From an optimization exercise on the open Yosys and OpenROAD flow, aimed at small area and a short achievable clock period; shortcuts taken in it are not production practice.
RTL that was checked went through simulation tests only; none was proved equivalent to the original.
Not every run is shown, and edits may drop behaviour that the tests do not exercise.
The RTL of runs 5 and 6 was laid out without a check of its function.

===== flow/design.v =====
module fullAdder(input logic a,b,cin,
					  output logic out,cout);
	assign out = (a ^ b) ^ cin;
	assign cout = ( b & cin) | (a & b) | (a & cin);
endmodule
module nBitsADD #(parameter N=32)
					  (input logic [N-1:0] a,b,
					   input logic cin,
					   output logic [N-1:0] out,
					   output logic overflow,cout);
	logic [N-1:0] carry;  
   genvar i;
   generate 
		for(i=0;i<N;i=i+1)
			begin: generateNbitAdder
				if(i==0)
					fullAdder f(a[0],b[0],cin,out[0],carry[0]); 
				else
					fullAdder f(a[i],b[i],carry[i-1],out[i],carry[i]);
			end
   endgenerate
	assign cout = carry[N-1];
	assign overflow = (carry[N-1] ^ carry[N-2]) | 1'b0;  
endmodule 
module Register #(parameter N=32)
					  (input logic [N-1:0] in,
						input logic clk, rst, enable,
						output logic [N-1:0] out);
	always_ff @ (posedge clk) begin
		if (rst) out<={N{1'b0}};
		else if (enable) out<=in;
		else out<=out;
	end	
endmodule 
module mux4 #(parameter N=32)
				 (input logic [N-1:0]in0,in1,in2,in3,in4,in5,in6,in7,in8,in9,in10,in11,in12,in13,in14,in15,
				  input logic [3:0] sel,
				  output logic [N-1:0]out);
	assign out=(sel == 4'b0)? in0 : (sel == 4'b1)? in1 : (sel == 4'b10)? in2 : (sel == 4'b11)? in3 :
				  (sel == 4'b100)? in4 : (sel == 4'b101)? in5 : (sel == 4'b110)? in6 : (sel == 4'b111)? in7 :
				  (sel == 4'b1000)? in8 : (sel == 4'b1001)? in9 : (sel == 4'b1010)? in10 : (sel == 4'b1011)? in11 :
				  (sel == 4'b1100)? in12 : (sel == 4'b1101)? in13 : (sel == 4'b1110)? in14 : in15;				
endmodule
module nBitsAND #(parameter N=32)
					  (input logic [N-1:0]a,b,
						output logic [N-1:0]out);
	assign out = a & b;
endmodule 
module nBitsOR #(parameter N=32)
					 (input logic [N-1:0]a,b,
					  output logic [N-1:0]out);
	assign out = a | b;
endmodule 
module nBitsNOT #(parameter N=32)
					  (input logic [N-1:0]a,
						output logic [N-1:0]out);
	assign out = ~a;
endmodule 
module nBitsC2 #(parameter N=32)
					 (input logic [N-1:0]a,
					  output logic [N-1:0]out);
	assign out = (~a) + 1'b1;
endmodule 
module nBitsShift	#(parameter N=32)
						 (input logic [N-1:0] a,
						  input logic [N-1:0]shamt,
						  input logic sel,  
						  output logic [N-1:0] out);
	logic [N-1:0] outIzq, outDer;
	assign outDer = a>>shamt;		
	assign outIzq = a<<shamt;
	assign out = (sel == 1'b0) ? outDer : outIzq;
endmodule
module ALU #(parameter N=32)
				(input logic [N-1:0] a, b,
				 input logic [3:0] sel,
				 output logic z, n, v,  
				 output logic [N-1:0] result);
	logic [N-1:0] outAND, outOR, outADD, selB, outC2, outShift, nLO, nHI, Ra, Rb;
	logic HI, LO, selShift, cout; 
	assign HI = 1'b1;
	assign LO = 1'b0;
	assign nLO = {N{LO}};
	assign nHI = {N{HI}};
	assign selShift = (sel == 4'b11) ? HI : LO;  
	assign selB = (sel == 4'b1) ? Rb : outC2;  
	assign n = result[N-1];
	assign z = (result == nLO) ? 1'b1 : 1'b0;
	assign Ra = (sel != 4'b1001)? a : b;
	assign Rb = (sel != 4'b1001)? b : a;
	nBitsAND #(N) AND (Ra, Rb, outAND);
	nBitsADD #(N) ADD (Ra, selB, LO, outADD, v, cout);
	nBitsOR #(N) OR (Ra, Rb, outOR);
	nBitsC2 #(N) C2 (Rb, outC2);
	nBitsShift #(N) SHIFT (Ra, Rb, selShift, outShift);
	mux4 #(N) MUX (nLO, outADD, outADD, outShift, outShift, outAND, outOR, Rb, Ra, outADD, nHI, nHI, nHI, nHI, nHI, nHI,
						sel, result);
endmodule
module AverageUnit #(parameter N=32)
						  (input logic [N-1:0] pixel,
							output logic [N-1:0] out);
	logic [9:0] outADD1, outADD2, etapa1, etapa2, etapa3;
	nBitsADD #(10) ADD1 ({2'b0,pixel[7:0]},{2'b0,pixel[15:8]},1'b0,outADD1);
	nBitsADD #(10) ADD2 ({2'b0,pixel[23:16]}, outADD1, 1'b0, outADD2);
	nBitsADD #(10) ADD3 (outADD2, outADD2>>2'b10, 1'b0, etapa1);
	nBitsADD #(10) ADD4 (etapa1, etapa1>>3'b100, 1'b0, etapa2);
	nBitsADD #(10) ADD5 (etapa2, etapa2>>4'b1000, 1'b0, etapa3);
	assign out = etapa3>>2'b10;
endmodule 
module UmbralUnit #(parameter N=32)
						 (input logic [N-1:0] pixel,
						  input logic [N-1:0] umbral,
						  output logic  out);
	assign out = (pixel[7:0]>=umbral)? 1 : 0;
endmodule 
module PAU #(parameter N=32)
				(input logic [N-1:0] pix, umbral,
				 input logic sel,
				 output logic [N-1:0] out);
	logic [N-1:0] outProm, outUmb;
	logic umb;
	AverageUnit #(N) Prom (pix, outProm);
	UmbralUnit #(N) Umb (pix, umbral, umb);
	assign outUmb = {{(N-1){1'b0}}, umb};  
	assign out = (sel)?  outUmb : outProm;  
endmodule 
module mux3 #(parameter N=32)
				 (input logic [N-1:0] in1, in2, in3, in4, in5, in6, in7, in8,
				  input logic [2:0] sel,
				  output logic [N-1:0] out);
	assign out = (sel == 3'b0) ? in1 : (sel == 3'b1) ? in2 : (sel == 3'b10) ? in3 : (sel == 3'b11) ? in4 : 
					 (sel == 3'b100) ? in5 : (sel == 3'b101) ? in6 : (sel == 3'b110) ? in7 : in8;
endmodule
module ConditionalUnit (input logic z, v, n, enable1, enable2, clk, rst,  
								input logic [2:0] cond,  
								output logic out);  
	logic [2:0] regMem, regFlags;
	logic outCond;
	assign regFlags[0]=z;
	assign regFlags[1]=v;
	assign regFlags[2]=n;
	Register #(3) REG (regFlags, clk, rst, enable1, regMem);
	mux3 #(1) MUX (regMem[0] & 1'b1,  
					 ~(regMem[0] ^ 1'b0),  
					 ~(regMem[2] ^ regMem[1]),  
						regMem[2] ^ regMem[1],  
					 ~(regMem[0] ^ 1'b0) & ~(regMem[2] ^ regMem[1]),  
						(regMem[0] & 1'b1) | (regMem[2] ^ regMem[1]),  
						1'b0,  
						1'b1,  
						cond, outCond);
	assign out = (enable2) ? outCond : 1'b0 ;
endmodule 
module ControlUnit(input logic [9:0] InstHeader,
						 output logic RnSrc, ImmSrc, RsSrc, ResultSrc, IOFlag, PAUOp, ImmExt, FlagWrite, ALUSrc, BranchInst, MemWrite, RegWrite, MemPWrite,
						 output logic [3:0] ALUControl,
						 output logic [2:0] CondFlag,
						 output logic [1:0] MemToReg);
	always_comb begin
		if (InstHeader[6:5] == 2'b0) begin  
			if (InstHeader[4]) begin  
				if(InstHeader[3:0] == 4'b1) begin  
					RnSrc = 1'b0;
					ImmSrc = 1'b0;
					ImmExt = 1'b1;
					RegWrite = 1'b1;
					RsSrc = 1'b0;
					PAUOp = 1'b0;
					FlagWrite = 1'b0;
					ALUSrc = 1'b1;
					BranchInst = 1'b0;
					ALUControl = 4'b10;
					CondFlag = InstHeader[9:7];  
					ResultSrc = 1'b0;
					MemWrite = 1'b0;
					MemPWrite = 1'b0;
					IOFlag = 1'b0;
					MemToReg = 2'b1;
				end
				else if(InstHeader[3:0] == 4'b10) begin  
					RnSrc = 1'b0;
					ImmSrc = 1'b0;
					ImmExt = 1'b1;
					RegWrite = 1'b1;
					RsSrc = 1'b0;
					PAUOp = 1'b0;
					FlagWrite = 1'b0;
					ALUSrc = 1'b1;
					BranchInst = 1'b0;
					ALUControl = 4'b1;
					CondFlag = InstHeader[9:7];  
					ResultSrc = 1'b0;
					MemWrite = 1'b0;
					MemPWrite = 1'b0;
					IOFlag = 1'b0;
					MemToReg = 2'b1;
				end
				else if(InstHeader[3:0] == 4'b11) begin 
					RnSrc = 1'b0;
					ImmSrc = 1'b0;
					ImmExt = 1'b1;
					RegWrite = 1'b1;
					RsSrc = 1'b0;
					PAUOp = 1'b0;
					FlagWrite = 1'b0;
					ALUSrc = 1'b1;
					BranchInst = 1'b0;
					ALUControl = 4'b0111;
					CondFlag = InstHeader[9:7];  
					ResultSrc = 1'b0;
					MemWrite = 1'b0;
					MemPWrite = 1'b0;
					IOFlag = 1'b0;
					MemToReg = 2'b01;
				end
				else if(InstHeader[3:0] == 4'b110) begin 
					RnSrc = 1'b0;
					ImmSrc = 1'b0;
					ImmExt = 1'b0;
					RegWrite = 1'b1;
					RsSrc = 1'b0;
					PAUOp = 1'b0;
					FlagWrite = 1'b0;
					ALUSrc = 1'b1;
					BranchInst = 1'b0;
					ALUControl = 4'b110;
					CondFlag = InstHeader[9:7];  
					ResultSrc = 1'b0;
					MemWrite = 1'b0;
					MemPWrite = 1'b0;
					IOFlag = 1'b0;
					MemToReg = 2'b1;
				end
				else if(InstHeader[3:0] == 4'b111) begin 
					RnSrc = 1'b1;
					ImmSrc = 1'b0;
					ImmExt = 1'b1;
					RegWrite = 1'b0;
					RsSrc = 1'b0;
					PAUOp = 1'b0;
					FlagWrite = 1'b1;
					ALUSrc = 1'b1;
					BranchInst = 1'b0;
					ALUControl = 4'b10;
					CondFlag = InstHeader[9:7];  
					ResultSrc = 1'b0;
					MemWrite = 1'b0;
					MemPWrite = 1'b0;
					IOFlag = 1'b0;
					MemToReg = 2'b01;
				end
				else if(InstHeader[3:0] == 4'b1000) begin 
					RnSrc = 1'b0;
					ImmSrc = 1'b0;
					ImmExt = 1'b0;
					RegWrite = 1'b1;
					RsSrc = 1'b0;
					PAUOp = 1'b0;
					FlagWrite = 1'b0;
					ALUSrc = 1'b1;
					BranchInst = 1'b0;
					ALUControl = 4'b11;
					CondFlag = InstHeader[9:7];  
					ResultSrc = 1'b0;
					MemWrite = 1'b0;
					MemPWrite = 1'b0;
					IOFlag = 1'b0;
					MemToReg = 2'b1;
				end
				else if(InstHeader[3:0] == 4'b1001) begin 
					RnSrc = 1'b0;
					ImmSrc = 1'b0;
					ImmExt = 1'b0;
					RegWrite = 1'b1;
					RsSrc = 1'b0;
					PAUOp = 1'b0;
					FlagWrite = 1'b0;
					ALUSrc = 1'b1;
					BranchInst = 1'b0;
					ALUControl = 4'b100;
					CondFlag = InstHeader[9:7];  
					ResultSrc = 1'b0;
					MemWrite = 1'b0;
					MemPWrite = 1'b0;
					IOFlag = 1'b0;
					MemToReg = 2'b1;
				end
				else begin 
					RnSrc = 1'b0;
					ImmSrc = 1'b0;
					ImmExt = 1'b0;
					RegWrite = 1'b0;
					RsSrc = 1'b0;
					PAUOp = 1'b0;
					FlagWrite = 1'b0;
					ALUSrc = 1'b0;
					BranchInst = 1'b0;
					ALUControl = 4'b0;
					CondFlag = 3'b0;
					ResultSrc = 1'b0;
					MemWrite = 1'b0;
					MemPWrite = 1'b0;
					IOFlag = 1'b0;
					MemToReg = 2'b0;
				end
			end
			else begin  
				if(InstHeader[3:0] == 4'b1) begin  
					RnSrc = 1'b0;
					ImmSrc = 1'b0;
					ImmExt = 1'b0;
					RegWrite = 1'b1;
					RsSrc = 1'b0;
					PAUOp = 1'b0;
					FlagWrite = 1'b0;
					ALUSrc = 1'b0;
					BranchInst = 1'b0;
					ALUControl = 4'b10;
					CondFlag = InstHeader[9:7];  
					ResultSrc = 1'b0;
					MemWrite = 1'b0;
					MemPWrite = 1'b0;
					IOFlag = 1'b0;
					MemToReg = 2'b1;
				end
				else if(InstHeader[3:0] == 4'b10) begin  
					RnSrc = 1'b0;
					ImmSrc = 1'b0;
					ImmExt = 1'b0;
					RegWrite = 1'b1;
					RsSrc = 1'b0;
					PAUOp = 1'b0;
					FlagWrite = 1'b0;
					ALUSrc = 1'b0;
					BranchInst = 1'b0;
					ALUControl = 4'b1;
					CondFlag = InstHeader[9:7];  
					ResultSrc = 1'b0;
					MemWrite = 1'b0;
					MemPWrite = 1'b0;
					IOFlag = 1'b0;
					MemToReg = 2'b1;
				end
				else if (InstHeader[3:0] == 4'b11) begin  
					RnSrc = 1'b0;
					ImmSrc = 1'b0;
					ImmExt = 1'b0;
					RegWrite = 1'b1;
					RsSrc = 1'b1;
					PAUOp = 1'b0;
					FlagWrite = 1'b0;
					ALUSrc = 1'b0;
					BranchInst = 1'b0;
					ALUControl = 4'b1000;
					CondFlag = InstHeader[9:7];  
					ResultSrc = 1'b0;
					MemWrite = 1'b0;
					MemPWrite = 1'b0;
					IOFlag = 1'b0;
					MemToReg = 2'b01;
				end
				else if (InstHeader[3:0] == 4'b110) begin  
					RnSrc = 1'b0;
					ImmSrc = 1'b0;
					ImmExt = 1'b0;
					RegWrite = 1'b1;
					RsSrc = 1'b0;
					PAUOp = 1'b0;
					FlagWrite = 1'b0;
					ALUSrc = 1'b0;
					BranchInst = 1'b0;
					ALUControl = 4'b110;
					CondFlag = InstHeader[9:7];  
					ResultSrc = 1'b0;
					MemWrite = 1'b0;
					MemPWrite = 1'b0;
					IOFlag = 1'b0;
					MemToReg = 2'b1;
				end
				else if (InstHeader[3:0] == 4'b111) begin  
					RnSrc = 1'b0;
					ImmSrc = 1'b0;
					ImmExt = 1'b0;
					RegWrite = 1'b0;
					RsSrc = 1'b1;
					PAUOp = 1'b0;
					FlagWrite = 1'b1;
					ALUSrc = 1'b0;
					BranchInst = 1'b0;
					ALUControl = 4'b1001;
					CondFlag = InstHeader[9:7];  
					ResultSrc = 1'b0;
					MemWrite = 1'b0;
					MemPWrite = 1'b0;
					IOFlag = 1'b0;
					MemToReg = 2'b0;
				end
				else if (InstHeader[3:0] == 4'b1000) begin  
					RnSrc = 1'b0;
					ImmSrc = 1'b0;
					ImmExt = 1'b0;
					RegWrite = 1'b1;
					RsSrc = 1'b0;
					PAUOp = 1'b0;
					FlagWrite = 1'b0;
					ALUSrc = 1'b0;
					BranchInst = 1'b0;
					ALUControl = 4'b11;
					CondFlag = InstHeader[9:7];  
					ResultSrc = 1'b0;
					MemWrite = 1'b0;
					MemPWrite = 1'b0;
					IOFlag = 1'b0;
					MemToReg = 2'b1;
				end
				else if (InstHeader[3:0] == 4'b1001) begin  
					RnSrc = 1'b0;
					ImmSrc = 1'b0;
					ImmExt = 1'b0;
					RegWrite = 1'b1;
					RsSrc = 1'b0;
					PAUOp = 1'b0;
					FlagWrite = 1'b0;
					ALUSrc = 1'b0;
					BranchInst = 1'b0;
					ALUControl = 4'b100;
					CondFlag = InstHeader[9:7];  
					ResultSrc = 1'b0;
					MemWrite = 1'b0;
					MemPWrite = 1'b0;
					IOFlag = 1'b0;
					MemToReg = 2'b1;
				end
				else if (InstHeader[3:0] == 4'b1010) begin  
					RnSrc = 1'b0;
					ImmSrc = 1'b0;
					ImmExt = 1'b0;
					RegWrite = 1'b1;
					RsSrc = 1'b0;
					PAUOp = 1'b0;
					FlagWrite = 1'b0;
					ALUSrc = 1'b0;
					BranchInst = 1'b0;
					ALUControl = 4'b0;
					CondFlag = InstHeader[9:7];  
					ResultSrc = 1'b1;
					MemWrite = 1'b0;
					MemPWrite = 1'b0;
					IOFlag = 1'b0;
					MemToReg = 2'b1;
				end
				else if (InstHeader[3:0] == 4'b1011) begin  
					RnSrc = 1'b0;
					ImmSrc = 1'b0;
					ImmExt = 1'b0;
					RegWrite = 1'b1;
					RsSrc = 1'b0;
					PAUOp = 1'b1;
					FlagWrite = 1'b0;
					ALUSrc = 1'b0;
					BranchInst = 1'b0;
					ALUControl = 4'b0;
					CondFlag = InstHeader[9:7];  
					ResultSrc = 1'b1;
					MemWrite = 1'b0;
					MemPWrite = 1'b0;
					IOFlag = 1'b0;
					MemToReg = 2'b1;
				end
				else begin  
					RnSrc = 1'b0;
					ImmSrc = 1'b0;
					ImmExt = 1'b0;
					RegWrite = 1'b0;
					RsSrc = 1'b0;
					PAUOp = 1'b0;
					FlagWrite = 1'b0;
					ALUSrc = 1'b0;
					BranchInst = 1'b0;
					ALUControl = 4'b0;
					CondFlag = 3'b0;
					ResultSrc = 1'b0;
					MemWrite = 1'b0;
					MemPWrite = 1'b0;
					IOFlag = 1'b0;
					MemToReg = 2'b0;
				end
			end
		end
		else if(InstHeader[6:5] == 2'b1) begin  
			if (InstHeader[4:3] == 2'b0) begin  
				RnSrc = 1'b0;
				ImmSrc = 1'b0;
				ImmExt = 1'b1;
				RegWrite = 1'b0;
				RsSrc = 1'b1;
				PAUOp = 1'b0;
				FlagWrite = 1'b0;
				ALUSrc = 1'b1;
				BranchInst = 1'b0;
				ALUControl = 4'b1;
				CondFlag = 3'b0;
				ResultSrc = 1'b0;
				MemWrite = 1'b1;
				MemPWrite = 1'b0;
				IOFlag = 1'b0;
				MemToReg = 2'b0;
			end
			else if (InstHeader[4:3] == 2'b1) begin  
				RnSrc = 1'b0;
				ImmSrc = 1'b0;
				ImmExt = 1'b0;
				RegWrite = 1'b1;
				RsSrc = 1'b1;
				PAUOp = 1'b0;
				FlagWrite = 1'b0;
				ALUSrc = 1'b0;
				BranchInst = 1'b0;
				ALUControl = 4'b1000;
				CondFlag = InstHeader[9:7];  
				ResultSrc = 1'b0;
				MemWrite = 1'b0;
				MemPWrite = 1'b0;
				IOFlag = 1'b0;
				MemToReg = 2'b10;
			end
			else if (InstHeader[4:3] == 2'b10) begin  
				RnSrc = 1'b0;
				ImmSrc = 1'b0;
				ImmExt = 1'b0;
				RegWrite = 1'b0;
				RsSrc = 1'b1;
				PAUOp = 1'b0;
				FlagWrite = 1'b0;
				ALUSrc = 1'b0;
				BranchInst = 1'b0;
				ALUControl = 4'b1000;
				CondFlag = InstHeader[9:7];  
				ResultSrc = 1'b0;
				MemWrite = 1'b0;
				MemPWrite = 1'b1;
				IOFlag = 1'b0;
				MemToReg = 2'b1;
			end
			else if (InstHeader[4:3] == 2'b11) begin  
				RnSrc = 1'b0;
				ImmSrc = 1'b0;
				ImmExt = 1'b1;
				RegWrite = 1'b1;
				RsSrc = 1'b1;
				PAUOp = 1'b0;
				FlagWrite = 1'b0;
				ALUSrc = 1'b1;
				BranchInst = 1'b0;
				ALUControl = 4'b1;
				CondFlag = InstHeader[9:7];  
				ResultSrc = 1'b0;
				MemWrite = 1'b0;
				MemPWrite = 1'b0;
				IOFlag = 1'b0;
				MemToReg = 2'b0;
			end
			else begin  
				RnSrc = 1'b0;
				ImmSrc = 1'b0;
				ImmExt = 1'b0;
				RegWrite = 1'b0;
				RsSrc = 1'b0;
				PAUOp = 1'b0;
				FlagWrite = 1'b0;
				ALUSrc = 1'b0;
				BranchInst = 1'b0;
				ALUControl = 4'b0;
				CondFlag = 3'b0;
				ResultSrc = 1'b0;
				MemWrite = 1'b0;
				MemPWrite = 1'b0;
				IOFlag = 1'b0;
				MemToReg = 2'b0;
			end
		end
		else if (InstHeader[6:5] == 2'b10) begin  
			RnSrc = 1'b0;
			ImmSrc = 1'b1;
			ImmExt = 1'b0;
			RegWrite = 1'b0;
			RsSrc = 1'b0;
			PAUOp = 1'b0;
			FlagWrite = 1'b0;
			ALUSrc = 1'b1;
			BranchInst = 1'b1;
			ALUControl = 4'b111;
			CondFlag = InstHeader[9:7];
			ResultSrc = 1'b0;
			MemWrite = 1'b0;
			MemPWrite = 1'b0;
			IOFlag = 1'b0;
			MemToReg = 2'b1;
		end
		else begin  
			RnSrc = 1'b0;
			ImmSrc = 1'b0;
			ImmExt = 1'b0;
			RegWrite = 1'b0;
			RsSrc = 1'b0;
			PAUOp = 1'b0;
			FlagWrite = 1'b0;
			ALUSrc = 1'b0;
			BranchInst = 1'b0;
			ALUControl = 4'b0;
			CondFlag = 3'b0;
			ResultSrc = 1'b0;
			MemWrite = 1'b0;
			MemPWrite = 1'b0;
			IOFlag = 1'b0;
			MemToReg = 2'b0;
		end
	end 
endmodule 
module Extend (input logic [26:0] imm,
					input logic ImmSrc, ImmExt,
					output logic [31:0] ExtImm);
	logic [31:0] ext14, ext27;
	assign ext14 = (ImmExt) ? { {18{ imm[13] }} , imm[13:0]} : { {18{ 1'b0 }} , imm[13:0]};  
	assign ext27 = (ImmExt) ? { {5{ imm[26] }} , imm} : { {5{ 1'b0 }} , imm };  
	assign ExtImm = (ImmSrc) ? ext27 : ext14;
endmodule 
module RegisterFile #(parameter N=4, M=32)
			(input logic clk,
			input logic rst,
			input logic WE3,
			input logic [N-1:0] A1,
			input logic [N-1:0] A2,
			input logic [N-1:0] A3,
			input logic [M-1:0] WD3,
			input logic [M-1:0] R15,
			output logic [M-1:0] RD1,
			output logic [M-1:0] RD2);
logic [31:0]rf[16];  
logic [31:0] rd1f, rd2f;
always_ff@(posedge clk)
	if (rst) begin
		for (int k = 0; k < 16; k++) rf[k] <= 32'b0;
	end
	else if (WE3) rf[A3] <= WD3;
	assign rd1f = (WE3 && A3 == A1) ? WD3 : rf[A1];
	assign rd2f = (WE3 && A3 == A2) ? WD3 : rf[A2];
	assign RD1 = (A1==4'b1111)? R15:rd1f;
	assign RD2 = (A1==4'b1111)? R15:rd2f;
endmodule
module Fetch #(parameter N = 32)
              (input  logic clk, rst, PCsrc,
		  		   input  logic [N-1:0] PCalu,
				   input  logic [N-1:0] imem_rdata,
				   output logic [N-1:0] inst,
					output logic [N-1:0] PCout);
	logic [N-1:0] PCin, PCplus1;
	Register #(N) PC (PCin, clk, rst, 1'b1, PCout);
	nBitsADD #(N) Sumador (PCout, 32'b1, 1'b0, PCplus1);
	assign inst = imem_rdata;  
	assign PCin = (PCsrc)? PCalu : PCplus1;
endmodule
module Decode #(parameter N=32)
					(input logic [N-1:0] inst, PC, DataWrite,
					 input logic [3:0] Rd,
					 input logic clk, rst, RegWrite,
					 output logic [N-1:0] Ra, Rb, ExtImm,
					 output logic [3:0] RdOut,
					 output logic MemPWrite, RegWriteOut, MemWrite, BranchInst, ALUSrc, FlagWrite, PAUOp, IOFlag, ResultSrc,
					 output logic [3:0] ALUControl,
					 output logic [2:0] CondFlag,
					 output logic [1:0] MemToReg);
	logic RnSrc, ImmSrc, RsSrc, ImmExt;
	logic [3:0] A1, A2;
	logic [26:0] ImmMux;
	ControlUnit UnidadControl (inst[31:22], RnSrc, ImmSrc, RsSrc, ResultSrc, IOFlag, PAUOp, ImmExt, FlagWrite, ALUSrc, 
										BranchInst, MemWrite, RegWriteOut, MemPWrite, ALUControl, CondFlag, MemToReg);
	RegisterFile #(4, N) BancoRegistro (clk, rst, RegWrite, A1, A2, Rd,	DataWrite, PC, Ra, Rb);
	Extend Extension (ImmMux, ImmSrc, ImmExt, ExtImm);
	assign ImmMux = (ImmSrc) ? inst[26:0] : { {13{1'b0}},inst[13:0]};
	assign A1 = (RnSrc) ? inst[17:14] : inst[21:18];
	assign A2 = (RsSrc) ? inst[17:14] : inst[13:10];
	assign RdOut = inst[17:14];
endmodule 
module Execute #(parameter N=32)
					(input logic MemPWrite, RegWrite, MemWrite, BranchInst, ALUSrc, FlagWrite, PAUOp, IOFlag, ResultSrc, clk, rst,
					 input logic [1:0] MemToReg,
					 input logic [3:0] ALUControl,
					 input logic [2:0] CondFlag,
					 input logic [31:0] Ra, Rb, ExtIm,
					 input logic [3:0] Rd,
					 output logic PCSrc, RegWriteOut, MemWriteOut, MemPWriteOut, IOFlagOut,
					 output logic [1:0] MemToRegOut,
					 output logic [N-1:0] ALUResult, WriteData, 
					 output logic [3:0] RdOut);
	logic z, v, n, enable2, condi;
	logic [31:0] ALUOut, APUout, RbMux;
	assign MemPWriteOut = MemPWrite;
	assign MemToRegOut = MemToReg;
	assign MemWriteOut = MemWrite;
	assign IOFlagOut = IOFlag;
	assign RdOut = Rd;
	assign WriteData = Rb;
	assign enable2 = BranchInst | RegWrite;  
	assign RegWriteOut = condi & RegWrite;  
	assign PCSrc = condi & BranchInst;  
	ConditionalUnit UniCondicion (z, v, n, FlagWrite, enable2, clk, rst, CondFlag, condi);
	ALU #(32) ALUnit (Ra, RbMux, ALUControl, z, n, v, ALUOut);
	PAU #(32) PAUnit (Ra, Rb,PAUOp, APUout);
	assign RbMux = (ALUSrc) ? ExtIm : Rb;
	assign ALUResult = (ResultSrc) ? APUout : ALUOut;
endmodule 
module MemoryStage #(parameter N = 32) 
						  (input logic clk, MEMWrite, MemPWrite, PCSrc, RegWrite, IOFlag,
							input logic [1:0] MemToReg,
							input logic [N-1:0] address, WriteData,
							input logic [3:0] RdIn,
							input logic [N-1:0] dmem_rdata,
							input logic [1:0] pmem_rdata,
							output logic [N-1:0] ReadDataDataMem, ReadDataPixMem, ALUresultOut,
							output logic [3:0]  RdOut,
							output logic PCSrcOut, RegWriteOut, IOFlagOut,
							output logic [1:0] MemToRegOut);
	assign ReadDataDataMem = dmem_rdata;
	assign ReadDataPixMem = {{(N-2){1'b0}}, pmem_rdata};
	assign ALUresultOut = address;
	assign RdOut = RdIn;
	assign PCSrcOut = PCSrc;
	assign RegWriteOut = RegWrite;
	assign IOFlagOut = IOFlag;
	assign MemToRegOut = MemToReg;
endmodule
module WriteBack #(parameter N=32)
						(input logic PCSrc, RegWrite, IOFlag,
						 input logic [1:0] MemToReg,
						 input logic [N-1:0] IOIn, ReadData, ReadDataP, ALUOut, 
						 input logic [3:0] Rd,
						 output logic [N-1:0] OutData, 
						 output logic [3:0] RdOut,
						 output logic PCSrcOut, RegWriteOut);
	logic [N-1:0] Result;
	assign Result = (MemToReg == 2'b0) ? ReadData : (MemToReg == 2'b1) ? ALUOut : (MemToReg == 2'b10) ? ReadDataP : 32'b0;
	assign OutData = (IOFlag) ? IOIn : Result;
	assign PCSrcOut = PCSrc;
	assign RegWriteOut = RegWrite;
	assign RdOut = Rd;
endmodule   
module ArquitecturaHybridARMIPS(input logic clk, reset,
										  output logic [31:0] imem_addr,
										  input logic [31:0] imem_rdata,
										  output logic [31:0] mem_addr,
										  output logic dmem_we,
										  output logic [31:0] dmem_wdata,
										  input logic [31:0] dmem_rdata,
										  output logic pmem_we,
										  output logic [1:0] pmem_wdata,
										  input logic [1:0] pmem_rdata,
										  output logic rf_we,
										  output logic [3:0] rf_waddr,
										  output logic [31:0] rf_wdata);
	logic enable;
	logic [31:0] inDE, PC, DataWrite, PCalu, IOIn, outFE;
	logic [3:0] Rd;
	logic PCSrc, RegWrite;
	logic [117:0] outDE, inEXE;
	logic [74:0] outEXE, inMEM;
	logic [104:0] outMEM, inWB;
	assign enable = 1'b1;
	assign IOIn = 32'b0;
	assign imem_addr = PC;
	assign mem_addr = inMEM[31:0];
	assign dmem_we = inMEM[72];
	assign dmem_wdata = inMEM[63:32];
	assign pmem_we = inMEM[73];
	assign pmem_wdata = inMEM[33:32];
	assign rf_we = RegWrite;
	assign rf_waddr = Rd;
	assign rf_wdata = DataWrite;
	Fetch #(32) IF (clk, reset, PCSrc,
		  		   DataWrite,
				   imem_rdata,
				   outFE, PC);
	Decode #(32) DE (inDE, PC, DataWrite,
					 Rd,
					 clk, reset, RegWrite,
					 outDE[95:64], outDE[63:32], outDE[31:0],  
					 outDE[99:96],  
					 outDE[100], outDE[101], outDE[102], outDE[103], outDE[104],  
					 outDE[105], outDE[106], outDE[107], outDE[108],   
					 outDE[112:109],  
					 outDE[115:113],  
					 outDE[117:116]);  
	Execute #(32) EXE (inEXE[100], inEXE[101], inEXE[102], inEXE[103], inEXE[104],  
					  inEXE[105], inEXE[106], inEXE[107], inEXE[108],  
					  clk, reset,
					  inEXE[117:116],  
					  inEXE[112:109],  
					  inEXE[115:113],  
					  inEXE[95:64], inEXE[63:32], inEXE[31:0],  
					  inEXE[99:96],  
					  outEXE[70], outEXE[71], outEXE[72], outEXE[73], outEXE[74],  
					  outEXE[69:68],  
					  outEXE[31:0], outEXE[63:32],  
					  outEXE[67:64]);  
	MemoryStage #(32) MEM (clk,
							inMEM[72], inMEM[73], inMEM[70], inMEM[71], inMEM[74],  
							inMEM[69:68],  
							inMEM[31:0], inMEM[63:32],  
							inMEM[67:64],  
							dmem_rdata, pmem_rdata,
							outMEM[31:0], outMEM[63:32], outMEM[95:64],  
							outMEM[99:96],  
							outMEM[102], outMEM[103], outMEM[104],  
							outMEM[101:100]);  
	WriteBack #(32) WB (inWB[102], inWB[103], inWB[104],  
						 inWB[101:100],  
						 IOIn, inWB[31:0], inWB[63:32], inWB[95:64],  
						 inWB[99:96],  
						 DataWrite, 
						 Rd,
						 PCSrc, RegWrite);
	Register #(32) IF_DE (outFE, clk, reset, enable, inDE);
	Register #(118) DE_EXE (outDE, clk, reset, enable, inEXE);
	Register #(75) EXE_MEM (outEXE, clk, reset, enable, inMEM);
	Register #(105) MEM_WB (outMEM, clk, reset, enable, inWB);
endmodule

===== flow/run.sh =====
#!/bin/bash
# synth_recipe.tcl (not shown) runs the flow's synth.tcl, then flattens the netlist and writes it again
# the make line also repeats each setting of config.mk as NAME=value (left out here)
make -C /OpenROAD-flow-scripts/flow DESIGN_CONFIG=/design/flow/config.mk WORK_HOME=/design/flow/orfs CLKGATE_MAP_FILE= SYNTH_SCRIPT=/design/flow/synth_recipe.tcl finish

===== flow/config.mk =====
export PLATFORM = sky130hd
export DESIGN_NAME = ArquitecturaHybridARMIPS
export DESIGN_NICKNAME = ArquitecturaHybridARMIPS
export VERILOG_FILES = /design/flow/design.v
export SDC_FILE = /design/flow/constraint.sdc
export NUM_CORES = 4
export LEC_CHECK = 0
export CAP_MARGIN = 20
export CORE_MARGIN = 5
export CORE_UTILIZATION = 40
export SLEW_MARGIN = 20

===== flow/constraint.sdc =====
create_clock -name core_clock -period 14.0 [get_ports {clk}]
set_input_delay 2.8000 -clock core_clock [delete_from_list [all_inputs] [get_ports {clk}]]
set_output_delay 2.8000 -clock core_clock [all_outputs]
set_load 0.01 [all_outputs]

==> run_1/power_grid.png <==
Scale: 1 px per um. Pins as bars on the die edge. Tap cells in grey.
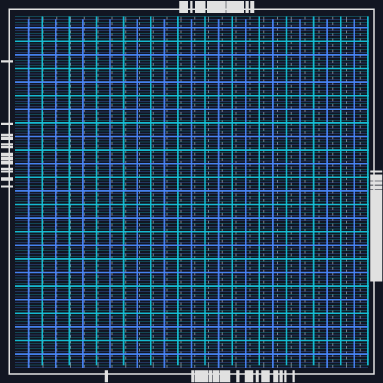
[cyan] VDD
[blue] VSS
met1 rails: 130
rows: 129
signal pins: 205
met4 straps: 26
DIE HEIGHT: 363 um
die width: 363 um
core area: 124000 um^2

==> run_1/placement_by_type.png <==
Scale: 1 px per um. Fill, decap, tap and diode cells in grey.
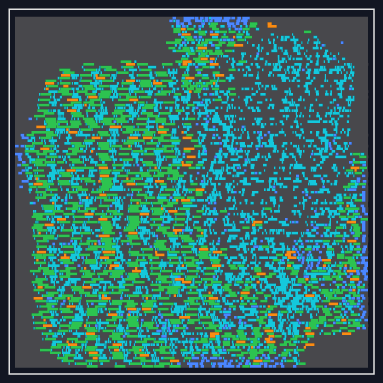
[green] sequential cells | cells: 840
[orange] clock drivers and dummy loads | cells: 173
[cyan] combinational and other logic | cells: 3907
[blue] remaining buffers and delay cells | cells: 388
Util after Layout: 45.3%
sequential cell area share: 39.1%
Site Rows: 129
post-route cell area: 56100 um^2

==> run_1/clk_routes.png <==
Scale: 1 px per um.
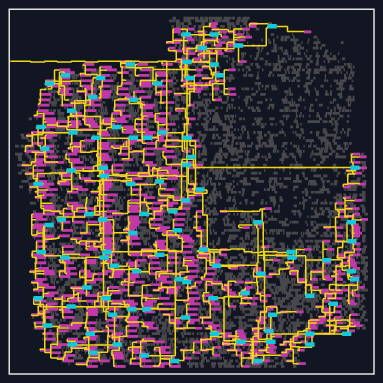
[magenta] flip-flops | count: 840
[yellow] clock wires | length: 11300 um
[cyan] clock drivers | count: 93
routed clock nets: 94

==> run_1/wires.png <==
Scale: 1.5 px per um. Two of the layers only.
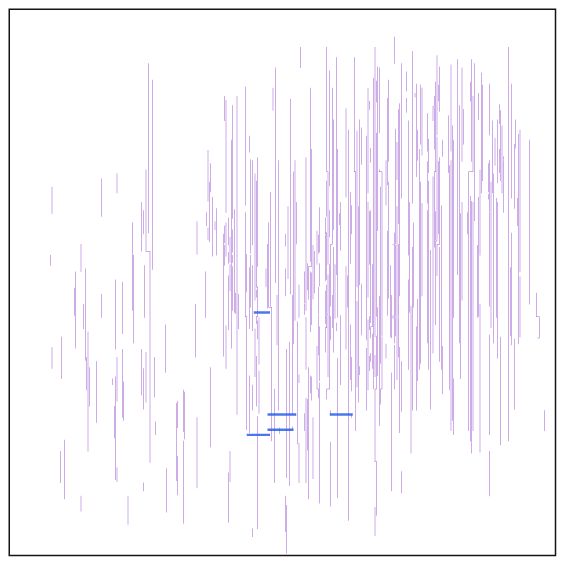
[purple] metal 4 | wire length: 19900 um
[blue] metal 5 | wire length: 69.9 um
GR Util All Layers: 34.8%
Vias: 44700
Routed WL per cell: 34.0 um
Routed WL: 237 mm

==> impl_metrics.py, run 1 <==
metrics = {
    "timing": {
        "fin_crit_ns": 13.50,
        "slew-limit-headroom_pct": 11.9,
        "rsz0062_at_grt": "no",
        "drv_slew": 0,
        "post-route-period-util_pct": 96.5,
        "worst_slack_ns": 0.496,
        "worst_pin_slew_ns": 1.31,
        "hold_ws_ns": 0.411,
    },
    "yosys": {
        "synthTopCellsByCount": "nor2_1 (796), nand2_1 (754), edfxtp_1 (512), clkbuf_1 (346), dfxtp_1 (328)",
        "ys_async_sr_fraction_pct": 0,
        "ys_types": 90,
        "postSynthCellCount": 5322,
        "avgSynthCellArea_um2": 9.37,
        "synth_area_leaders": "edfxtp_1 (31%), dfxtp_1 (13%), mux4_2 (6.6%)",
        "yosysSeqAreaShare_pct": 44.0,
        "yosysMostFrequentCell": "nor2_1",
        "synthesis.area_um2": 49900,
        "synth-warning-count": 7,
        "synth_fp_nets": 5507,
        "synth_top_area_share_pct": 30.8,
        "synth-edff-count": 512,
    },
    "critical_path": {
        "cp.buffers_inverters": 7,
        "r2r-start": "DE_EXE.out[110]",
        "cp_top_family": "adder cells",
        "cp-end-kind": "flip-flop",
        "critPathCapture": "EXE.UniCondicion.REG.out[0]",
        "ff2ff_path_depth": 48,
        "cp-start-kind": "flip-flop",
        "worstPathArrival_ns": 14.16,
        "critical_path_class": "reg -> reg",
        "slowest_stage": "fa_1",
        "worst_path_most_repeated_cell": "fa_1",
    },
    "place": {
        "placedCellCount": 6769,
        "placed_area_um2": 53000,
        "place.detailed.hpwl_mm": 162,
        "portBuffers": 204,
    },
    "final_layout": {
        "largest_register_ff_count": 512,
        "syn_to_final_growth_pct": 12.4,
        "mostFrequentLayoutCell": "nor2_1",
        "top_regs": "DE.BancoRegistro.rf: 512 flops, DE_EXE.out: 113 flops",
    },
    "global_route": {
        "grt_max_degree": 131,
        "first_global_vias": 42800,
        "grt_util_met2_pct": 54.0,
        "grt_util_met3_pct": 8.58,
        "grt_antenna_before_repair": 24,
        "grt.busiest_layer": "met2",
        "use_met1_pct": 42.8,
    },
    "die": {
        "io-pin-count": 205,
        "fp.dieArea_um2": 132000,
        "initial_utilization_pct": 40.3,
    },
    "clock_tree": {
        "cts_tree": "yes",
        "cts_sinks": 840,
        "numCtsBuffers": 93,
        "htreeDepth": 3,
        "clkLatencyLatePin_ns": 0.74,
        "cts_root_buf": "clkbuf_16",
    },
    "route": {
        "highest_layer": "met5",
        "drc": 0,
        "wl_met1_mm": 85.4,
        "drt_iter0_markers": 6063,
        "ant_nets": 0,
    },
    "min_path": {
        "hp-start": "IF_DE.out[29]",
        "whs_path_depth": 2,
    },
    "outcome": {
        "status": "timing/DRC/antenna clean",
    },
    "run": {
        "cap_violations": 0,
    },
}
==> run 1: kinds of logic (layout without fill, tap and decap cells) <==
kind of cell | count (synthesis) | count (layout) | share of synthesized area (%)
AO/OA/AOI/OAI | 965 | 965 | 12.9
XOR/XNOR | 45 | 45 | 0.790
adder cells (fa/ha/maj) | 117 | 117 | 3.81
buffers and inverters | 695 | 681 | 6.34
flip-flops | 840 | 840 | 44.0
multiplexers | 404 | 404 | 12.1
other | 0 | 21 | 0
AND/OR/NAND/NOR | 2256 | 2256 | 20.0
==> run 1: cell type report <==
| cell class | instances | area [um^2] |
|---|---|---|
| Timing Repair Buffer | 388 | 3450 |
| Inverter | 120 | 450 |
| Clock inverter | 39 | 358 |
| Clock buffer | 134 | 2640 |
| Fill cell | 11800 | 67700 |
| Sequential cell | 840 | 21900 |
| Antenna cell | 21 | 52.6 |
| Multi-Input combinational cell | 3787 | 25100 |
| Tap cell | 1637 | 2050 |
==> run 1: repair_timing <==
action	CTS	global route
setup endpoints to repair	0	2
resized for setup	0	12
buffers inserted	0	3
hold buffers	0	0
==> run 2: a larger rewrite; changed files in full <==
==> flow/design.v <==
module ArquitecturaHybridARMIPS(input logic clk, reset,
										  output logic [31:0] imem_addr,
										  input logic [31:0] imem_rdata,
										  output logic [31:0] mem_addr,
										  output logic dmem_we,
										  output logic [31:0] dmem_wdata,
										  input logic [31:0] dmem_rdata,
										  output logic pmem_we,
										  output logic [1:0] pmem_wdata,
										  input logic [1:0] pmem_rdata,
										  output logic rf_we,
										  output logic [3:0] rf_waddr,
										  output logic [31:0] rf_wdata);
	logic [31:0] pc, pc_d;             
	logic [31:0] ir;                   
	logic        ir_v;
	logic [3:0]  e_a1, e_a2, e_rd;
	logic        e_a_en, e_pc, e_pca, e_bimm, e_br2, e_sub;
	logic        e_add, e_shl, e_shr, e_or, e_avr, e_cum;
	logic        e_rw, e_br, e_cmp, e_mw, e_mpw, e_ldr, e_lpx;
	logic [2:0]  e_cond;
	logic [13:0] e_imm_lo;
	logic [12:0] e_imm_mid;
	logic        e_imm_top;
	logic [31:0] m_res, m_wd;
	logic [3:0]  m_rd;
	logic        m_rw, m_br, m_mw, m_mpw, m_ldr, m_lpx, m_cmp, m_a31, m_nb31;
	logic [31:0] w_res;
	logic [3:0]  w_rd;
	logic        w_rw, w_br;
	logic        f_z, f_n, f_v;
	logic [31:0] rf [16];
	logic [15:0] rf_v;
	always_ff @(posedge clk) begin
		if (reset) pc <= 32'b0;
		else if (w_br) pc <= w_res;
		else pc <= pc + 32'd1;
		pc_d <= pc;
		ir <= imem_rdata;
		ir_v <= ~reset;
	end
	assign imem_addr = pc;
	logic [1:0] cls;
	logic       immf;
	logic [3:0] op, Rn, Rd, Rs;
	logic       isD, isM, isB;
	logic       dSUB, dADD, dMOV, dORR, dCMP, dLSL, dLSR, dAVR, dCUM;
	logic       mSTR, mLPX, mSPX, mLDR;
	logic       d_sx;
	assign cls  = ir[28:27];
	assign immf = ir[26];
	assign op   = ir[25:22];
	assign Rn   = ir[21:18];
	assign Rd   = ir[17:14];
	assign Rs   = ir[13:10];
	assign isD  = ir_v & (cls == 2'd0);
	assign isM  = ir_v & (cls == 2'd1);
	assign isB  = ir_v & (cls == 2'd2);
	assign dSUB = isD & (op == 4'd1);
	assign dADD = isD & (op == 4'd2);
	assign dMOV = isD & (op == 4'd3);
	assign dORR = isD & (op == 4'd6);
	assign dCMP = isD & (op == 4'd7);
	assign dLSL = isD & (op == 4'd8);
	assign dLSR = isD & (op == 4'd9);
	assign dAVR = isD & ~immf & (op == 4'd10);
	assign dCUM = isD & ~immf & (op == 4'd11);
	assign mSTR = isM & (ir[26:25] == 2'd0);
	assign mLPX = isM & (ir[26:25] == 2'd1);
	assign mSPX = isM & (ir[26:25] == 2'd2);
	assign mLDR = isM & (ir[26:25] == 2'd3);
	assign d_sx = ~(dORR | dLSL | dLSR);
	always_ff @(posedge clk) begin
		e_a1   <= dCMP ? Rd : Rn;
		e_a2   <= isM ? Rd : ((dCMP & ~immf) ? Rn : Rs);
		e_rd   <= Rd;
		e_pc   <= ((dCMP & immf) ? Rd : Rn) == 4'hf;
		e_pca  <= (((dCMP & immf) ? Rd : Rn) == 4'hf) & ~((dMOV & immf) | isB);
		e_a_en <= ~((dMOV & immf) | isB);
		e_bimm <= (immf & (dSUB | dADD | dMOV | dORR | dCMP | dLSL | dLSR)) | mSTR | mLDR | isB;
		e_br2  <= ~immf & (dSUB | dADD | dORR | dCMP | dLSL | dLSR);
		e_sub  <= dSUB | dCMP;
		e_imm_lo  <= ir[13:0];
		e_imm_mid <= (cls == 2'd2) ? ir[26:14] : {13{d_sx & ir[13]}};
		e_imm_top <= (cls != 2'd2) & d_sx & ir[13];
		e_cond <= ir[31:29];
		e_ldr  <= mLDR;
		e_lpx  <= mLPX;
		if (reset) begin
			e_add <= 1'b0; e_shl <= 1'b0; e_shr <= 1'b0; e_or <= 1'b0;
			e_avr <= 1'b0; e_cum <= 1'b0;
			e_rw <= 1'b0; e_br <= 1'b0; e_cmp <= 1'b0; e_mw <= 1'b0; e_mpw <= 1'b0;
		end else begin
			e_add <= dSUB | dADD | dMOV | dCMP | isM | isB;
			e_shl <= dLSL;
			e_shr <= dLSR;
			e_or  <= dORR;
			e_avr <= dAVR;
			e_cum <= dCUM;
			e_rw  <= dSUB | dADD | dMOV | dORR | dLSL | dLSR | dAVR | dCUM | mLPX | mLDR;
			e_br  <= isB;
			e_cmp <= dCMP;
			e_mw  <= mSTR;
			e_mpw <= mSPX;
		end
	end
	logic [31:0] R1, R2, b, bx, imm32, sum, shl, shr, res;
	logic [9:0]  s0, e1, e2, e3;
	logic        cum, big, nb31;
	logic        z, n, v, condi;
	assign imm32 = {{5{e_imm_top}}, e_imm_mid, e_imm_lo};
	always_comb begin
		R1 = e_pca ? pc_d : 32'b0;
		R2 = e_pc ? pc_d : 32'b0;
		for (int k = 0; k < 16; k++) begin
			if (e_a_en && !e_pc && rf_v[k] && e_a1 == k[3:0]) R1 = R1 | rf[k];
			if (!e_pc && rf_v[k] && e_a2 == k[3:0]) R2 = R2 | rf[k];
		end
	end
	assign b   = (e_bimm ? imm32 : 32'b0) | (e_br2 ? R2 : 32'b0);
	assign bx  = b ^ {32{e_sub}};
	assign sum = R1 + bx + {31'b0, e_sub};
	assign big = |b[31:5];
	assign shl = big ? 32'b0 : (R1 << b[4:0]);
	assign shr = big ? 32'b0 : (R1 >> b[4:0]);
	assign s0  = {2'b0, R1[7:0]} + {2'b0, R1[15:8]} + {2'b0, R1[23:16]};
	assign e1  = s0 + (s0 >> 2);
	assign e2  = e1 + (e1 >> 4);
	assign e3  = e2 + (e2 >> 8);
	assign cum = (R2[31:8] == 24'b0) & (R1[7:0] >= R2[7:0]);
	assign nb31 = (b[30:0] == 31'b0) ? b[31] : ~b[31];
	logic g;
	assign g = ~reset;
	assign res = ((g & e_add) ? sum : 32'b0)
	           | ((g & e_shl) ? shl : 32'b0)
	           | ((g & e_shr) ? shr : 32'b0)
	           | ((g & e_or)  ? (R1 | b) : 32'b0)
	           | ((g & e_avr) ? {24'b0, e3[9:2]} : 32'b0)
	           | ((g & e_cum) ? {31'b0, cum} : 32'b0);
	assign z = m_cmp ? (m_res == 32'b0) : f_z;
	assign n = m_cmp ? m_res[31] : f_n;
	assign v = m_cmp ? ((m_a31 == m_nb31) & (m_res[31] != m_a31)) : f_v;
	always_comb
		case (e_cond)
			3'd0: condi = z;
			3'd1: condi = ~z;
			3'd2: condi = (n == v);
			3'd3: condi = (n != v);
			3'd4: condi = ~z & (n == v);
			3'd5: condi = z | (n != v);
			3'd6: condi = 1'b0;
			default: condi = 1'b1;
		endcase
	always_ff @(posedge clk) begin
		m_res  <= res;
		m_wd   <= R2;
		m_rd   <= e_rd;
		m_ldr  <= e_ldr;
		m_lpx  <= e_lpx;
		m_a31  <= R1[31];
		m_nb31 <= nb31;
		if (reset) begin
			m_rw <= 1'b0; m_br <= 1'b0; m_mw <= 1'b0; m_mpw <= 1'b0; m_cmp <= 1'b0;
			f_z <= 1'b0; f_n <= 1'b0; f_v <= 1'b0;
		end else begin
			m_rw  <= e_rw & condi;
			m_br  <= e_br & condi;
			m_mw  <= e_mw;
			m_mpw <= e_mpw;
			m_cmp <= e_cmp;
			f_z <= z; f_n <= n; f_v <= v;
		end
	end
	assign mem_addr   = m_res;
	assign dmem_we    = m_mw;
	assign dmem_wdata = m_wd;
	assign pmem_we    = m_mpw;
	assign pmem_wdata = m_wd[1:0];
	always_ff @(posedge clk) begin
		w_res <= m_ldr ? dmem_rdata : (m_lpx ? {30'b0, pmem_rdata} : m_res);
		w_rd  <= m_rd;
		if (reset) begin
			w_rw <= 1'b0; w_br <= 1'b0;
		end else begin
			w_rw <= m_rw;
			w_br <= m_br;
		end
	end
	assign rf_we    = w_rw;
	assign rf_waddr = w_rd;
	assign rf_wdata = w_res;
	always_ff @(posedge clk) begin
		for (int k = 0; k < 16; k++)
			if (w_rw && w_rd == k[3:0]) rf[k] <= w_res;
		if (reset) rf_v <= 16'b0;
		else for (int k = 0; k < 16; k++)
			if (w_rw && w_rd == k[3:0]) rf_v[k] <= 1'b1;
	end
endmodule
==> run_2/clk_routes.png <==
Scale: 1.5 px per um.
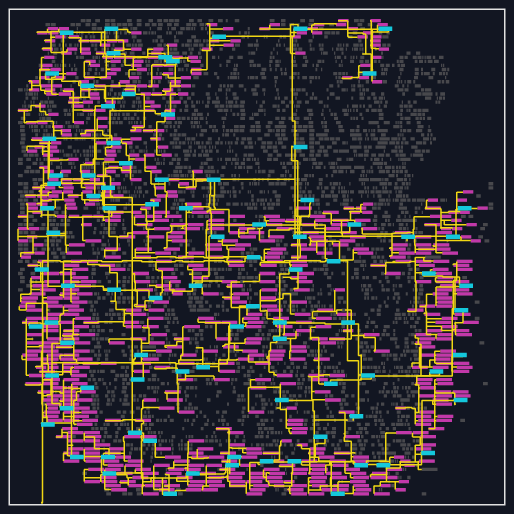
Layout Skew: 0.0407 ns

==> run_2/wires.png <==
Scale: 1.5 px per um. Two of the layers only.
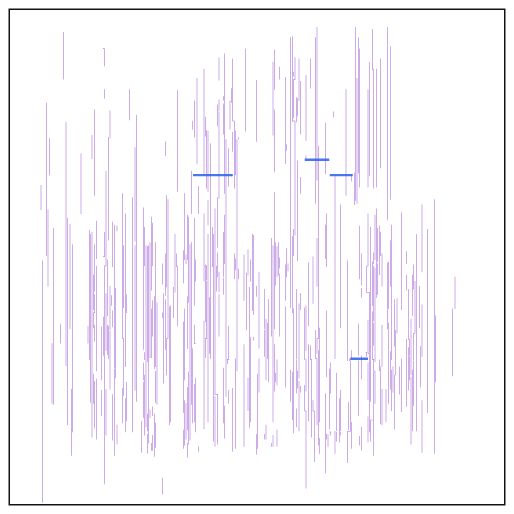
Vias: 38000
GR Util All Layers: 38.6%
Routed WL: 218 mm

==> run 2 against run 1 <==
Flip-flop and latch count fell by 35. Sequential share of layout area is 5.6 points higher. Worst hold slack lost 0.087 ns. Register-to-register slack improved by 2.9 ns. Still clean on timing, DRC and antenna. Clock skew decreased by 0.0091 ns. Non-clock buffer count decreased by 31. Global-route usage increased by 3.8 points.
==> impl_metrics.py, run 2 <==
metrics = {
    "yosys": {
        "synth_fp_nets": 3899,
        "synth_top_family_by_area": "compound AO/OA/AOI/OAI gates",
        "synth_area_leaders": "edfxtp_1 (38%), dfxtp_1 (14%), a22oi_1 (4.2%)",
        "synth-edff-count": 512,
        "synthTopCellsByCount": "edfxtp_1 (512), dfxtp_1 (293), nand2_1 (253), nor2_1 (246), a22oi_1 (229)",
        "ys_types": 111,
        "yosys.area_share.simple_pct": 15.9,
        "muxShareOfSynthArea_pct": 4.67,
        "synth_top_area_share_pct": 37.7,
        "yosysSeqAreaShare_pct": 52.1,
        "synth_compound_area_share_pct": 18.5,
        "synthesis.area_um2": 40800,
        "synth-xor-area-share_pct": 2.47,
        "synth_fa_ha_area_share_pct": 2.48,
        "yosysMostFrequentCell": "edfxtp_1",
    },
    "clock_tree": {
        "cts_tree": "yes",
        "cts_setup_buffers": 0,
        "clkLatencyLatePin_ns": 0.69,
        "cts_root_buf": "clkbuf_16",
        "ctsHoldBuffers": 0,
    },
    "critical_path": {
        "critPathCapture": "m_res[6]",
        "ff2ff_path_depth": 34,
        "cp.buffers_inverters": 7,
        "cp_top_family": "compound AO/OA/AOI/OAI gates",
        "cp-end-kind": "flip-flop",
        "slowest_stage": "and3_1",
        "r2r-start": "e_a1[3]",
    },
    "global_route": {
        "grt_util_met2_pct": 53.7,
        "first_global_vias": 35000,
        "grt_max_degree": 65,
        "grt_util_met3_pct": 12.6,
        "grt_antenna_before_repair": 20,
    },
    "run": {
        "cap_violations": 0,
    },
    "timing": {
        "slew-limit-headroom_pct": 11.1,
        "worst_pin_slew_ns": 1.30,
        "fin_crit_ns": 10.57,
        "drv_slew": 0,
        "rsz0062_at_grt": "no",
        "worst_slack_ns": 3.43,
    },
    "min_path": {
        "hp-start": "ir[8]",
        "whs_path_depth": 0,
    },
    "outcome": {
        "status": "timing/DRC/antenna clean",
    },
    "final_layout": {
        "largest_register_ff_count": 512,
        "syn_to_final_growth_pct": 16.5,
        "mostFrequentLayoutCell": "edfxtp_1",
    },
    "die": {
        "die_y_um": 329,
        "fp.dieArea_um2": 108000,
        "initial_utilization_pct": 40.2,
    },
    "route": {
        "drt_iter0_markers": 7511,
        "ant_nets": 0,
    },
    "place": {
        "place.detailed.hpwl_mm": 149,
        "placedCellCount": 5195,
    },
}
## run 2: worst reg2reg max path, delay by kind of cell (launching register included)
kind | cells | cell delay, ns
XOR/XNOR | 2 | 0.31
flip-flops | 1 | 0.72
adder cells (fa/ha/maj) | 8 | 2.94
AO/OA/AOI/OAI | 11 | 2.96
AND/OR/NAND/NOR | 6 | 2.00
buffers and inverters | 7 | 1.56
## run 2: area by class of cell
| class | count | area [um^2] |
|---|---|---|
| Antenna cell | 22 | 55.1 |
| Clock buffer | 105 | 2340 |
| Clock inverter | 57 | 548 |
| Fill cell | 9445 | 54100 |
| Inverter | 56 | 210 |
| Multi-Input combinational cell | 2610 | 18200 |
| Sequential cell | 805 | 21300 |
| Tap cell | 1368 | 1710 |
| Timing Repair Buffer | 357 | 3190 |
## run 2: metrics by stage
stage | util, % | cell area [um^2]
3_5_place_dp | 43.8 | 44500
2_1_floorplan | - | 40800
6_report | 46.8 | 47500
4_1_cts | 46.7 | 47400
3_3_place_gp | 43.8 | 44500
5_1_grt | 46.7 | 47500
## Run 3: files that changed since run 2, shown whole
==> flow/design.v <==
module AverageUnit (input logic [9:0] s,
                    output logic [7:0] out);
	localparam logic [8191:0] TABLE = {
		256'h4343434242424141414040403f3f3e3e3e3d3d3d3c3c3c3c3b3b3a3a3a393939,
		256'h383838383737363636353535343434343333333232313131303030302f2f2f2e,
		256'h2e2d2d2d2c2c2c2c2b2b2b2a2a29292928282828272727262625252524242424,
		256'h2323232222222121202020201f1f1f1e1e1e1d1d1c1c1c1c1b1b1b1a1a1a1919,
		256'h181818181717171616161515141414141313131212121111111010100f0f0f0e,
		256'h0e0e0d0d0d0c0c0c0b0b0b0a0a0a090909080808070707060606050505040404,
		256'h0303030202020101010000000f0f0f0e0e0e0d0d0d0c0c0c0b0b0b0a0a0a0909,
		256'h09080808070707060606050505040404030303020202010101000000000000ff,
		256'hfffefefefdfdfdfdfcfcfcfbfbfafafaf9f9f9f9f8f8f8f7f7f6f6f6f5f5f5f5,
		256'hf4f4f4f3f3f3f2f2f1f1f1f1f0f0f0efefefeeeeededededecececebebebeaea,
		256'he9e9e9e9e8e8e8e7e7e7e6e6e5e5e5e5e4e4e4e3e3e3e2e2e2e1e1e1e0e0e0df,
		256'hdfdfdedededddddddcdcdcdbdbdbdadadad9d9d9d8d8d8d7d7d7d6d6d6d5d5d5,
		256'hd4d4d4d3d3d3d2d2d2d1d1d1d0d0d0cfcfcfcecececdcdcdcccccccbcbcbcaca,
		256'hcac9c9c9c8c8c8c7c7c7c6c6c6c5c5c5c4c4c4c3c3c3c2c2c2c1c1c1c0c0c0bf,
		256'hbfbebebebdbdbdbdbcbcbcbbbbbababab9b9b9b9b8b8b8b7b7b6b6b6b5b5b5b5,
		256'hb4b4b4b3b3b3b2b2b1b1b1b1b0b0b0afafafaeaeadadadadacacacabababaaaa,
		256'ha9a9a9a9a8a8a8a7a7a7a6a6a5a5a5a5a4a4a4a3a3a3a2a2a2a1a1a1a0a0a09f,
		256'h9f9f9e9e9e9d9d9d9c9c9c9b9b9b9a9a9a999999989898979797969696959595,
		256'h9494949393939292929191919090908f8f8f8e8e8e8d8d8d8c8c8c8b8b8b8a8a,
		256'h8a8989898888888787878686868585858484848383838282828181818080807f,
		256'h7f7e7e7e7d7d7d7d7c7c7c7b7b7a7a7a79797979787878777776767675757575,
		256'h7474747373737272717171717070706f6f6f6e6e6d6d6d6d6c6c6c6b6b6b6a6a,
		256'h696969696868686767676666656565656464646363636262626161616060605f,
		256'h5f5f5e5e5e5d5d5d5c5c5c5b5b5b5a5a5a595959585858575757565656555555,
		256'h5454545353535252525151515050504f4f4f4e4e4e4d4d4d4c4c4c4b4b4b4a4a,
		256'h4a4949494848484747474646464545454444444343434242424141414040403f,
		256'h3f3e3e3e3d3d3d3d3c3c3c3b3b3a3a3a39393939383838373736363635353535,
		256'h3434343333333232313131313030302f2f2f2e2e2d2d2d2d2c2c2c2b2b2b2a2a,
		256'h292929292828282727272626252525252424242323232222222121212020201f,
		256'h1f1f1e1e1e1d1d1d1c1c1c1b1b1b1a1a1a191919181818171717161616151515,
		256'h1414141313131212121111111010100f0f0f0e0e0e0d0d0d0c0c0c0b0b0b0a0a,
		256'h0a09090908080807070706060605050504040403030302020201010100000000
	};
	assign out = TABLE[{s, 3'b000} +: 8];
endmodule
module ArquitecturaHybridARMIPS(input logic clk, reset,
										  output logic [31:0] imem_addr,
										  input logic [31:0] imem_rdata,
										  output logic [31:0] mem_addr,
										  output logic dmem_we,
										  output logic [31:0] dmem_wdata,
										  input logic [31:0] dmem_rdata,
										  output logic pmem_we,
										  output logic [1:0] pmem_wdata,
										  input logic [1:0] pmem_rdata,
										  output logic rf_we,
										  output logic [3:0] rf_waddr,
										  output logic [31:0] rf_wdata);
	logic [31:0] pc;                   
	logic [31:0] ir;                   
	logic        ir_v;
	logic [31:0] e_a, e_b, e_wd;
	logic [3:0]  e_rd;
	logic        e_sub;
	logic        e_add, e_shl, e_shr, e_or, e_avr, e_cum;
	logic        e_rw, e_br, e_cmp, e_mw, e_mpw, e_ldr, e_lpx;
	logic [2:0]  e_cond;
	logic [31:0] m_res, m_wd;
	logic [3:0]  m_rd;
	logic        m_rw, m_br, m_mw, m_mpw, m_ldr, m_lpx, m_cmp, m_a31, m_nb31;
	logic [31:0] w_res;
	logic [3:0]  w_rd;
	logic        w_rw, w_br;
	logic        f_z, f_n, f_v;
	logic [31:0] rf [16];
	logic [15:0] rf_v;
	always_ff @(posedge clk) begin
		if (reset) pc <= 32'b0;
		else if (w_br) pc <= w_res;
		else pc <= pc + 32'd1;
		ir <= imem_rdata;
		ir_v <= ~reset;
	end
	assign imem_addr = pc;
	logic [1:0] cls;
	logic       immf;
	logic [3:0] op, Rn, Rd, Rs, p1, p2;
	logic       isD, isM, isB;
	logic       dSUB, dADD, dMOV, dORR, dCMP, dLSL, dLSR, dAVR, dCUM;
	logic       mSTR, mLPX, mSPX, mLDR;
	logic       d_sx, pcq, a_en, bimm, br2, sub;
	logic [31:0] imm32, R1, R2, B;
	logic [7:0]  cs_s, cs_c;
	assign cls  = ir[28:27];
	assign immf = ir[26];
	assign op   = ir[25:22];
	assign Rn   = ir[21:18];
	assign Rd   = ir[17:14];
	assign Rs   = ir[13:10];
	assign isD  = ir_v & (cls == 2'd0);
	assign isM  = ir_v & (cls == 2'd1);
	assign isB  = ir_v & (cls == 2'd2);
	assign dSUB = isD & (op == 4'd1);
	assign dADD = isD & (op == 4'd2);
	assign dMOV = isD & (op == 4'd3);
	assign dORR = isD & (op == 4'd6);
	assign dCMP = isD & (op == 4'd7);
	assign dLSL = isD & (op == 4'd8);
	assign dLSR = isD & (op == 4'd9);
	assign dAVR = isD & ~immf & (op == 4'd10);
	assign dCUM = isD & ~immf & (op == 4'd11);
	assign mSTR = isM & (ir[26:25] == 2'd0);
	assign mLPX = isM & (ir[26:25] == 2'd1);
	assign mSPX = isM & (ir[26:25] == 2'd2);
	assign mLDR = isM & (ir[26:25] == 2'd3);
	assign d_sx = ~(dORR | dLSL | dLSR);
	assign imm32 = (cls == 2'd2) ? {5'b0, ir[26:0]} : {{18{d_sx & ir[13]}}, ir[13:0]};
	assign p1  = dCMP ? Rd : Rn;
	assign p2  = isM ? Rd : ((dCMP & ~immf) ? Rn : Rs);
	assign pcq = ((dCMP & immf) ? Rd : Rn) == 4'hf;
	always_comb begin
		R1 = 32'b0;
		R2 = 32'b0;
		for (int k = 0; k < 16; k++) begin
			if (rf_v[k] && p1 == k[3:0]) R1 = R1 | rf[k];
			if (rf_v[k] && p2 == k[3:0]) R2 = R2 | rf[k];
		end
		if (w_rw && w_rd == p1) R1 = w_res;
		if (w_rw && w_rd == p2) R2 = w_res;
		if (pcq) begin
			R1 = pc;
			R2 = pc;
		end
	end
	assign a_en = ~((dMOV & immf) | isB);
	assign bimm = (immf & (dSUB | dADD | dMOV | dORR | dCMP | dLSL | dLSR)) | mSTR | mLDR | isB;
	assign br2  = (~immf & (dSUB | dADD | dORR | dCMP | dLSL | dLSR)) | dCUM;
	assign sub  = dSUB | dCMP;
	assign cs_s = R1[7:0] ^ R1[15:8] ^ R1[23:16];
	assign cs_c = (R1[7:0] & R1[15:8]) | (R1[7:0] & R1[23:16]) | (R1[15:8] & R1[23:16]);
	assign B = (bimm ? imm32 : 32'b0) | (br2 ? R2 : 32'b0) | (dAVR ? {16'b0, cs_c, cs_s} : 32'b0);
	always_ff @(posedge clk) begin
		e_a    <= a_en ? R1 : 32'b0;
		e_b    <= B ^ {32{sub}};
		e_wd   <= R2;
		e_sub  <= sub;
		e_rd   <= Rd;
		e_cond <= ir[31:29];
		e_ldr  <= mLDR;
		e_lpx  <= mLPX;
		if (reset) begin
			e_add <= 1'b0; e_shl <= 1'b0; e_shr <= 1'b0; e_or <= 1'b0;
			e_avr <= 1'b0; e_cum <= 1'b0;
			e_rw <= 1'b0; e_br <= 1'b0; e_cmp <= 1'b0; e_mw <= 1'b0; e_mpw <= 1'b0;
		end else begin
			e_add <= dSUB | dADD | dMOV | dCMP | isM | isB;
			e_shl <= dLSL;
			e_shr <= dLSR;
			e_or  <= dORR;
			e_avr <= dAVR;
			e_cum <= dCUM;
			e_rw  <= dSUB | dADD | dMOV | dORR | dLSL | dLSR | dAVR | dCUM | mLPX | mLDR;
			e_br  <= isB;
			e_cmp <= dCMP;
			e_mw  <= mSTR;
			e_mpw <= mSPX;
		end
	end
	logic [31:0] sum, shl, shr, res;
	logic [9:0]  csum;
	logic [7:0]  avr;
	logic        cum, big, nb31;
	logic        z, n, v, condi;
	assign sum  = e_a + e_b + {31'b0, e_sub};
	assign big  = |e_b[31:5];
	assign shl  = big ? 32'b0 : (e_a << e_b[4:0]);
	assign shr  = big ? 32'b0 : (e_a >> e_b[4:0]);
	assign csum = {2'b0, e_b[7:0]} + {1'b0, e_b[15:8], 1'b0};
	AverageUnit avg (csum, avr);
	assign cum  = (e_b[31:8] == 24'b0) & (e_a[7:0] >= e_b[7:0]);
	assign nb31 = (e_b[30:0] == {31{1'b1}}) ? ~e_b[31] : e_b[31];
	logic g;
	assign g = ~reset;
	assign res = ((g & e_add) ? sum : 32'b0)
	           | ((g & e_shl) ? shl : 32'b0)
	           | ((g & e_shr) ? shr : 32'b0)
	           | ((g & e_or)  ? (e_a | e_b) : 32'b0)
	           | ((g & e_avr) ? {24'b0, avr} : 32'b0)
	           | ((g & e_cum) ? {31'b0, cum} : 32'b0);
	assign z = m_cmp ? (m_res == 32'b0) : f_z;
	assign n = m_cmp ? m_res[31] : f_n;
	assign v = m_cmp ? ((m_a31 == m_nb31) & (m_res[31] != m_a31)) : f_v;
	always_comb
		case (e_cond)
			3'd0: condi = z;
			3'd1: condi = ~z;
			3'd2: condi = (n == v);
			3'd3: condi = (n != v);
			3'd4: condi = ~z & (n == v);
			3'd5: condi = z | (n != v);
			3'd6: condi = 1'b0;
			default: condi = 1'b1;
		endcase
	always_ff @(posedge clk) begin
		m_res  <= res;
		m_wd   <= e_wd;
		m_rd   <= e_rd;
		m_ldr  <= e_ldr;
		m_lpx  <= e_lpx;
		m_a31  <= e_a[31];
		m_nb31 <= nb31;
		if (reset) begin
			m_rw <= 1'b0; m_br <= 1'b0; m_mw <= 1'b0; m_mpw <= 1'b0; m_cmp <= 1'b0;
			f_z <= 1'b0; f_n <= 1'b0; f_v <= 1'b0;
		end else begin
			m_rw  <= e_rw & condi;
			m_br  <= e_br & condi;
			m_mw  <= e_mw;
			m_mpw <= e_mpw;
			m_cmp <= e_cmp;
			f_z <= z; f_n <= n; f_v <= v;
		end
	end
	assign mem_addr   = m_res;
	assign dmem_we    = m_mw;
	assign dmem_wdata = m_wd;
	assign pmem_we    = m_mpw;
	assign pmem_wdata = m_wd[1:0];
	always_ff @(posedge clk) begin
		w_res <= m_ldr ? dmem_rdata : (m_lpx ? {30'b0, pmem_rdata} : m_res);
		w_rd  <= m_rd;
		if (reset) begin
			w_rw <= 1'b0; w_br <= 1'b0;
		end else begin
			w_rw <= m_rw;
			w_br <= m_br;
		end
	end
	assign rf_we    = w_rw;
	assign rf_waddr = w_rd;
	assign rf_wdata = w_res;
	always_ff @(posedge clk) begin
		for (int k = 0; k < 16; k++)
			if (w_rw && w_rd == k[3:0]) rf[k] <= w_res;
		if (reset) rf_v <= 16'b0;
		else for (int k = 0; k < 16; k++)
			if (w_rw && w_rd == k[3:0]) rf_v[k] <= 1'b1;
	end
endmodule
==> run_3/power_grid.png <==
Scale: 1 px per um. Pins as bars on the die edge. Tap cells in grey.
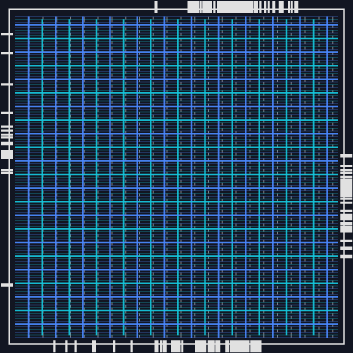
[cyan] VDD
[blue] VSS
signal pins: 205
met5 straps: 23
met4 straps: 23
met1 rails: 119
tap cells: 1380
die width: 333 um
DIE HEIGHT: 333 um
core area: 104000 um^2

==> run_3/clk_routes.png <==
Scale: 1.5 px per um.
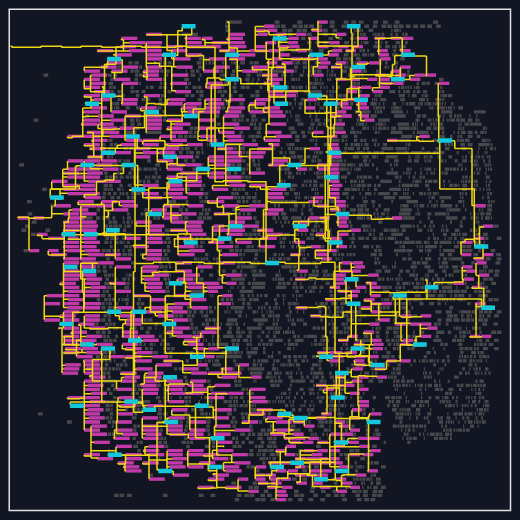
Clock Latency Late Sink: 0.69 ns
Layout Skew: 0.0438 ns

==> run 3 against run 2 <==
Area after synthesis up 2.4%. Critical endpoint is now e_b[3]. Flip-flop and latch count increased by 23. Design area increased by 3.0%. Via count shrank 3.3%. Clock skew is 0.0031 ns higher. Critical path type unchanged. Still clean on timing, DRC and antenna. Highest routed layer unchanged. Utilization is 0.43 points higher. Synthesized cell count rose by 4.5%. Sequential share of layout area shrank 0.36 points.
==> impl_metrics.py, run 3 <==
metrics = {
    "global_route": {
        "grt_pass1_wl_mm": 251,
        "track_usage_pct": 30.5,
        "grt.busiest_layer": "met2",
        "first_global_vias": 35000,
        "grt_util_met3_pct": 8.27,
        "grt_antenna_before_repair": 7,
        "grt_util_met2_pct": 48.3,
        "use_met1_pct": 38.6,
        "grt_overflow": 0,
        "grt_max_degree": 79,
    },
    "outcome": {
        "status": "timing/DRC/antenna clean",
    },
    "critical_path": {
        "ff2ff_path_depth": 14,
        "ff2ff_setup_slack_ns": 7.68,
        "cp.buffers_inverters": 1,
        "worstPathArrival_ns": 6.86,
        "critical_path_class": "reg -> reg",
        "slowest_stage": "nor4_1",
        "critPathMaxStageDelay_ns": 0.96,
        "crit_fanout": 23,
        "reg2reg_to": "e_b[3]",
        "cp-end-kind": "flip-flop",
        "path_cells": "nand3b_1 -> o21ai_0 -> nand2_1 -> buf_4 -> and2_1 -> a221oi_1 -> nand3_1 -> nor4_1 -> o21ai_0 -> fa_1 -> a22o_1 -> a21oi_1 -> o31ai_1 -> xnor2_1",
        "cp.required_ns": 14.54,
        "worst_path_most_repeated_cell": "o21ai_0",
        "cp-start-kind": "flip-flop",
        "cp_top_family": "simple AND/OR/NAND/NOR gates",
        "r2r-start": "ir[23]",
    },
    "final_layout": {
        "fin_util_pct": 47.2,
        "regMostFlops": "rf",
        "stdcell_area_um2": 48900,
        "fill_cells": 9525,
        "nNetsFinal": 4221,
        "mostFrequentLayoutCell": "edfxtp_1",
        "diodes": 0,
        "largest_register_ff_count": 512,
        "syn_to_final_growth_pct": 17.1,
        "drive_above_1_share_pct": 10.3,
        "final_cell_mix": "edfxtp_1 (512), nor2_1 (337), dfxtp_1 (311), a22oi_1 (285), nand2_1 (262)",
        "finalNonFillerCells": 5520,
    },
    "route": {
        "route.met3.wl_mm": 21.8,
        "drt-total-wl_mm": 178,
        "dr_total_vias": 36800,
        "drc": 0,
        "wl_met1_mm": 65.7,
        "vias_per_cell": 6.66,
        "wl_per_cell_um": 32.3,
        "highest_layer": "met5",
        "ant_nets": 0,
        "firstDrtPassIters": 10,
        "dr_wl_met2_mm": 79.8,
        "drt_iter0_markers": 6314,
    },
    "min_path": {
        "whs_path_depth": 0,
        "hold_path_class": "reg -> reg",
        "hp-start": "e_rd[1]",
    },
    "die": {
        "rows": 118,
        "initial_utilization_pct": 40.3,
        "fp.dieArea_um2": 111000,
        "io-pin-count": 205,
    },
    "yosys": {
        "synth_seq_cells": 828,
        "synth_top_family_by_area": "compound AO/OA/AOI/OAI gates",
        "synth-warning-count": 2,
        "synth-xor-area-share_pct": 2.30,
        "avgSynthCellArea_um2": 10.6,
        "ys_types": 95,
        "yosysMostFrequentCell": "edfxtp_1",
        "synth_area_leaders": "edfxtp_1 (37%), dfxtp_1 (15%), a22oi_1 (5.1%)",
        "postSynthCellCount": 3928,
        "yosys.area_share.simple_pct": 12.4,
        "synth_compound_area_share_pct": 22.4,
        "synth_ff_type": "edfxtp_1",
        "yosysSeqAreaShare_pct": 52.0,
        "synth_largest_area_cell": "edfxtp_1",
        "ys_async_sr_fraction_pct": 0,
        "synthTopCellsByCount": "edfxtp_1 (512), nor2_1 (350), dfxtp_1 (316), a22oi_1 (285), nand2_1 (262)",
        "synth_fa_ha_area_share_pct": 2.97,
        "synth_fp_nets": 4086,
        "synth-edff-count": 512,
        "synth_top_area_share_pct": 36.8,
        "synthesis.area_um2": 41800,
        "muxShareOfSynthArea_pct": 4.15,
    },
    "clock_tree": {
        "cts_root_buf": "clkbuf_16",
        "cts_tree": "yes",
        "numCtsBuffers": 90,
        "cts_setup_buffers": 0,
        "ctsHoldBuffers": 0,
        "cts_buffer_depth": 3,
        "cts_sinks": 828,
        "ctsResizeCount": 0,
        "clk_pin_slew_ns": 0.06,
        "htreeDepth": 3,
    },
    "run": {
        "cap_violations": 0,
    },
    "timing": {
        "hold_ws_ns": 0.323,
        "rsz0062_at_grt": "no",
        "post-route-period-util_pct": 45.1,
        "drv_slew": 0,
        "worst_slack_ns": 7.68,
        "worst_pin_slew_ns": 1.26,
        "final_hold_viol_count": 0,
        "fin_crit_ns": 6.32,
        "slew-limit-headroom_pct": 15.4,
        "clock.fmax_mhz": 158,
        "fin_setup_tns_ns": 0,
    },
    "place": {
        "placed_area_um2": 45800,
        "place.detailed.hpwl_mm": 117,
        "pre_cts_ws_ns": 8.17,
        "placedCellCount": 5351,
        "portBuffers": 204,
    },
}
[run 3: layout make-up]
| class | count | area [um^2] | share of cell area, % |
|---|---|---|---|
| flip-flops and latches | 828 | 21700 | 44.4 |
| multi-input cells | 2702 | 18900 | 38.6 |
| repair buffers | 340 | 3060 | 6.25 |
| clock buffers | 107 | 2410 | 4.92 |
| well taps | 1380 | 1730 | 3.53 |
| clock inverters | 62 | 737 | 1.51 |
| inverters | 101 | 379 | 0.775 |
[run 3: worst max-delay path by stage]
stage                      start       end  slack [ns]  depth (start not counted)
final                     ir[23]    e_b[3]        7.68                         14
after floorplan            reset  m_res[0]        9.38                         11
after detailed placement  ir[23]    e_b[3]        8.17                         14
after CTS                 ir[23]    e_b[0]        8.16                         14
after global routing      ir[23]    e_b[0]        7.60                         14
after global placement    ir[23]    e_b[0]        8.26                         15
--- run 4 (diff from run 3) ---
--- a/flow/design.v
+++ b/flow/design.v
@@ -118,8 +118,6 @@
 			if (rf_v[k] && p1 == k[3:0]) R1 = R1 | rf[k];
 			if (rf_v[k] && p2 == k[3:0]) R2 = R2 | rf[k];
 		end
-		if (w_rw && w_rd == p1) R1 = w_res;
-		if (w_rw && w_rd == p2) R2 = w_res;
 		if (pcq) begin
 			R1 = pc;
 			R2 = pc;
@@ -172,14 +170,12 @@
 	AverageUnit avg (csum, avr);
 	assign cum  = (e_b[31:8] == 24'b0) & (e_a[7:0] >= e_b[7:0]);
 	assign nb31 = (e_b[30:0] == {31{1'b1}}) ? ~e_b[31] : e_b[31];
-	logic g;
-	assign g = ~reset;
-	assign res = ((g & e_add) ? sum : 32'b0)
-	           | ((g & e_shl) ? shl : 32'b0)
-	           | ((g & e_shr) ? shr : 32'b0)
-	           | ((g & e_or)  ? (e_a | e_b) : 32'b0)
-	           | ((g & e_avr) ? {24'b0, avr} : 32'b0)
-	           | ((g & e_cum) ? {31'b0, cum} : 32'b0);
+	assign res = (e_add ? sum : 32'b0)
+	           | (e_shl ? shl : 32'b0)
+	           | (e_shr ? shr : 32'b0)
+	           | (e_or  ? (e_a | e_b) : 32'b0)
+	           | (e_avr ? {24'b0, avr} : 32'b0)
+	           | (e_cum ? {31'b0, cum} : 32'b0);
 	assign z = m_cmp ? (m_res == 32'b0) : f_z;
 	assign n = m_cmp ? m_res[31] : f_n;
 	assign v = m_cmp ? ((m_a31 == m_nb31) & (m_res[31] != m_a31)) : f_v;
@@ -195,7 +191,6 @@
 			default: condi = 1'b1;
 		endcase
 	always_ff @(posedge clk) begin
-		m_res  <= res;
 		m_wd   <= e_wd;
 		m_rd   <= e_rd;
 		m_ldr  <= e_ldr;
@@ -203,9 +198,11 @@
 		m_a31  <= e_a[31];
 		m_nb31 <= nb31;
 		if (reset) begin
+			m_res <= 32'b0;
 			m_rw <= 1'b0; m_br <= 1'b0; m_mw <= 1'b0; m_mpw <= 1'b0; m_cmp <= 1'b0;
 			f_z <= 1'b0; f_n <= 1'b0; f_v <= 1'b0;
 		end else begin
+			m_res <= res;
 			m_rw  <= e_rw & condi;
 			m_br  <= e_br & condi;
 			m_mw  <= e_mw;
@@ -219,8 +216,10 @@
 	assign dmem_wdata = m_wd;
 	assign pmem_we    = m_mpw;
 	assign pmem_wdata = m_wd[1:0];
-	always_ff @(posedge clk) begin
-		w_res <= m_ldr ? dmem_rdata : (m_lpx ? {30'b0, pmem_rdata} : m_res);
+	logic [31:0] m_out;
+	assign m_out = m_ldr ? dmem_rdata : (m_lpx ? {30'b0, pmem_rdata} : m_res);
+	always_ff @(posedge clk) begin
+		w_res <= m_out;
 		w_rd  <= m_rd;
 		if (reset) begin
 			w_rw <= 1'b0; w_br <= 1'b0;
@@ -234,9 +233,9 @@
 	assign rf_wdata = w_res;
 	always_ff @(posedge clk) begin
 		for (int k = 0; k < 16; k++)
-			if (w_rw && w_rd == k[3:0]) rf[k] <= w_res;
+			if (m_rw && m_rd == k[3:0]) rf[k] <= m_out;
 		if (reset) rf_v <= 16'b0;
 		else for (int k = 0; k < 16; k++)
-			if (w_rw && w_rd == k[3:0]) rf_v[k] <= 1'b1;
+			if (m_rw && m_rd == k[3:0]) rf_v[k] <= 1'b1;
 	end
 endmodule
==> run_4/clk_routes.png <==
Scale: 1.5 px per um.
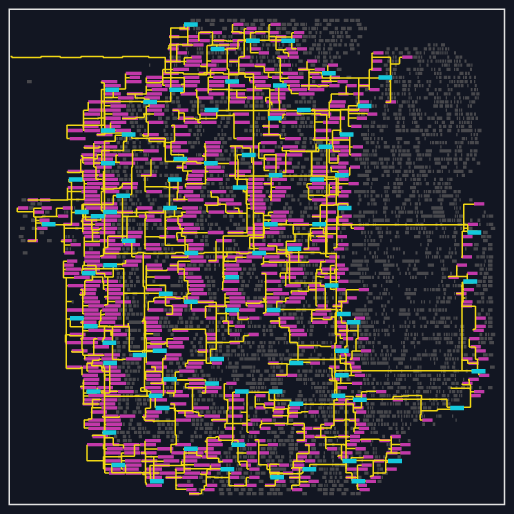

==> run_4/wires.png <==
Scale: 1.5 px per um. Two of the layers only.
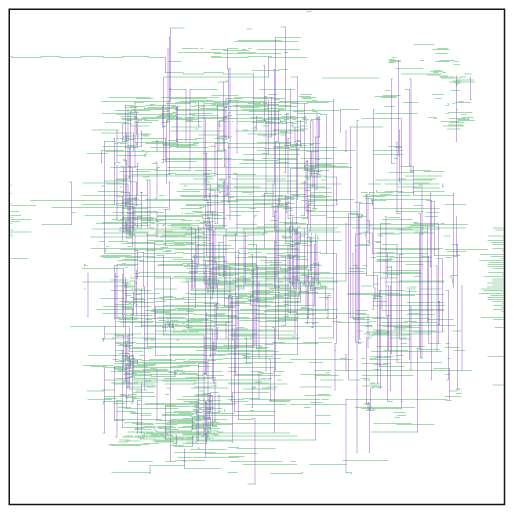
[purple] metal 4 | wire length: 13100 um
[green] metal 3 | wire length: 22.9 mm
Routed WL: 179 mm
Routed WL per cell: 33.3 um

==> run 4 against run 3 <==
Still clean on timing, DRC and antenna. Register-to-register slack improved by 0.71 ns. Area after synthesis shrank 2.4%. Clock skew rose by 0.0020 ns. Routed wire length rose by 0.25%. Design area shrank 3.1%. Critical path depth is 1 lower. Critical path type unchanged.
==> impl_metrics.py, run 4 <==
metrics = {
    "critical_path": {
        "critPathMaxStageDelay_ns": 1.19,
        "cp_top_family": "simple AND/OR/NAND/NOR gates",
        "cp.required_ns": 14.53,
        "crit_path_start": "ir_v",
        "worstPathArrival_ns": 6.14,
        "cp.buffers_inverters": 1,
        "cp-start-kind": "flip-flop",
        "cp-end-kind": "flip-flop",
        "critical_path_class": "reg -> reg",
        "worst_path_most_repeated_cell": "a21oi_1",
        "slowest_stage": "and3b_2",
        "crit_fanout": 32,
    },
    "yosys": {
        "synth_ff_type": "edfxtp_1",
        "synth-warning-count": 2,
        "synthTopCellsByCount": "edfxtp_1 (512), nor2_1 (373), a22oi_1 (323), dfxtp_1 (316), a21oi_1 (254)",
        "postSynthCellCount": 3785,
        "yosysSeqAreaShare_pct": 53.2,
        "synth-edff-count": 512,
        "synth-xor-area-share_pct": 2.28,
        "synth_top_area_share_pct": 37.7,
        "synth_seq_cells": 828,
        "ys_types": 103,
        "ys_async_sr_fraction_pct": 0,
        "synth_largest_area_cell": "edfxtp_1",
        "muxShareOfSynthArea_pct": 3.51,
        "synthesis.area_um2": 40800,
        "yosysMostFrequentCell": "edfxtp_1",
    },
    "final_layout": {
        "syn_to_final_growth_pct": 16.4,
        "stdcell_area_um2": 47400,
        "fin_util_pct": 46.7,
        "largest_register_ff_count": 512,
        "drive_above_1_share_pct": 10.4,
        "mostFrequentLayoutCell": "edfxtp_1",
        "regMostFlops": "rf",
        "final_cell_mix": "edfxtp_1 (512), nor2_1 (361), a22oi_1 (323), dfxtp_1 (310), a21oi_1 (253)",
    },
    "timing": {
        "post-route-period-util_pct": 40.1,
        "drv_slew": 0,
        "fin_crit_ns": 5.61,
        "final_hold_viol_count": 0,
        "rsz0062_at_grt": "no",
        "hold_ws_ns": 0.324,
        "worst_pin_slew_ns": 1.30,
        "clock.fmax_mhz": 178,
        "fin_setup_tns_ns": 0,
    },
    "global_route": {
        "track_usage_pct": 31.4,
        "grt_overflow": 0,
        "first_global_vias": 33800,
        "grt_max_degree": 76,
        "grt_pass1_wl_mm": 247,
    },
    "die": {
        "rows": 117,
        "core_um2": 101000,
        "initial_utilization_pct": 40.2,
        "die_w_um": 329,
        "die_y_um": 329,
    },
    "clock_tree": {
        "ctsHoldBuffers": 0,
        "cts_tree": "yes",
        "cts_buffer_depth": 3,
        "clkLatencyLatePin_ns": 0.69,
        "cts_root_buf": "clkbuf_16",
        "htreeDepth": 3,
    },
    "place": {
        "place.detailed.hpwl_mm": 116,
        "placed_area_um2": 44500,
        "pre_cts_ws_ns": 8.64,
        "portBuffers": 204,
        "placedCellCount": 5190,
    },
    "route": {
        "ant_nets": 0,
        "drc": 0,
        "dr_total_vias": 35900,
        "drt_iter0_markers": 6397,
    },
    "outcome": {
        "status": "timing/DRC/antenna clean",
    },
    "min_path": {
        "hold_path_class": "reg -> reg",
    },
    "run": {
        "cap_violations": 0,
    },
}
run 4: cell count changes after synthesis, sizes merged, moves of 20 or more:
cell and change:
a21oi +95, nand2 -71, o21ai -66, o31ai -50, a22oi +38, nand4 -31
and2 +27, nor2b -26, o221ai -24, nor2 +22, nand3 -20
run 4: per-layer routing:
layer	track usage [%]	share of wire [%]	up-vias
li1	-	-	14900
met1	39.2	36	17200
met2	48.5	44	3048
met3	9.08	13	790
met4	19.0	7.3	0
met5	0	0	-
run 4: final timing paths:
check | end | slack [ns] | cells past startpoint
setup / recovery | e_b[3] | 8.39 | 13
hold / removal | m_ldr | 0.32 | 0
setup reg to reg | e_b[3] | 8.39 | 13
hold reg to reg | m_ldr | 0.32 | 0
run 4: cell type report:
type                       count  area, um^2
fill                        9252       54000
sequential                   828       21700
multi-input combinational   2563       17700
timing repair buffer         329        2980
clock buffer                 121        2550
tap                         1368        1710
inverter                     102         383
clock inverter                42         348
antenna                        9        22.5
run 4: worst register-to-register path, delay by kind of cell, from the launching register on:
kind,cells,cell delay [ns]
xor gates and xnor gates,1,0.10
and+or+nand+nor,4,2.69
adders and majority gates,1,0.52
buffers and inverters,1,0.34
DFF,1,0.45
AOI/OAI and AO/OA,6,1.38
--- run 5 (diff from run 4) ---
--- a/flow/design.v
+++ b/flow/design.v
@@ -52,6 +52,8 @@
 	logic [31:0] pc;                   
 	logic [31:0] ir;                   
 	logic        ir_v;
+	logic [15:0] ir_s1, ir_s2;         
+	logic        ir_pc;                
 	logic [31:0] e_a, e_b, e_wd;
 	logic [3:0]  e_rd;
 	logic        e_sub;
@@ -73,15 +75,27 @@
 		else pc <= pc + 32'd1;
 		ir <= imem_rdata;
 		ir_v <= ~reset;
+		for (int k = 0; k < 16; k++) begin
+			ir_s1[k] <= ~f_pcq & (f_p1 == k[3:0]);
+			ir_s2[k] <= ~f_pcq & (f_p2 == k[3:0]);
+		end
+		ir_pc <= f_pcq;
 	end
 	assign imem_addr = pc;
+	logic [3:0] f_p1, f_p2;
+	logic       f_cmp, f_pcq;
+	assign f_cmp = (imem_rdata[28:27] == 2'd0) & (imem_rdata[25:22] == 4'd7);
+	assign f_p1  = f_cmp ? imem_rdata[17:14] : imem_rdata[21:18];
+	assign f_p2  = (imem_rdata[28:27] == 2'd1) ? imem_rdata[17:14] :
+	               ((f_cmp & ~imem_rdata[26]) ? imem_rdata[21:18] : imem_rdata[13:10]);
+	assign f_pcq = ((f_cmp & imem_rdata[26]) ? imem_rdata[17:14] : imem_rdata[21:18]) == 4'hf;
 	logic [1:0] cls;
 	logic       immf;
-	logic [3:0] op, Rn, Rd, Rs, p1, p2;
+	logic [3:0] op, Rn, Rd, Rs;
 	logic       isD, isM, isB;
 	logic       dSUB, dADD, dMOV, dORR, dCMP, dLSL, dLSR, dAVR, dCUM;
 	logic       mSTR, mLPX, mSPX, mLDR;
-	logic       d_sx, pcq, a_en, bimm, br2, sub;
+	logic       d_sx, a_en, bimm, br2, sub;
 	logic [31:0] imm32, R1, R2, B;
 	logic [7:0]  cs_s, cs_c;
 	assign cls  = ir[28:27];
@@ -108,19 +122,16 @@
 	assign mLDR = isM & (ir[26:25] == 2'd3);
 	assign d_sx = ~(dORR | dLSL | dLSR);
 	assign imm32 = (cls == 2'd2) ? {5'b0, ir[26:0]} : {{18{d_sx & ir[13]}}, ir[13:0]};
-	assign p1  = dCMP ? Rd : Rn;
-	assign p2  = isM ? Rd : ((dCMP & ~immf) ? Rn : Rs);
-	assign pcq = ((dCMP & immf) ? Rd : Rn) == 4'hf;
 	always_comb begin
 		R1 = 32'b0;
 		R2 = 32'b0;
 		for (int k = 0; k < 16; k++) begin
-			if (rf_v[k] && p1 == k[3:0]) R1 = R1 | rf[k];
-			if (rf_v[k] && p2 == k[3:0]) R2 = R2 | rf[k];
-		end
-		if (pcq) begin
-			R1 = pc;
-			R2 = pc;
+			if (rf_v[k] && ir_s1[k]) R1 = R1 | rf[k];
+			if (rf_v[k] && ir_s2[k]) R2 = R2 | rf[k];
+		end
+		if (ir_pc) begin
+			R1 = R1 | pc;
+			R2 = R2 | pc;
 		end
 	end
 	assign a_en = ~((dMOV & immf) | isB);
==> flow/flow/run.sh (new file) <==
#!/bin/bash
# The standard synthesis and layout (standard.sh), with two changes in
# how the layout is made:
#  - timing repair aims at a tighter setup target (a slack margin) than the
#    clock period alone asks for;
#  - the port buffers are plain buf_2 cells instead of delay buffers.
set -o pipefail
bash standard.sh SETUP_SLACK_MARGIN=10 "BUFFER_PORTS_ARGS=-buffer_cell sky130_fd_sc_hd__buf_2" finish > standard.log 2>&1
==> flow/standard.sh (new file) <==
#!/bin/bash
# synth_recipe.tcl (not shown) runs the flow's synth.tcl, then flattens the netlist and writes it again
# the make line also repeats each setting of config.mk as NAME=value (left out here)
make -C /OpenROAD-flow-scripts/flow DESIGN_CONFIG=/design/flow/config.mk WORK_HOME=/design/flow/orfs CLKGATE_MAP_FILE= SYNTH_SCRIPT=/design/flow/synth_recipe.tcl "${@:-finish}"
removed: flow/run.sh
==> run_5/placement_by_type.png <==
Scale: 1 px per um. Fill, decap, tap and diode cells in grey.
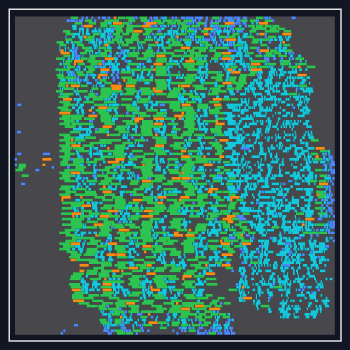
Util after Layout: 47.5%
sequential cell area share: 46.8%
core area: 102000 um^2
Site Rows: 117

==> run_5/power_grid.png <==
Scale: 1 px per um. Pins as bars on the die edge. Tap cells in grey.
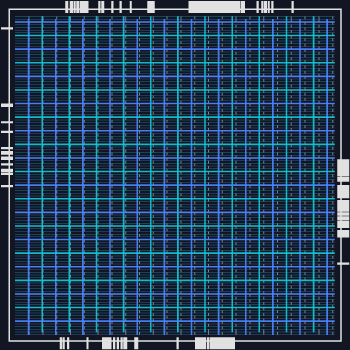
DIE HEIGHT: 330 um
die width: 330 um

==> run 5 against run 4 <==
Still clean on timing, DRC and antenna. Register-to-register slack gained 1.6 ns. Die area grew 0.61%. Design area grew 1.9%.
==> impl_metrics.py, run 5 <==
metrics = {
    "yosys": {
        "synthTopCellsByCount": "edfxtp_1 (512), nor2_1 (372), dfxtp_1 (349), a22oi_1 (323), nand2_1 (257)",
        "synthesis.area_um2": 41000,
        "synth-edff-count": 512,
        "ys_async_sr_fraction_pct": 0,
        "synth_area_leaders": "edfxtp_1 (37%), dfxtp_1 (17%), a22oi_1 (5.9%)",
        "postSynthCellCount": 3766,
    },
    "global_route": {
        "grt_antenna_before_repair": 6,
        "track_usage_pct": 31.1,
        "first_global_vias": 33800,
        "grt_overflow": 0,
    },
    "critical_path": {
        "worstPathArrival_ns": 4.68,
        "path_cells": "buf_6 -> nand4b_1 -> buf_6 -> or3_4 -> nor2_4 -> mux2i_2 -> o21ai_2 -> or3_4 -> nor3b_2",
        "crit_fanout": 4,
        "cp.buffers_inverters": 2,
        "r2r-start": "e_b[0]",
        "slowest_stage": "or3_4",
    },
    "die": {
        "initial_utilization_pct": 40.3,
        "fp.dieArea_um2": 109000,
    },
    "clock_tree": {
        "cts_buffer_depth": 3,
        "htreeDepth": 3,
    },
    "final_layout": {
        "buffers": 379,
        "fill_cells": 9273,
        "multi_input_area_share_pct": 36.5,
        "finalNonFillerCells": 5427,
        "regMostFlops": "rf",
        "clock_buffers": 127,
        "drive_above_1_share_pct": 19.8,
        "inverters": 110,
        "final_cell_mix": "edfxtp_1 (512), nor2_1 (353), a22oi_1 (323), dfxtp_1 (266), nand2_1 (256)",
        "nNetsFinal": 4131,
        "bufAreaShareNonClock_pct": 5.62,
        "seq_cells": 861,
    },
    "outcome": {
        "status": "timing/DRC/antenna clean",
    },
    "timing": {
        "worst_pin_slew_ns": 1.17,
        "drv_slew": 0,
        "clock.fmax_mhz": 244,
        "post-route-period-util_pct": 29.2,
        "slew-limit-headroom_pct": 22.1,
        "final_hold_viol_count": 0,
    },
    "route": {
        "ant_nets": 0,
        "route.met3.wl_mm": 23.1,
        "dr_total_vias": 35700,
        "drt-total-wl_mm": 177,
    },
    "place": {
        "placedCellCount": 5170,
        "pre_cts_ws_ns": 8.93,
    },
    "min_path": {
        "hp-start": "e_wd[13]",
    },
}
[run 5: cell types whose count changed after synthesis, sizes merged, moves of 25 or more]
cell and change:
nand4 +26, nand2 +67, a222oi +25, a21oi -87
nand3 +62, dfxtp +33
[run 5: metal layers]
metal	up-vias	GRT usage, %
met5	-	0
li1	15000	-
met1	17400	40.7
met3	565	7.98
met4	0	14.5
met2	2749	48.7
[run 5: final timing paths]
| path | endpoint | slack, ns | depth (start not counted) |
|---|---|---|---|
| worst max-delay path | ir_s2[1] | 9.91 | 9 |
| worst min-delay path | m_wd[13] | 0.30 | 0 |
| worst max register to register | m_res[0] | 9.99 | 9 |
| worst min register to register | m_wd[13] | 0.30 | 0 |
[run 5: logic make-up after synthesis]
kind of cell	synth area share, %
flip-flops	54.5
AO/OA/AOI/OAI	20.0
AND/OR/NAND/NOR	12.5
XOR/XNOR	2.05
buffers and inverters	3.62
adder cells (fa/ha/maj)	3.00
multiplexers	4.34
[run 5: timing repair]
action / 4_1_cts / 5_1_grt
buffers inserted: 59 / 13
cloned: 1 / 1
gates resized for setup: 209 / 40
setup endpoints to repair: 114 / 46
pin swaps: 6 / 17
--- run 6 (diff from run 5) ---
--- a/flow/config.mk
+++ b/flow/config.mk
@@ -7,5 +7,5 @@
 export LEC_CHECK = 0
 export CAP_MARGIN = 20
 export CORE_MARGIN = 5
-export CORE_UTILIZATION = 40
+export CORE_UTILIZATION = 65
 export SLEW_MARGIN = 20
==> run_6/congestion.png <==
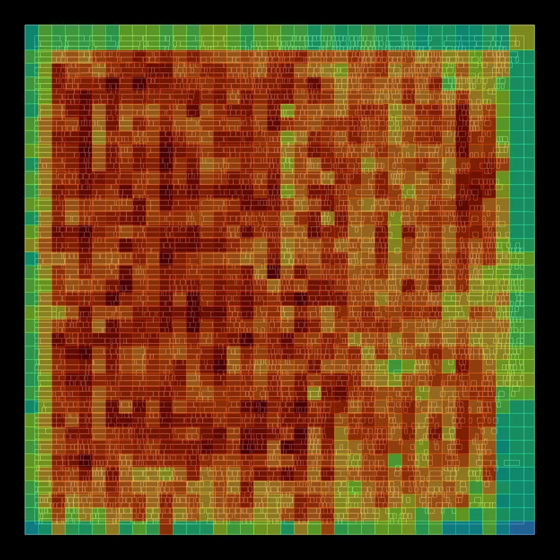
met3 global-route usage: 20.7%
GR Util All Layers: 48.4%

==> run_6/placement_by_type.png <==
Scale: 1.5 px per um. Fill, decap, tap and diode cells in grey.
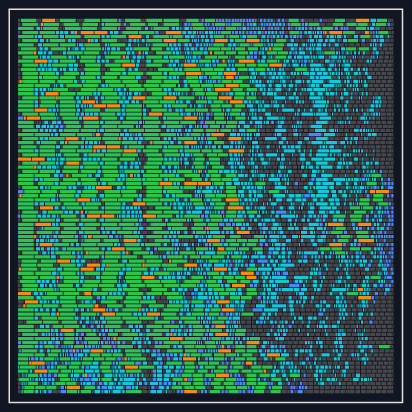
[orange] clock drivers and dummy loads | cells: 155
[green] sequential cells | cells: 861
[blue] remaining buffers and delay cells | cells: 361
[cyan] combinational and other logic | cells: 2641

==> run 6 against run 5 <==
Still clean on timing, DRC and antenna. Cell count down 10%. Utilization up 27 points. Design area down 2.8%. Global-route usage up 17 points. First-iteration DRC count up 38%. Count of clock-buffer cells in the layout down 14. Flip-flop and latch count unchanged. Non-clock buffer count down 18. Maximum frequency down 3.8%. Worst hold slack better by 0.021 ns. Critical endpoint is now ir_s2[0]. Largest cell class unchanged.
==> impl_metrics.py, run 6 <==
metrics = {
    "outcome": {
        "status": "timing/DRC/antenna clean",
    },
    "route": {
        "vias_per_cell": 7.89,
        "drt-total-wl_mm": 174,
        "dr_total_vias": 38400,
        "drc": 0,
    },
    "final_layout": {
        "mostFrequentLayoutCell": "edfxtp_1",
        "bufAreaShareNonClock_pct": 5.03,
        "regMostFlops": "rf",
        "largest_register_ff_count": 512,
        "final_cell_mix": "edfxtp_1 (512), nor2_1 (347), a22oi_1 (323), dfxtp_1 (275), nand2_1 (253)",
        "nNetsFinal": 4106,
        "seq_cells": 861,
        "largestClassByArea": "sequential cells",
        "syn_to_final_growth_pct": 14.5,
        "buffers": 361,
        "clock_buffers": 113,
        "diodes": 4,
    },
    "timing": {
        "fin_setup_tns_ns": 0,
        "finClkSkew_ns": 0.0331,
        "final_hold_viol_count": 0,
        "rsz0062_at_grt": "yes",
        "drv_slew": 0,
        "clock.fmax_mhz": 235,
    },
    "critical_path": {
        "cp-start-kind": "primary input",
        "critical_path_class": "in -> reg",
        "crit_path_start": "imem_rdata[25]",
        "r2r-start": "m_res[28]",
        "reg2reg_to": "m_rw",
        "ff2ff_path_depth": 9,
        "critPathCapture": "ir_s2[0]",
    },
    "yosys": {
        "synth_ff_type": "edfxtp_1",
        "avgSynthCellArea_um2": 10.9,
        "synth_top_area_share_pct": 37.5,
        "synth_fp_nets": 3924,
        "ys_async_sr_fraction_pct": 0,
        "synth_largest_area_cell": "edfxtp_1",
        "synthTopCellsByCount": "edfxtp_1 (512), nor2_1 (372), dfxtp_1 (349), a22oi_1 (323), nand2_1 (257)",
        "ys_types": 99,
        "postSynthCellCount": 3766,
        "synth_area_leaders": "edfxtp_1 (37%), dfxtp_1 (17%), a22oi_1 (5.9%)",
    },
    "global_route": {
        "grt_pass1_wl_mm": 242,
        "grt_antenna_before_repair": 13,
        "first_global_vias": 36400,
        "grt_max_degree": 72,
    },
    "die": {
        "die_y_um": 261,
        "rows": 92,
        "io-pin-count": 205,
        "nWellTaps": 846,
        "initial_utilization_pct": 65.4,
    },
    "place": {
        "place.detailed.hpwl_mm": 104,
        "placed_area_um2": 43000,
    },
    "clock_tree": {
        "clkLatencyLatePin_ns": 0.65,
        "cts_sinks": 861,
        "clk_pin_slew_ns": 0.06,
        "cts_setup_buffers": 37,
        "cts_root_buf": "clkbuf_16",
    },
    "min_path": {
        "hold_path_class": "reg -> reg",
        "hp-start": "e_wd[12]",
    },
}
[run 6: cell counts after synthesis]
No cell type changed its count.
[run 6: cells by family (layout without fill, tap and decap cells)]
logic type	Yosys count	in the layout	synth area share, %
compound gates	1130	1130	20.0
xor+xnor	91	93	2.05
fa+ha+maj	92	92	3.00
buf+inv	377	627	3.62
flops	861	861	54.5
mux	120	120	4.34
other cells	0	4	0
simple gates	1095	1095	12.5
[run 6: per-layer routing]
metal	part of all wire [%]	GRT usage [%]	up-vias
met1	31	59.1	17600
met2	41	70.2	4413
met4	9.6	32.4	18
met3	18	20.7	1423
met5	0.073	0	-
li1	-	-	14900
[run 6: per-stage QoR]
step / hold WS (ns) / instances / setup slack (ns) / util, %
floorplan: 0.310 / 3766 / 9.57 / -
global placement: 0.311 / 4654 / 8.86 / 68.5
detailed placement: 0.312 / 4654 / 8.79 / 68.5
CTS: 0.326 / 4848 / 9.86 / 74.1
global route: 0.332 / 4865 / 9.70 / 74.9
finish: 0.325 / 4868 / 9.74 / 74.9
--- run 7 (diff from run 6) ---
--- a/flow/design.v
+++ b/flow/design.v
@@ -76,8 +76,8 @@
 		ir <= imem_rdata;
 		ir_v <= ~reset;
 		for (int k = 0; k < 16; k++) begin
-			ir_s1[k] <= ~f_pcq & (f_p1 == k[3:0]);
-			ir_s2[k] <= ~f_pcq & (f_p2 == k[3:0]);
+			ir_s1[k] <= rf_v_next[k] & ~f_pcq & (f_p1 == k[3:0]);
+			ir_s2[k] <= rf_v_next[k] & ~f_pcq & (f_p2 == k[3:0]);
 		end
 		ir_pc <= f_pcq;
 	end
@@ -126,8 +126,8 @@
 		R1 = 32'b0;
 		R2 = 32'b0;
 		for (int k = 0; k < 16; k++) begin
-			if (rf_v[k] && ir_s1[k]) R1 = R1 | rf[k];
-			if (rf_v[k] && ir_s2[k]) R2 = R2 | rf[k];
+			if (ir_s1[k]) R1 = R1 | rf[k];
+			if (ir_s2[k]) R2 = R2 | rf[k];
 		end
 		if (ir_pc) begin
 			R1 = R1 | pc;
@@ -181,12 +181,14 @@
 	AverageUnit avg (csum, avr);
 	assign cum  = (e_b[31:8] == 24'b0) & (e_a[7:0] >= e_b[7:0]);
 	assign nb31 = (e_b[30:0] == {31{1'b1}}) ? ~e_b[31] : e_b[31];
-	assign res = (e_add ? sum : 32'b0)
-	           | (e_shl ? shl : 32'b0)
-	           | (e_shr ? shr : 32'b0)
-	           | (e_or  ? (e_a | e_b) : 32'b0)
-	           | (e_avr ? {24'b0, avr} : 32'b0)
-	           | (e_cum ? {31'b0, cum} : 32'b0);
+	logic g;
+	assign g = ~reset;
+	assign res = ((g & e_add) ? sum : 32'b0)
+	           | ((g & e_shl) ? shl : 32'b0)
+	           | ((g & e_shr) ? shr : 32'b0)
+	           | ((g & e_or)  ? (e_a | e_b) : 32'b0)
+	           | ((g & e_avr) ? {24'b0, avr} : 32'b0)
+	           | ((g & e_cum) ? {31'b0, cum} : 32'b0);
 	assign z = m_cmp ? (m_res == 32'b0) : f_z;
 	assign n = m_cmp ? m_res[31] : f_n;
 	assign v = m_cmp ? ((m_a31 == m_nb31) & (m_res[31] != m_a31)) : f_v;
@@ -202,6 +204,7 @@
 			default: condi = 1'b1;
 		endcase
 	always_ff @(posedge clk) begin
+		m_res  <= res;
 		m_wd   <= e_wd;
 		m_rd   <= e_rd;
 		m_ldr  <= e_ldr;
@@ -209,11 +212,9 @@
 		m_a31  <= e_a[31];
 		m_nb31 <= nb31;
 		if (reset) begin
-			m_res <= 32'b0;
 			m_rw <= 1'b0; m_br <= 1'b0; m_mw <= 1'b0; m_mpw <= 1'b0; m_cmp <= 1'b0;
 			f_z <= 1'b0; f_n <= 1'b0; f_v <= 1'b0;
 		end else begin
-			m_res <= res;
 			m_rw  <= e_rw & condi;
 			m_br  <= e_br & condi;
 			m_mw  <= e_mw;
@@ -242,11 +243,13 @@
 	assign rf_we    = w_rw;
 	assign rf_waddr = w_rd;
 	assign rf_wdata = w_res;
+	logic [15:0] rf_v_next;
+	always_comb
+		for (int k = 0; k < 16; k++)
+			rf_v_next[k] = ~reset & (rf_v[k] | (m_rw && m_rd == k[3:0]));
 	always_ff @(posedge clk) begin
 		for (int k = 0; k < 16; k++)
 			if (m_rw && m_rd == k[3:0]) rf[k] <= m_out;
-		if (reset) rf_v <= 16'b0;
-		else for (int k = 0; k < 16; k++)
-			if (m_rw && m_rd == k[3:0]) rf_v[k] <= 1'b1;
+		rf_v <= rf_v_next;
 	end
 endmodule
==> run_7/power_grid.png <==
Scale: 1.5 px per um. Pins as bars on the die edge. Tap cells in grey.
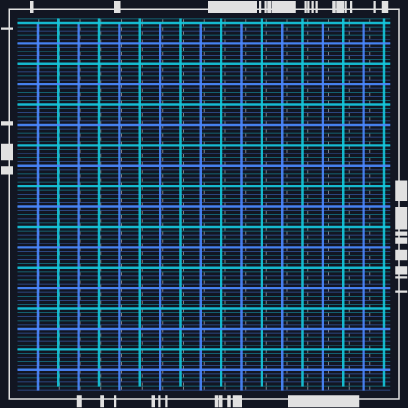
core area: 61500 um^2
die width: 259 um

==> run_7/congestion.png <==
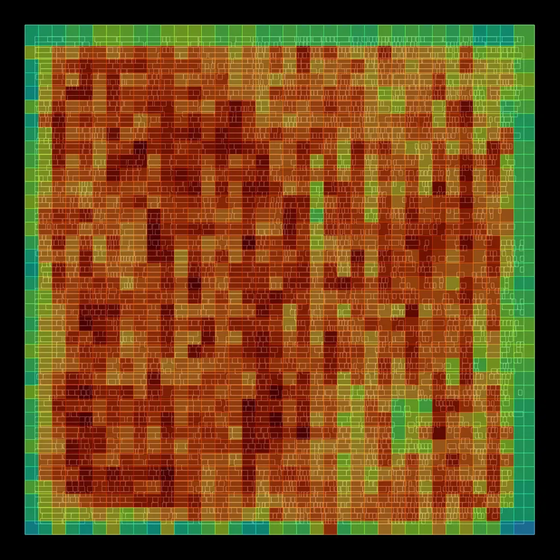
M2 GR Usage: 69.4%
GR Util All Layers: 47.4%
most crowded layer after global routing: met2
met1 GRT Util: 59.8%
Util after Layout: 75.6%

==> run 7 against run 6 <==
Synthesized cell count down 5.7%. Register-to-register slack better by 0.05 ns. Die area down 1.8%. Via count down 4.3%. Critical path depth down 1. Maximum frequency up 4.0%. Design area down 1.1%. Count of clock-buffer cells in the layout up 4. Routed wire length down 4.0%. Largest cell class unchanged.
==> impl_metrics.py, run 7 <==
metrics = {
    "outcome": {
        "status": "timing/DRC/antenna clean",
    },
    "run": {
        "cap_violations": 0,
    },
    "final_layout": {
        "seq_cells": 861,
        "nNetsFinal": 3911,
        "bufAreaShareNonClock_pct": 5.36,
        "seq_share_pct": 48.6,
        "stdcell_area_um2": 46500,
        "clock_buffers": 117,
        "regArea_um2": 22600,
        "multi_input_comb_cells": 2341,
        "final-clk-cell-share_pct": 6.43,
        "inverters": 98,
        "syn_to_final_growth_pct": 15.4,
        "multi_input_area_um2": 17000,
        "diodes": 4,
        "fill_cells": 3902,
        "drive_above_1_share_pct": 19.9,
    },
    "critical_path": {
        "worstPathArrival_ns": 4.68,
        "critical_path_class": "in -> reg",
        "cp.buffers_inverters": 1,
        "crit_fanout": 4,
        "critPathCapture": "ir_s2[3]",
        "reg2reg_to": "m_res[2]",
        "r2r-start": "e_b[2]",
        "ff2ff_setup_slack_ns": 10.10,
        "ff2ff_path_depth": 14,
        "crit_path_start": "imem_rdata[25]",
        "cp_top_family": "simple AND/OR/NAND/NOR gates",
    },
    "yosys": {
        "synth_area_leaders": "edfxtp_1 (38%), dfxtp_1 (17%), a22oi_1 (3.4%)",
        "synth-warning-count": 2,
        "ys_async_sr_fraction_pct": 0,
        "synth_seq_cells": 861,
        "synth_fp_nets": 3711,
        "ys_types": 91,
        "synth_largest_area_cell": "edfxtp_1",
        "yosysMostFrequentCell": "edfxtp_1",
        "synthTopCellsByCount": "edfxtp_1 (512), dfxtp_1 (349), nor2_1 (293), nand2_1 (214), clkbuf_1 (193)",
        "synth_top_area_share_pct": 38.2,
        "synth_ff_type": "edfxtp_1",
    },
    "timing": {
        "fin_setup_tns_ns": 0,
        "post-route-period-util_pct": 29.2,
        "hold_ws_ns": 0.300,
        "rsz0062_at_grt": "yes",
        "worst_slack_ns": 9.91,
        "fin_crit_ns": 4.09,
        "clock.fmax_mhz": 244,
    },
    "place": {
        "pre_cts_ws_ns": 8.21,
        "portBuffers": 204,
        "placedCellCount": 4395,
        "place.detailed.hpwl_mm": 103,
    },
    "die": {
        "fp.dieArea_um2": 67000,
        "nWellTaps": 790,
    },
    "global_route": {
        "grt_max_degree": 65,
        "first_global_vias": 35100,
        "grt_pass1_wl_mm": 235,
        "grt_util_met3_pct": 18.5,
    },
    "clock_tree": {
        "ctsResizeCount": 175,
        "cts_sinks": 861,
        "cts_root_buf": "clkbuf_16",
        "ctsHoldBuffers": 0,
        "clk_pin_slew_ns": 0.07,
        "cts_buffer_depth": 3,
        "cts_setup_buffers": 43,
        "clkLatencyLatePin_ns": 0.66,
    },
    "min_path": {
        "hp-start": "e_wd[23]",
        "hold_path_class": "reg -> reg",
        "whs_path_depth": 0,
    },
    "route": {
        "vias_per_cell": 7.96,
        "firstDrtPassIters": 10,
        "ant_nets": 0,
        "drt_iter0_markers": 7791,
        "dr_total_vias": 36800,
        "drc": 0,
        "drt-total-wl_mm": 167,
    },
}
## run 7: cell count changes after synthesis, sizes merged, moves of 20 or more
cell,change
a221oi,+54
nand2,-44
and3,+22
nor3,-22
nor2,-80
a22oi,-142
a22o,+59
a21oi,-30
nand3,-56
o211a,+22
and2,-37
xnor2,+20
nand4,+28
a221o,+22
## run 7: cell families (layout without fill, tap and decap cells)
group | count (synthesis) | after routing | synth area share [%]
buffers and inverters | 352 | 621 | 3.45
AOI/OAI and AO/OA | 1131 | 1131 | 21.1
muxes | 113 | 113 | 3.84
adders and majority gates | 92 | 92 | 3.05
and+or+nand+nor | 910 | 910 | 10.9
other | 0 | 4 | 0
xor gates and xnor gates | 94 | 95 | 2.15
DFF | 861 | 861 | 55.5
## run 7: layer usage
| metal | wire, um | share of wire, % |
|---|---|---|
| met5 | 58 | 0.035 |
| met4 | 14500 | 8.7 |
| met3 | 29600 | 18 |
| met2 | 68900 | 41 |
| met1 | 53700 | 32 |
--- run 8 (diff from run 7) ---
--- a/flow/config.mk
+++ b/flow/config.mk
@@ -7,5 +7,8 @@
 export LEC_CHECK = 0
 export CAP_MARGIN = 20
 export CORE_MARGIN = 5
-export CORE_UTILIZATION = 65
+export CORE_UTILIZATION = 50
+export CTS_BUF_LIST = sky130_fd_sc_hd__clkbuf_16
+export CTS_CLUSTER_DIAMETER = 80
+export CTS_CLUSTER_SIZE = 30
 export SLEW_MARGIN = 20
==> run_8/wires.png <==
Scale: 2 px per um. Two of the layers only.
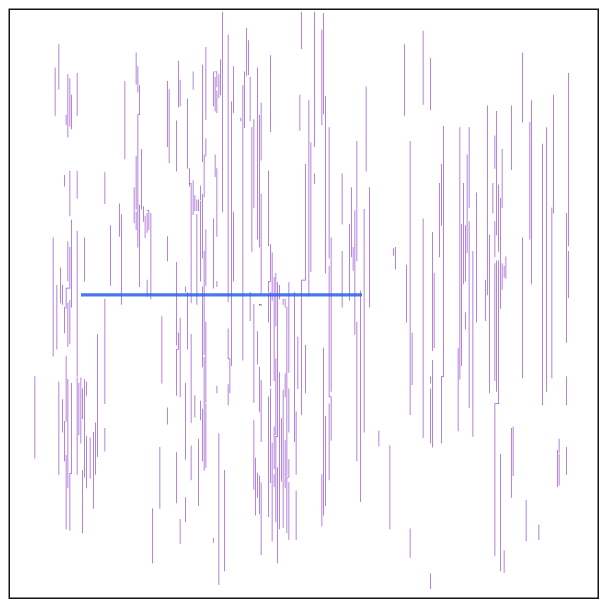
[blue] metal 5 | wire length: 139 um
[purple] metal 4 | wire length: 10900 um
Vias: 34800
Routed WL: 172 mm
GR Util All Layers: 38.0%
Routed WL per cell: 35.6 um

==> run_8/congestion.png <==
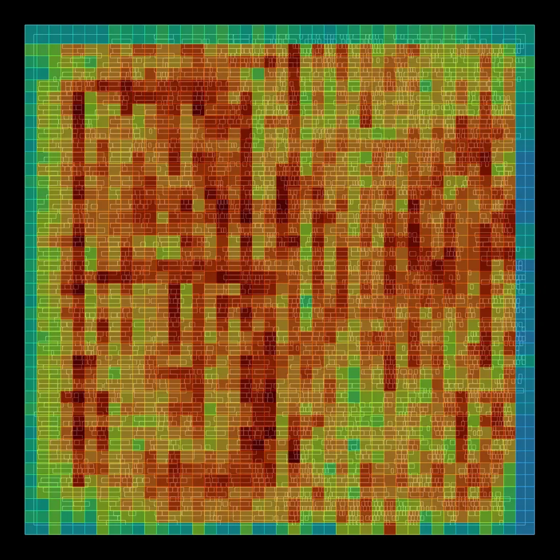
Util after Layout: 56.5%
M2 GR Usage: 58.3%

==> run 8 against run 7 <==
Via count is 5.4% lower. Flip-flop and latch count stayed put. Die area up 29%. Worst setup slack improved by 0.028 ns. Critical path depth rose by 1. Register-to-register slack gained 0.08 ns.
==> impl_metrics.py, run 8 <==
metrics = {
    "outcome": {
        "status": "timing/DRC/antenna clean",
    },
    "critical_path": {
        "crit_fanout": 6,
        "crit_path_start": "imem_rdata[25]",
        "path_cells": "buf_6 -> nand4b_1 -> or3_4 -> nor2_4 -> mux2i_2 -> o21ai_2 -> nand2b_1 -> nand2b_2 -> nor2_1",
        "ff2ff_setup_slack_ns": 10.18,
        "cp.buffers_inverters": 1,
        "critical_path_class": "in -> reg",
    },
    "final_layout": {
        "syn_to_final_growth_pct": 12.5,
        "multi_input_area_um2": 17000,
        "largest_register_ff_count": 512,
        "stdcell_area_um2": 45300,
    },
    "yosys": {
        "synth_ff_type": "edfxtp_1",
        "ys_types": 91,
        "ys_async_sr_fraction_pct": 0,
        "synth-warning-count": 2,
        "synthesis.area_um2": 40300,
        "synth_top_area_share_pct": 38.2,
        "muxShareOfSynthArea_pct": 3.84,
        "synth_largest_area_cell": "edfxtp_1",
        "yosysMostFrequentCell": "edfxtp_1",
        "avgSynthCellArea_um2": 11.3,
        "synth_fa_ha_area_share_pct": 3.05,
    },
    "global_route": {
        "grt_max_degree": 71,
        "first_global_vias": 33000,
        "use_met1_pct": 50.2,
    },
    "route": {
        "firstDrtPassIters": 10,
        "drt_iter0_markers": 5888,
        "vias_per_cell": 7.21,
        "route.met3.wl_mm": 22.8,
    },
    "clock_tree": {
        "cts_buffer_depth": 3,
        "cts_root_buf": "clkbuf_16",
        "numCtsBuffers": 41,
        "cts_sinks": 861,
        "cts_setup_buffers": 43,
        "htreeDepth": 2,
    },
    "timing": {
        "worst_pin_slew_ns": 1.14,
        "worst_slack_ns": 9.93,
        "slew-limit-headroom_pct": 24.3,
        "fin_setup_tns_ns": 0,
        "clock.fmax_mhz": 246,
    },
    "die": {
        "core_um2": 80200,
        "fp.dieArea_um2": 86300,
    },
    "run": {
        "cap_violations": 0,
    },
    "place": {
        "place.detailed.hpwl_mm": 109,
    },
}
[run 8: cells by family (layout without fill, tap and decap cells)]
group / after synthesis / in the layout
AO/OA/AOI/OAI: 1131 / 1131
AND/OR/NAND/NOR: 910 / 910
adder cells (fa/ha/maj): 92 / 92
flip-flops: 861 / 861
XOR/XNOR: 94 / 94
other: 0 / 8
multiplexers: 113 / 113
buffers and inverters: 352 / 557
[run 8: area by class of cell]
class | instances | area share, %
diodes | 8 | 0.0442
clock buffers | 41 | 2.26
clock inverters | 31 | 0.776
inverters | 98 | 0.837
multi-input cells | 2340 | 37.5
flip-flops and latches | 861 | 49.8
well taps | 1060 | 2.93
repair buffers | 386 | 5.85
repair inverters | 1 | 0.0110
[run 8: worst min path at each step]
stage	from	end	slack, ns	depth (start not counted)
finish	e_wd[16]	m_wd[16]	0.34	0
global route	e_rd[0]	m_rd[0]	0.33	0
CTS	e_wd[9]	m_wd[9]	0.34	0
detailed placement	e_wd[21]	m_wd[21]	0.31	0
global placement	ir[31]	e_cond[2]	0.31	0
floorplan	ir[29]	e_cond[0]	0.31	0
--- run 9 (diff from run 8) ---
--- a/flow/config.mk
+++ b/flow/config.mk
@@ -7,7 +7,7 @@
 export LEC_CHECK = 0
 export CAP_MARGIN = 20
 export CORE_MARGIN = 5
-export CORE_UTILIZATION = 50
+export CORE_UTILIZATION = 40
 export CTS_BUF_LIST = sky130_fd_sc_hd__clkbuf_16
 export CTS_CLUSTER_DIAMETER = 80
 export CTS_CLUSTER_SIZE = 30
==> run_9/clk_routes.png <==
Scale: 1.5 px per um.
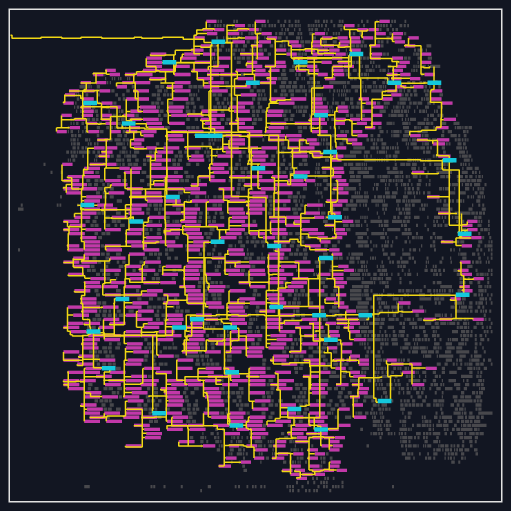
[magenta] flip-flops | count: 861
[cyan] clock drivers | count: 41
[yellow] clock wires | length: 8920 um
routed clock nets: 42
Clock Latency Late Sink: 0.64 ns
Layout Skew: 0.0381 ns

==> run_9/power_grid.png <==
Scale: 1 px per um. Pins as bars on the die edge. Tap cells in grey.
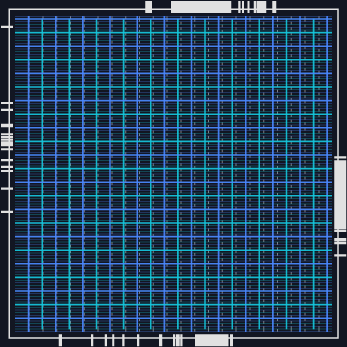
core area: 100000 um^2
DIE HEIGHT: 327 um

==> run 9 against run 8 <==
Maximum frequency rose by 0.58%. First-iteration DRC count rose by 2.3%. Sequential share of layout area decreased by 0.28 points. Register-to-register slack lost 0.07 ns. Highest routed layer unchanged.
==> impl_metrics.py, run 9 <==
metrics = {
    "outcome": {
        "status": "timing/DRC/antenna clean",
    },
    "clock_tree": {
        "htreeDepth": 2,
        "clk_pin_slew_ns": 0.11,
        "numCtsBuffers": 41,
        "cts_sinks": 861,
        "cts_root_buf": "clkbuf_16",
        "ctsHoldBuffers": 0,
        "ctsResizeCount": 191,
        "cts_setup_buffers": 49,
    },
    "final_layout": {
        "drive_above_1_share_pct": 18.9,
        "mostFrequentLayoutCell": "edfxtp_1",
        "syn_to_final_growth_pct": 13.4,
        "fill_cells": 9110,
        "regMostFlops": "rf",
        "final_cell_mix": "edfxtp_1 (512), nor2_1 (274), dfxtp_1 (250), nand2_1 (211), buf_2 (186)",
        "finalNonFillerCells": 5062,
        "fin_util_pct": 45.7,
        "largest_register_ff_count": 512,
        "nNetsFinal": 3880,
        "stdcell_area_um2": 45700,
    },
    "min_path": {
        "hold_path_class": "reg -> reg",
        "hold_end": "m_wd[13]",
        "whs_path_depth": 0,
        "hp-start": "e_wd[13]",
    },
    "route": {
        "ant_nets": 0,
        "drt_iter0_markers": 6023,
        "vias_per_cell": 6.82,
        "wl_per_cell_um": 34.5,
        "firstDrtPassIters": 10,
        "drt-total-wl_mm": 175,
        "dr_total_vias": 34500,
        "drc": 0,
    },
    "timing": {
        "worst_slack_ns": 9.96,
        "rsz0062_at_grt": "yes",
        "clock.fmax_mhz": 247,
        "slew-limit-headroom_pct": 13.8,
        "hold_ws_ns": 0.335,
        "final_hold_viol_count": 0,
        "fin_setup_tns_ns": 0,
        "fin_crit_ns": 4.04,
        "post-route-period-util_pct": 28.9,
        "worst_pin_slew_ns": 1.29,
        "drv_slew": 0,
    },
    "yosys": {
        "synth_ff_type": "edfxtp_1",
        "synthesis.area_um2": 40300,
        "synth_largest_area_cell": "edfxtp_1",
        "ys_async_sr_fraction_pct": 0,
        "postSynthCellCount": 3553,
        "synth_fp_nets": 3711,
        "synth_fa_ha_area_share_pct": 3.05,
        "synth-edff-count": 512,
        "synth_top_area_share_pct": 38.2,
        "synth_seq_cells": 861,
        "synth_compound_area_share_pct": 21.1,
        "synth-xor-area-share_pct": 2.15,
        "muxShareOfSynthArea_pct": 3.84,
        "synthTopCellsByCount": "edfxtp_1 (512), dfxtp_1 (349), nor2_1 (293), nand2_1 (214), clkbuf_1 (193)",
        "avgSynthCellArea_um2": 11.3,
        "synth_top_family_by_area": "compound AO/OA/AOI/OAI gates",
        "synth_area_leaders": "edfxtp_1 (38%), dfxtp_1 (17%), a22oi_1 (3.4%)",
        "synth-warning-count": 2,
        "ys_types": 91,
    },
    "global_route": {
        "grt_max_degree": 67,
        "grt_antenna_before_repair": 12,
        "grt_overflow": 0,
        "grt_pass1_wl_mm": 241,
        "track_usage_pct": 31.0,
        "first_global_vias": 32600,
    },
    "die": {
        "initial_utilization_pct": 40.3,
        "io-pin-count": 205,
        "die_w_um": 327,
        "fp.dieArea_um2": 107000,
    },
    "critical_path": {
        "critPathMaxStageDelay_ns": 0.44,
        "cp.required_ns": 14.58,
        "worstPathArrival_ns": 4.62,
        "ff2ff_setup_slack_ns": 10.11,
        "slowest_stage": "or3_4",
        "cp-start-kind": "primary input",
        "crit_cells": 8,
        "critPathCapture": "ir_s2[9]",
        "cp.buffers_inverters": 1,
        "cp_top_family": "simple AND/OR/NAND/NOR gates",
        "cp-end-kind": "flip-flop",
        "crit_fanout": 4,
        "reg2reg_to": "m_res[2]",
        "critical_path_class": "in -> reg",
        "r2r-start": "e_b[8]",
        "ff2ff_path_depth": 12,
        "crit_path_start": "imem_rdata[25]",
        "path_cells": "buf_6 -> nand4b_1 -> or3_4 -> nor2_4 -> mux2i_1 -> o21ai_2 -> nor3b_2 -> and3_1",
    },
    "place": {
        "placedCellCount": 4904,
        "portBuffers": 204,
        "placed_area_um2": 42900,
        "place.detailed.hpwl_mm": 108,
        "pre_cts_ws_ns": 8.36,
    },
    "run": {
        "cap_violations": 0,
    },
}
-- run 9: cell count changes in the layout (fill, tap and decap cells not counted), sizes merged, moves of 2 or more --
cell / change
clkinv: +6
buf: -7
clkbuf: +3
inv: -2
-- run 9: layer usage --
layer,track usage [%],vias to the layer above,routed length [um]
li1,-,14300,-
met1,40.1,16800,63600
met2,48.4,2750,76700
met3,8.87,599,23600
met4,14.1,8,10600
met5,0,-,63
-- run 9: final cells by class --
| type | instances | area (um^2) | area share (%) |
|---|---|---|---|
| Sequential cell | 861 | 22600 | 49.6 |
| Multi-Input combinational cell | 2340 | 17000 | 37.2 |
| Timing Repair Buffer | 379 | 2630 | 5.76 |
| Tap cell | 1298 | 1620 | 3.56 |
| Clock buffer | 43 | 1080 | 2.36 |
| Inverter | 98 | 382 | 0.836 |
| Clock inverter | 33 | 314 | 0.688 |
| Antenna cell | 9 | 22.5 | 0.0493 |
| Timing Repair inverter | 1 | 5.00 | 0.0110 |
-- run 9: logic make-up after synthesis --
group / after synthesis
buffers and inverters: 352
adder cells (fa/ha/maj): 92
AO/OA/AOI/OAI: 1131
multiplexers: 113
AND/OR/NAND/NOR: 910
flip-flops: 861
XOR/XNOR: 94

## Gallery

Routing congestion.
Plate I
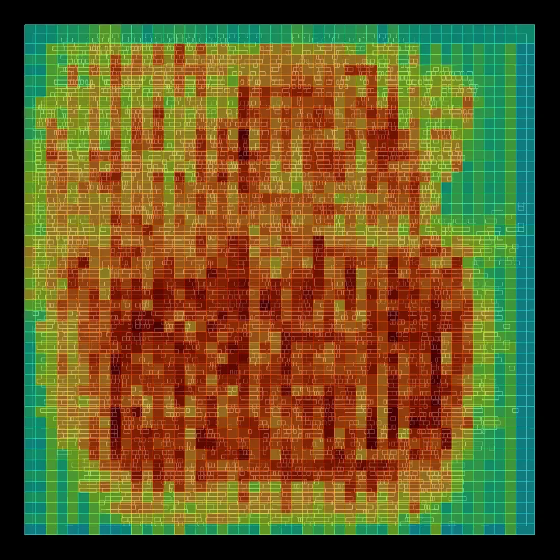
Plate II
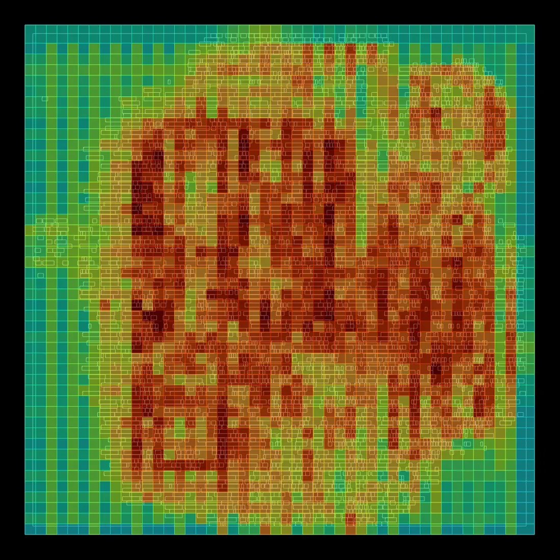
Plate III
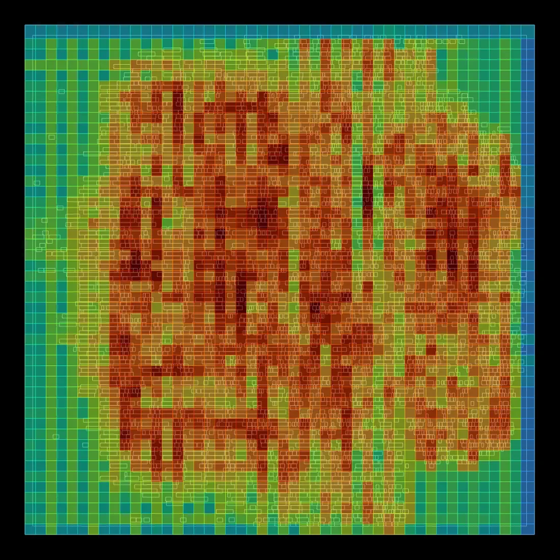
Plate IV
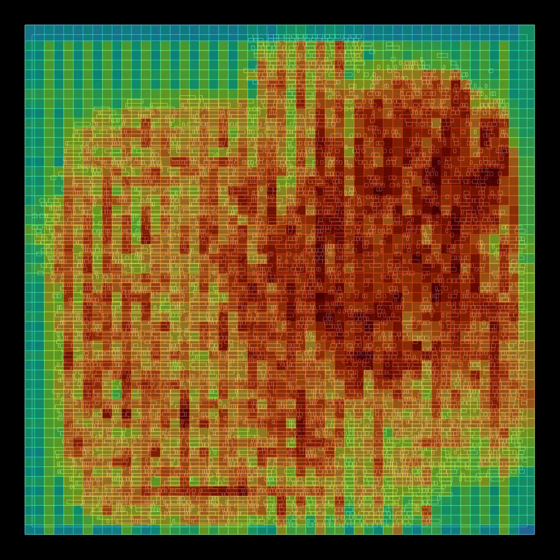
Plate IV comes from run 1.
Plate III comes from run 3.
Plate I comes from run 2.
Plate II comes from run 4.


==> layout pictures side by side <==
Cells coloured by class.
shot_01.png
Scale: 1.5 px per um. Fill, decap, tap and diode cells in grey.
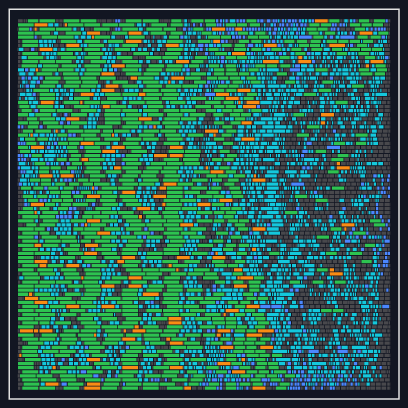
shot_02.png
Scale: 1 px per um. Fill, decap, tap and diode cells in grey.
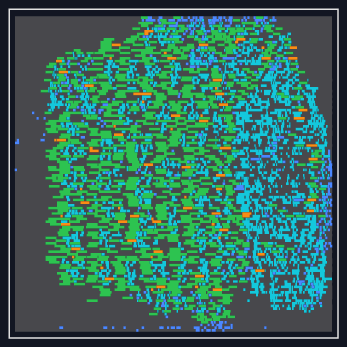
shot_03.png
Scale: 1 px per um. Fill, decap, tap and diode cells in grey.
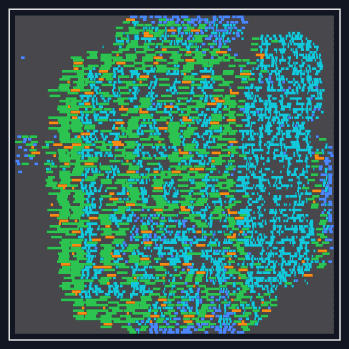
shot_04.png
Scale: 1 px per um. Fill, decap, tap and diode cells in grey.
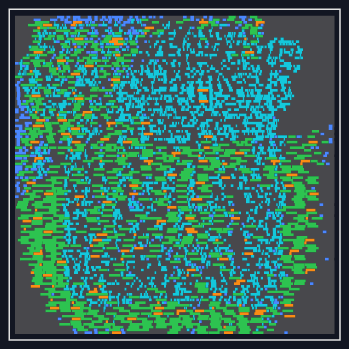
shot_05.png
Scale: 1 px per um. Fill, decap, tap and diode cells in grey.
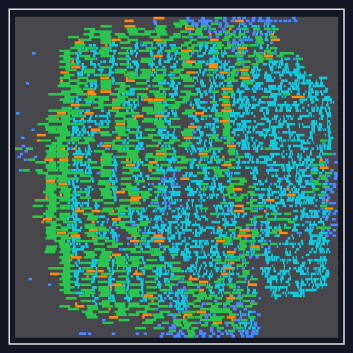
shot_04.png: run 2
shot_02.png: run 9
shot_05.png: run 3
shot_01.png: run 7
shot_03.png: run 4
- smallest die: shot_01.png
- highest utilization: shot_01.png

static timing again, ports no longer ideal:
The results above use ideal ports. As a check the final layouts listed here were re-extracted and re-timed, cells and wires unchanged. Step 1 (the two cells are an assumption about what drives the block):
set clk [get_ports {clk}]
set_driving_cell -lib_cell sky130_fd_sc_hd__clkbuf_16 $clk
set_driving_cell -lib_cell sky130_fd_sc_hd__buf_2 [delete_from_list [all_inputs] $clk]
Step 2 moves the port delays by t, midway between the first and last clock arrival at a register: inputs arrive t later, outputs are due t later. That takes back most of the time a late clock gives input paths. a / b / c = ideal ports / drivers / drivers and shift; a / b = the first two.
run	t (ns)	setup slack, ns	hold WS [ns]	clock arrival spread, ns
run 1	0.783	0.496 / 0.496 / 0.496	0.411 / 0.411 / 0.411	0.058 / 0.058
run 2	0.752	3.426 / 3.426 / 3.426	0.323 / 0.323 / 0.323	0.041 / 0.041
run 3	0.741	7.680 / 7.680 / 7.680	0.323 / 0.323 / 0.323	0.044 / 0.044
run 4	0.732	8.391 / 8.391 / 8.391	0.324 / 0.324 / 0.324	0.046 / 0.046
run 5	0.728	9.905 / 9.896 / 9.206	0.304 / 0.304 / 0.304	0.065 / 0.065
run 6	0.693	9.743 / 9.765 / 9.072	0.325 / 0.325 / 0.325	0.035 / 0.034
run 7	0.711	9.905 / 9.894 / 9.183	0.300 / 0.300 / 0.300	0.040 / 0.040
run 8	0.692	9.934 / 9.928 / 9.263	0.335 / 0.335 / 0.335	0.066 / 0.066
run 9	0.689	9.957 / 9.827 / 9.138	0.335 / 0.335 / 0.335	0.040 / 0.040
After both steps setup and hold are still met in every run listed. For run 9, which loses most, drivers alone change the setup slack by -0.130 ns; drivers and shift together by -0.819 ns.
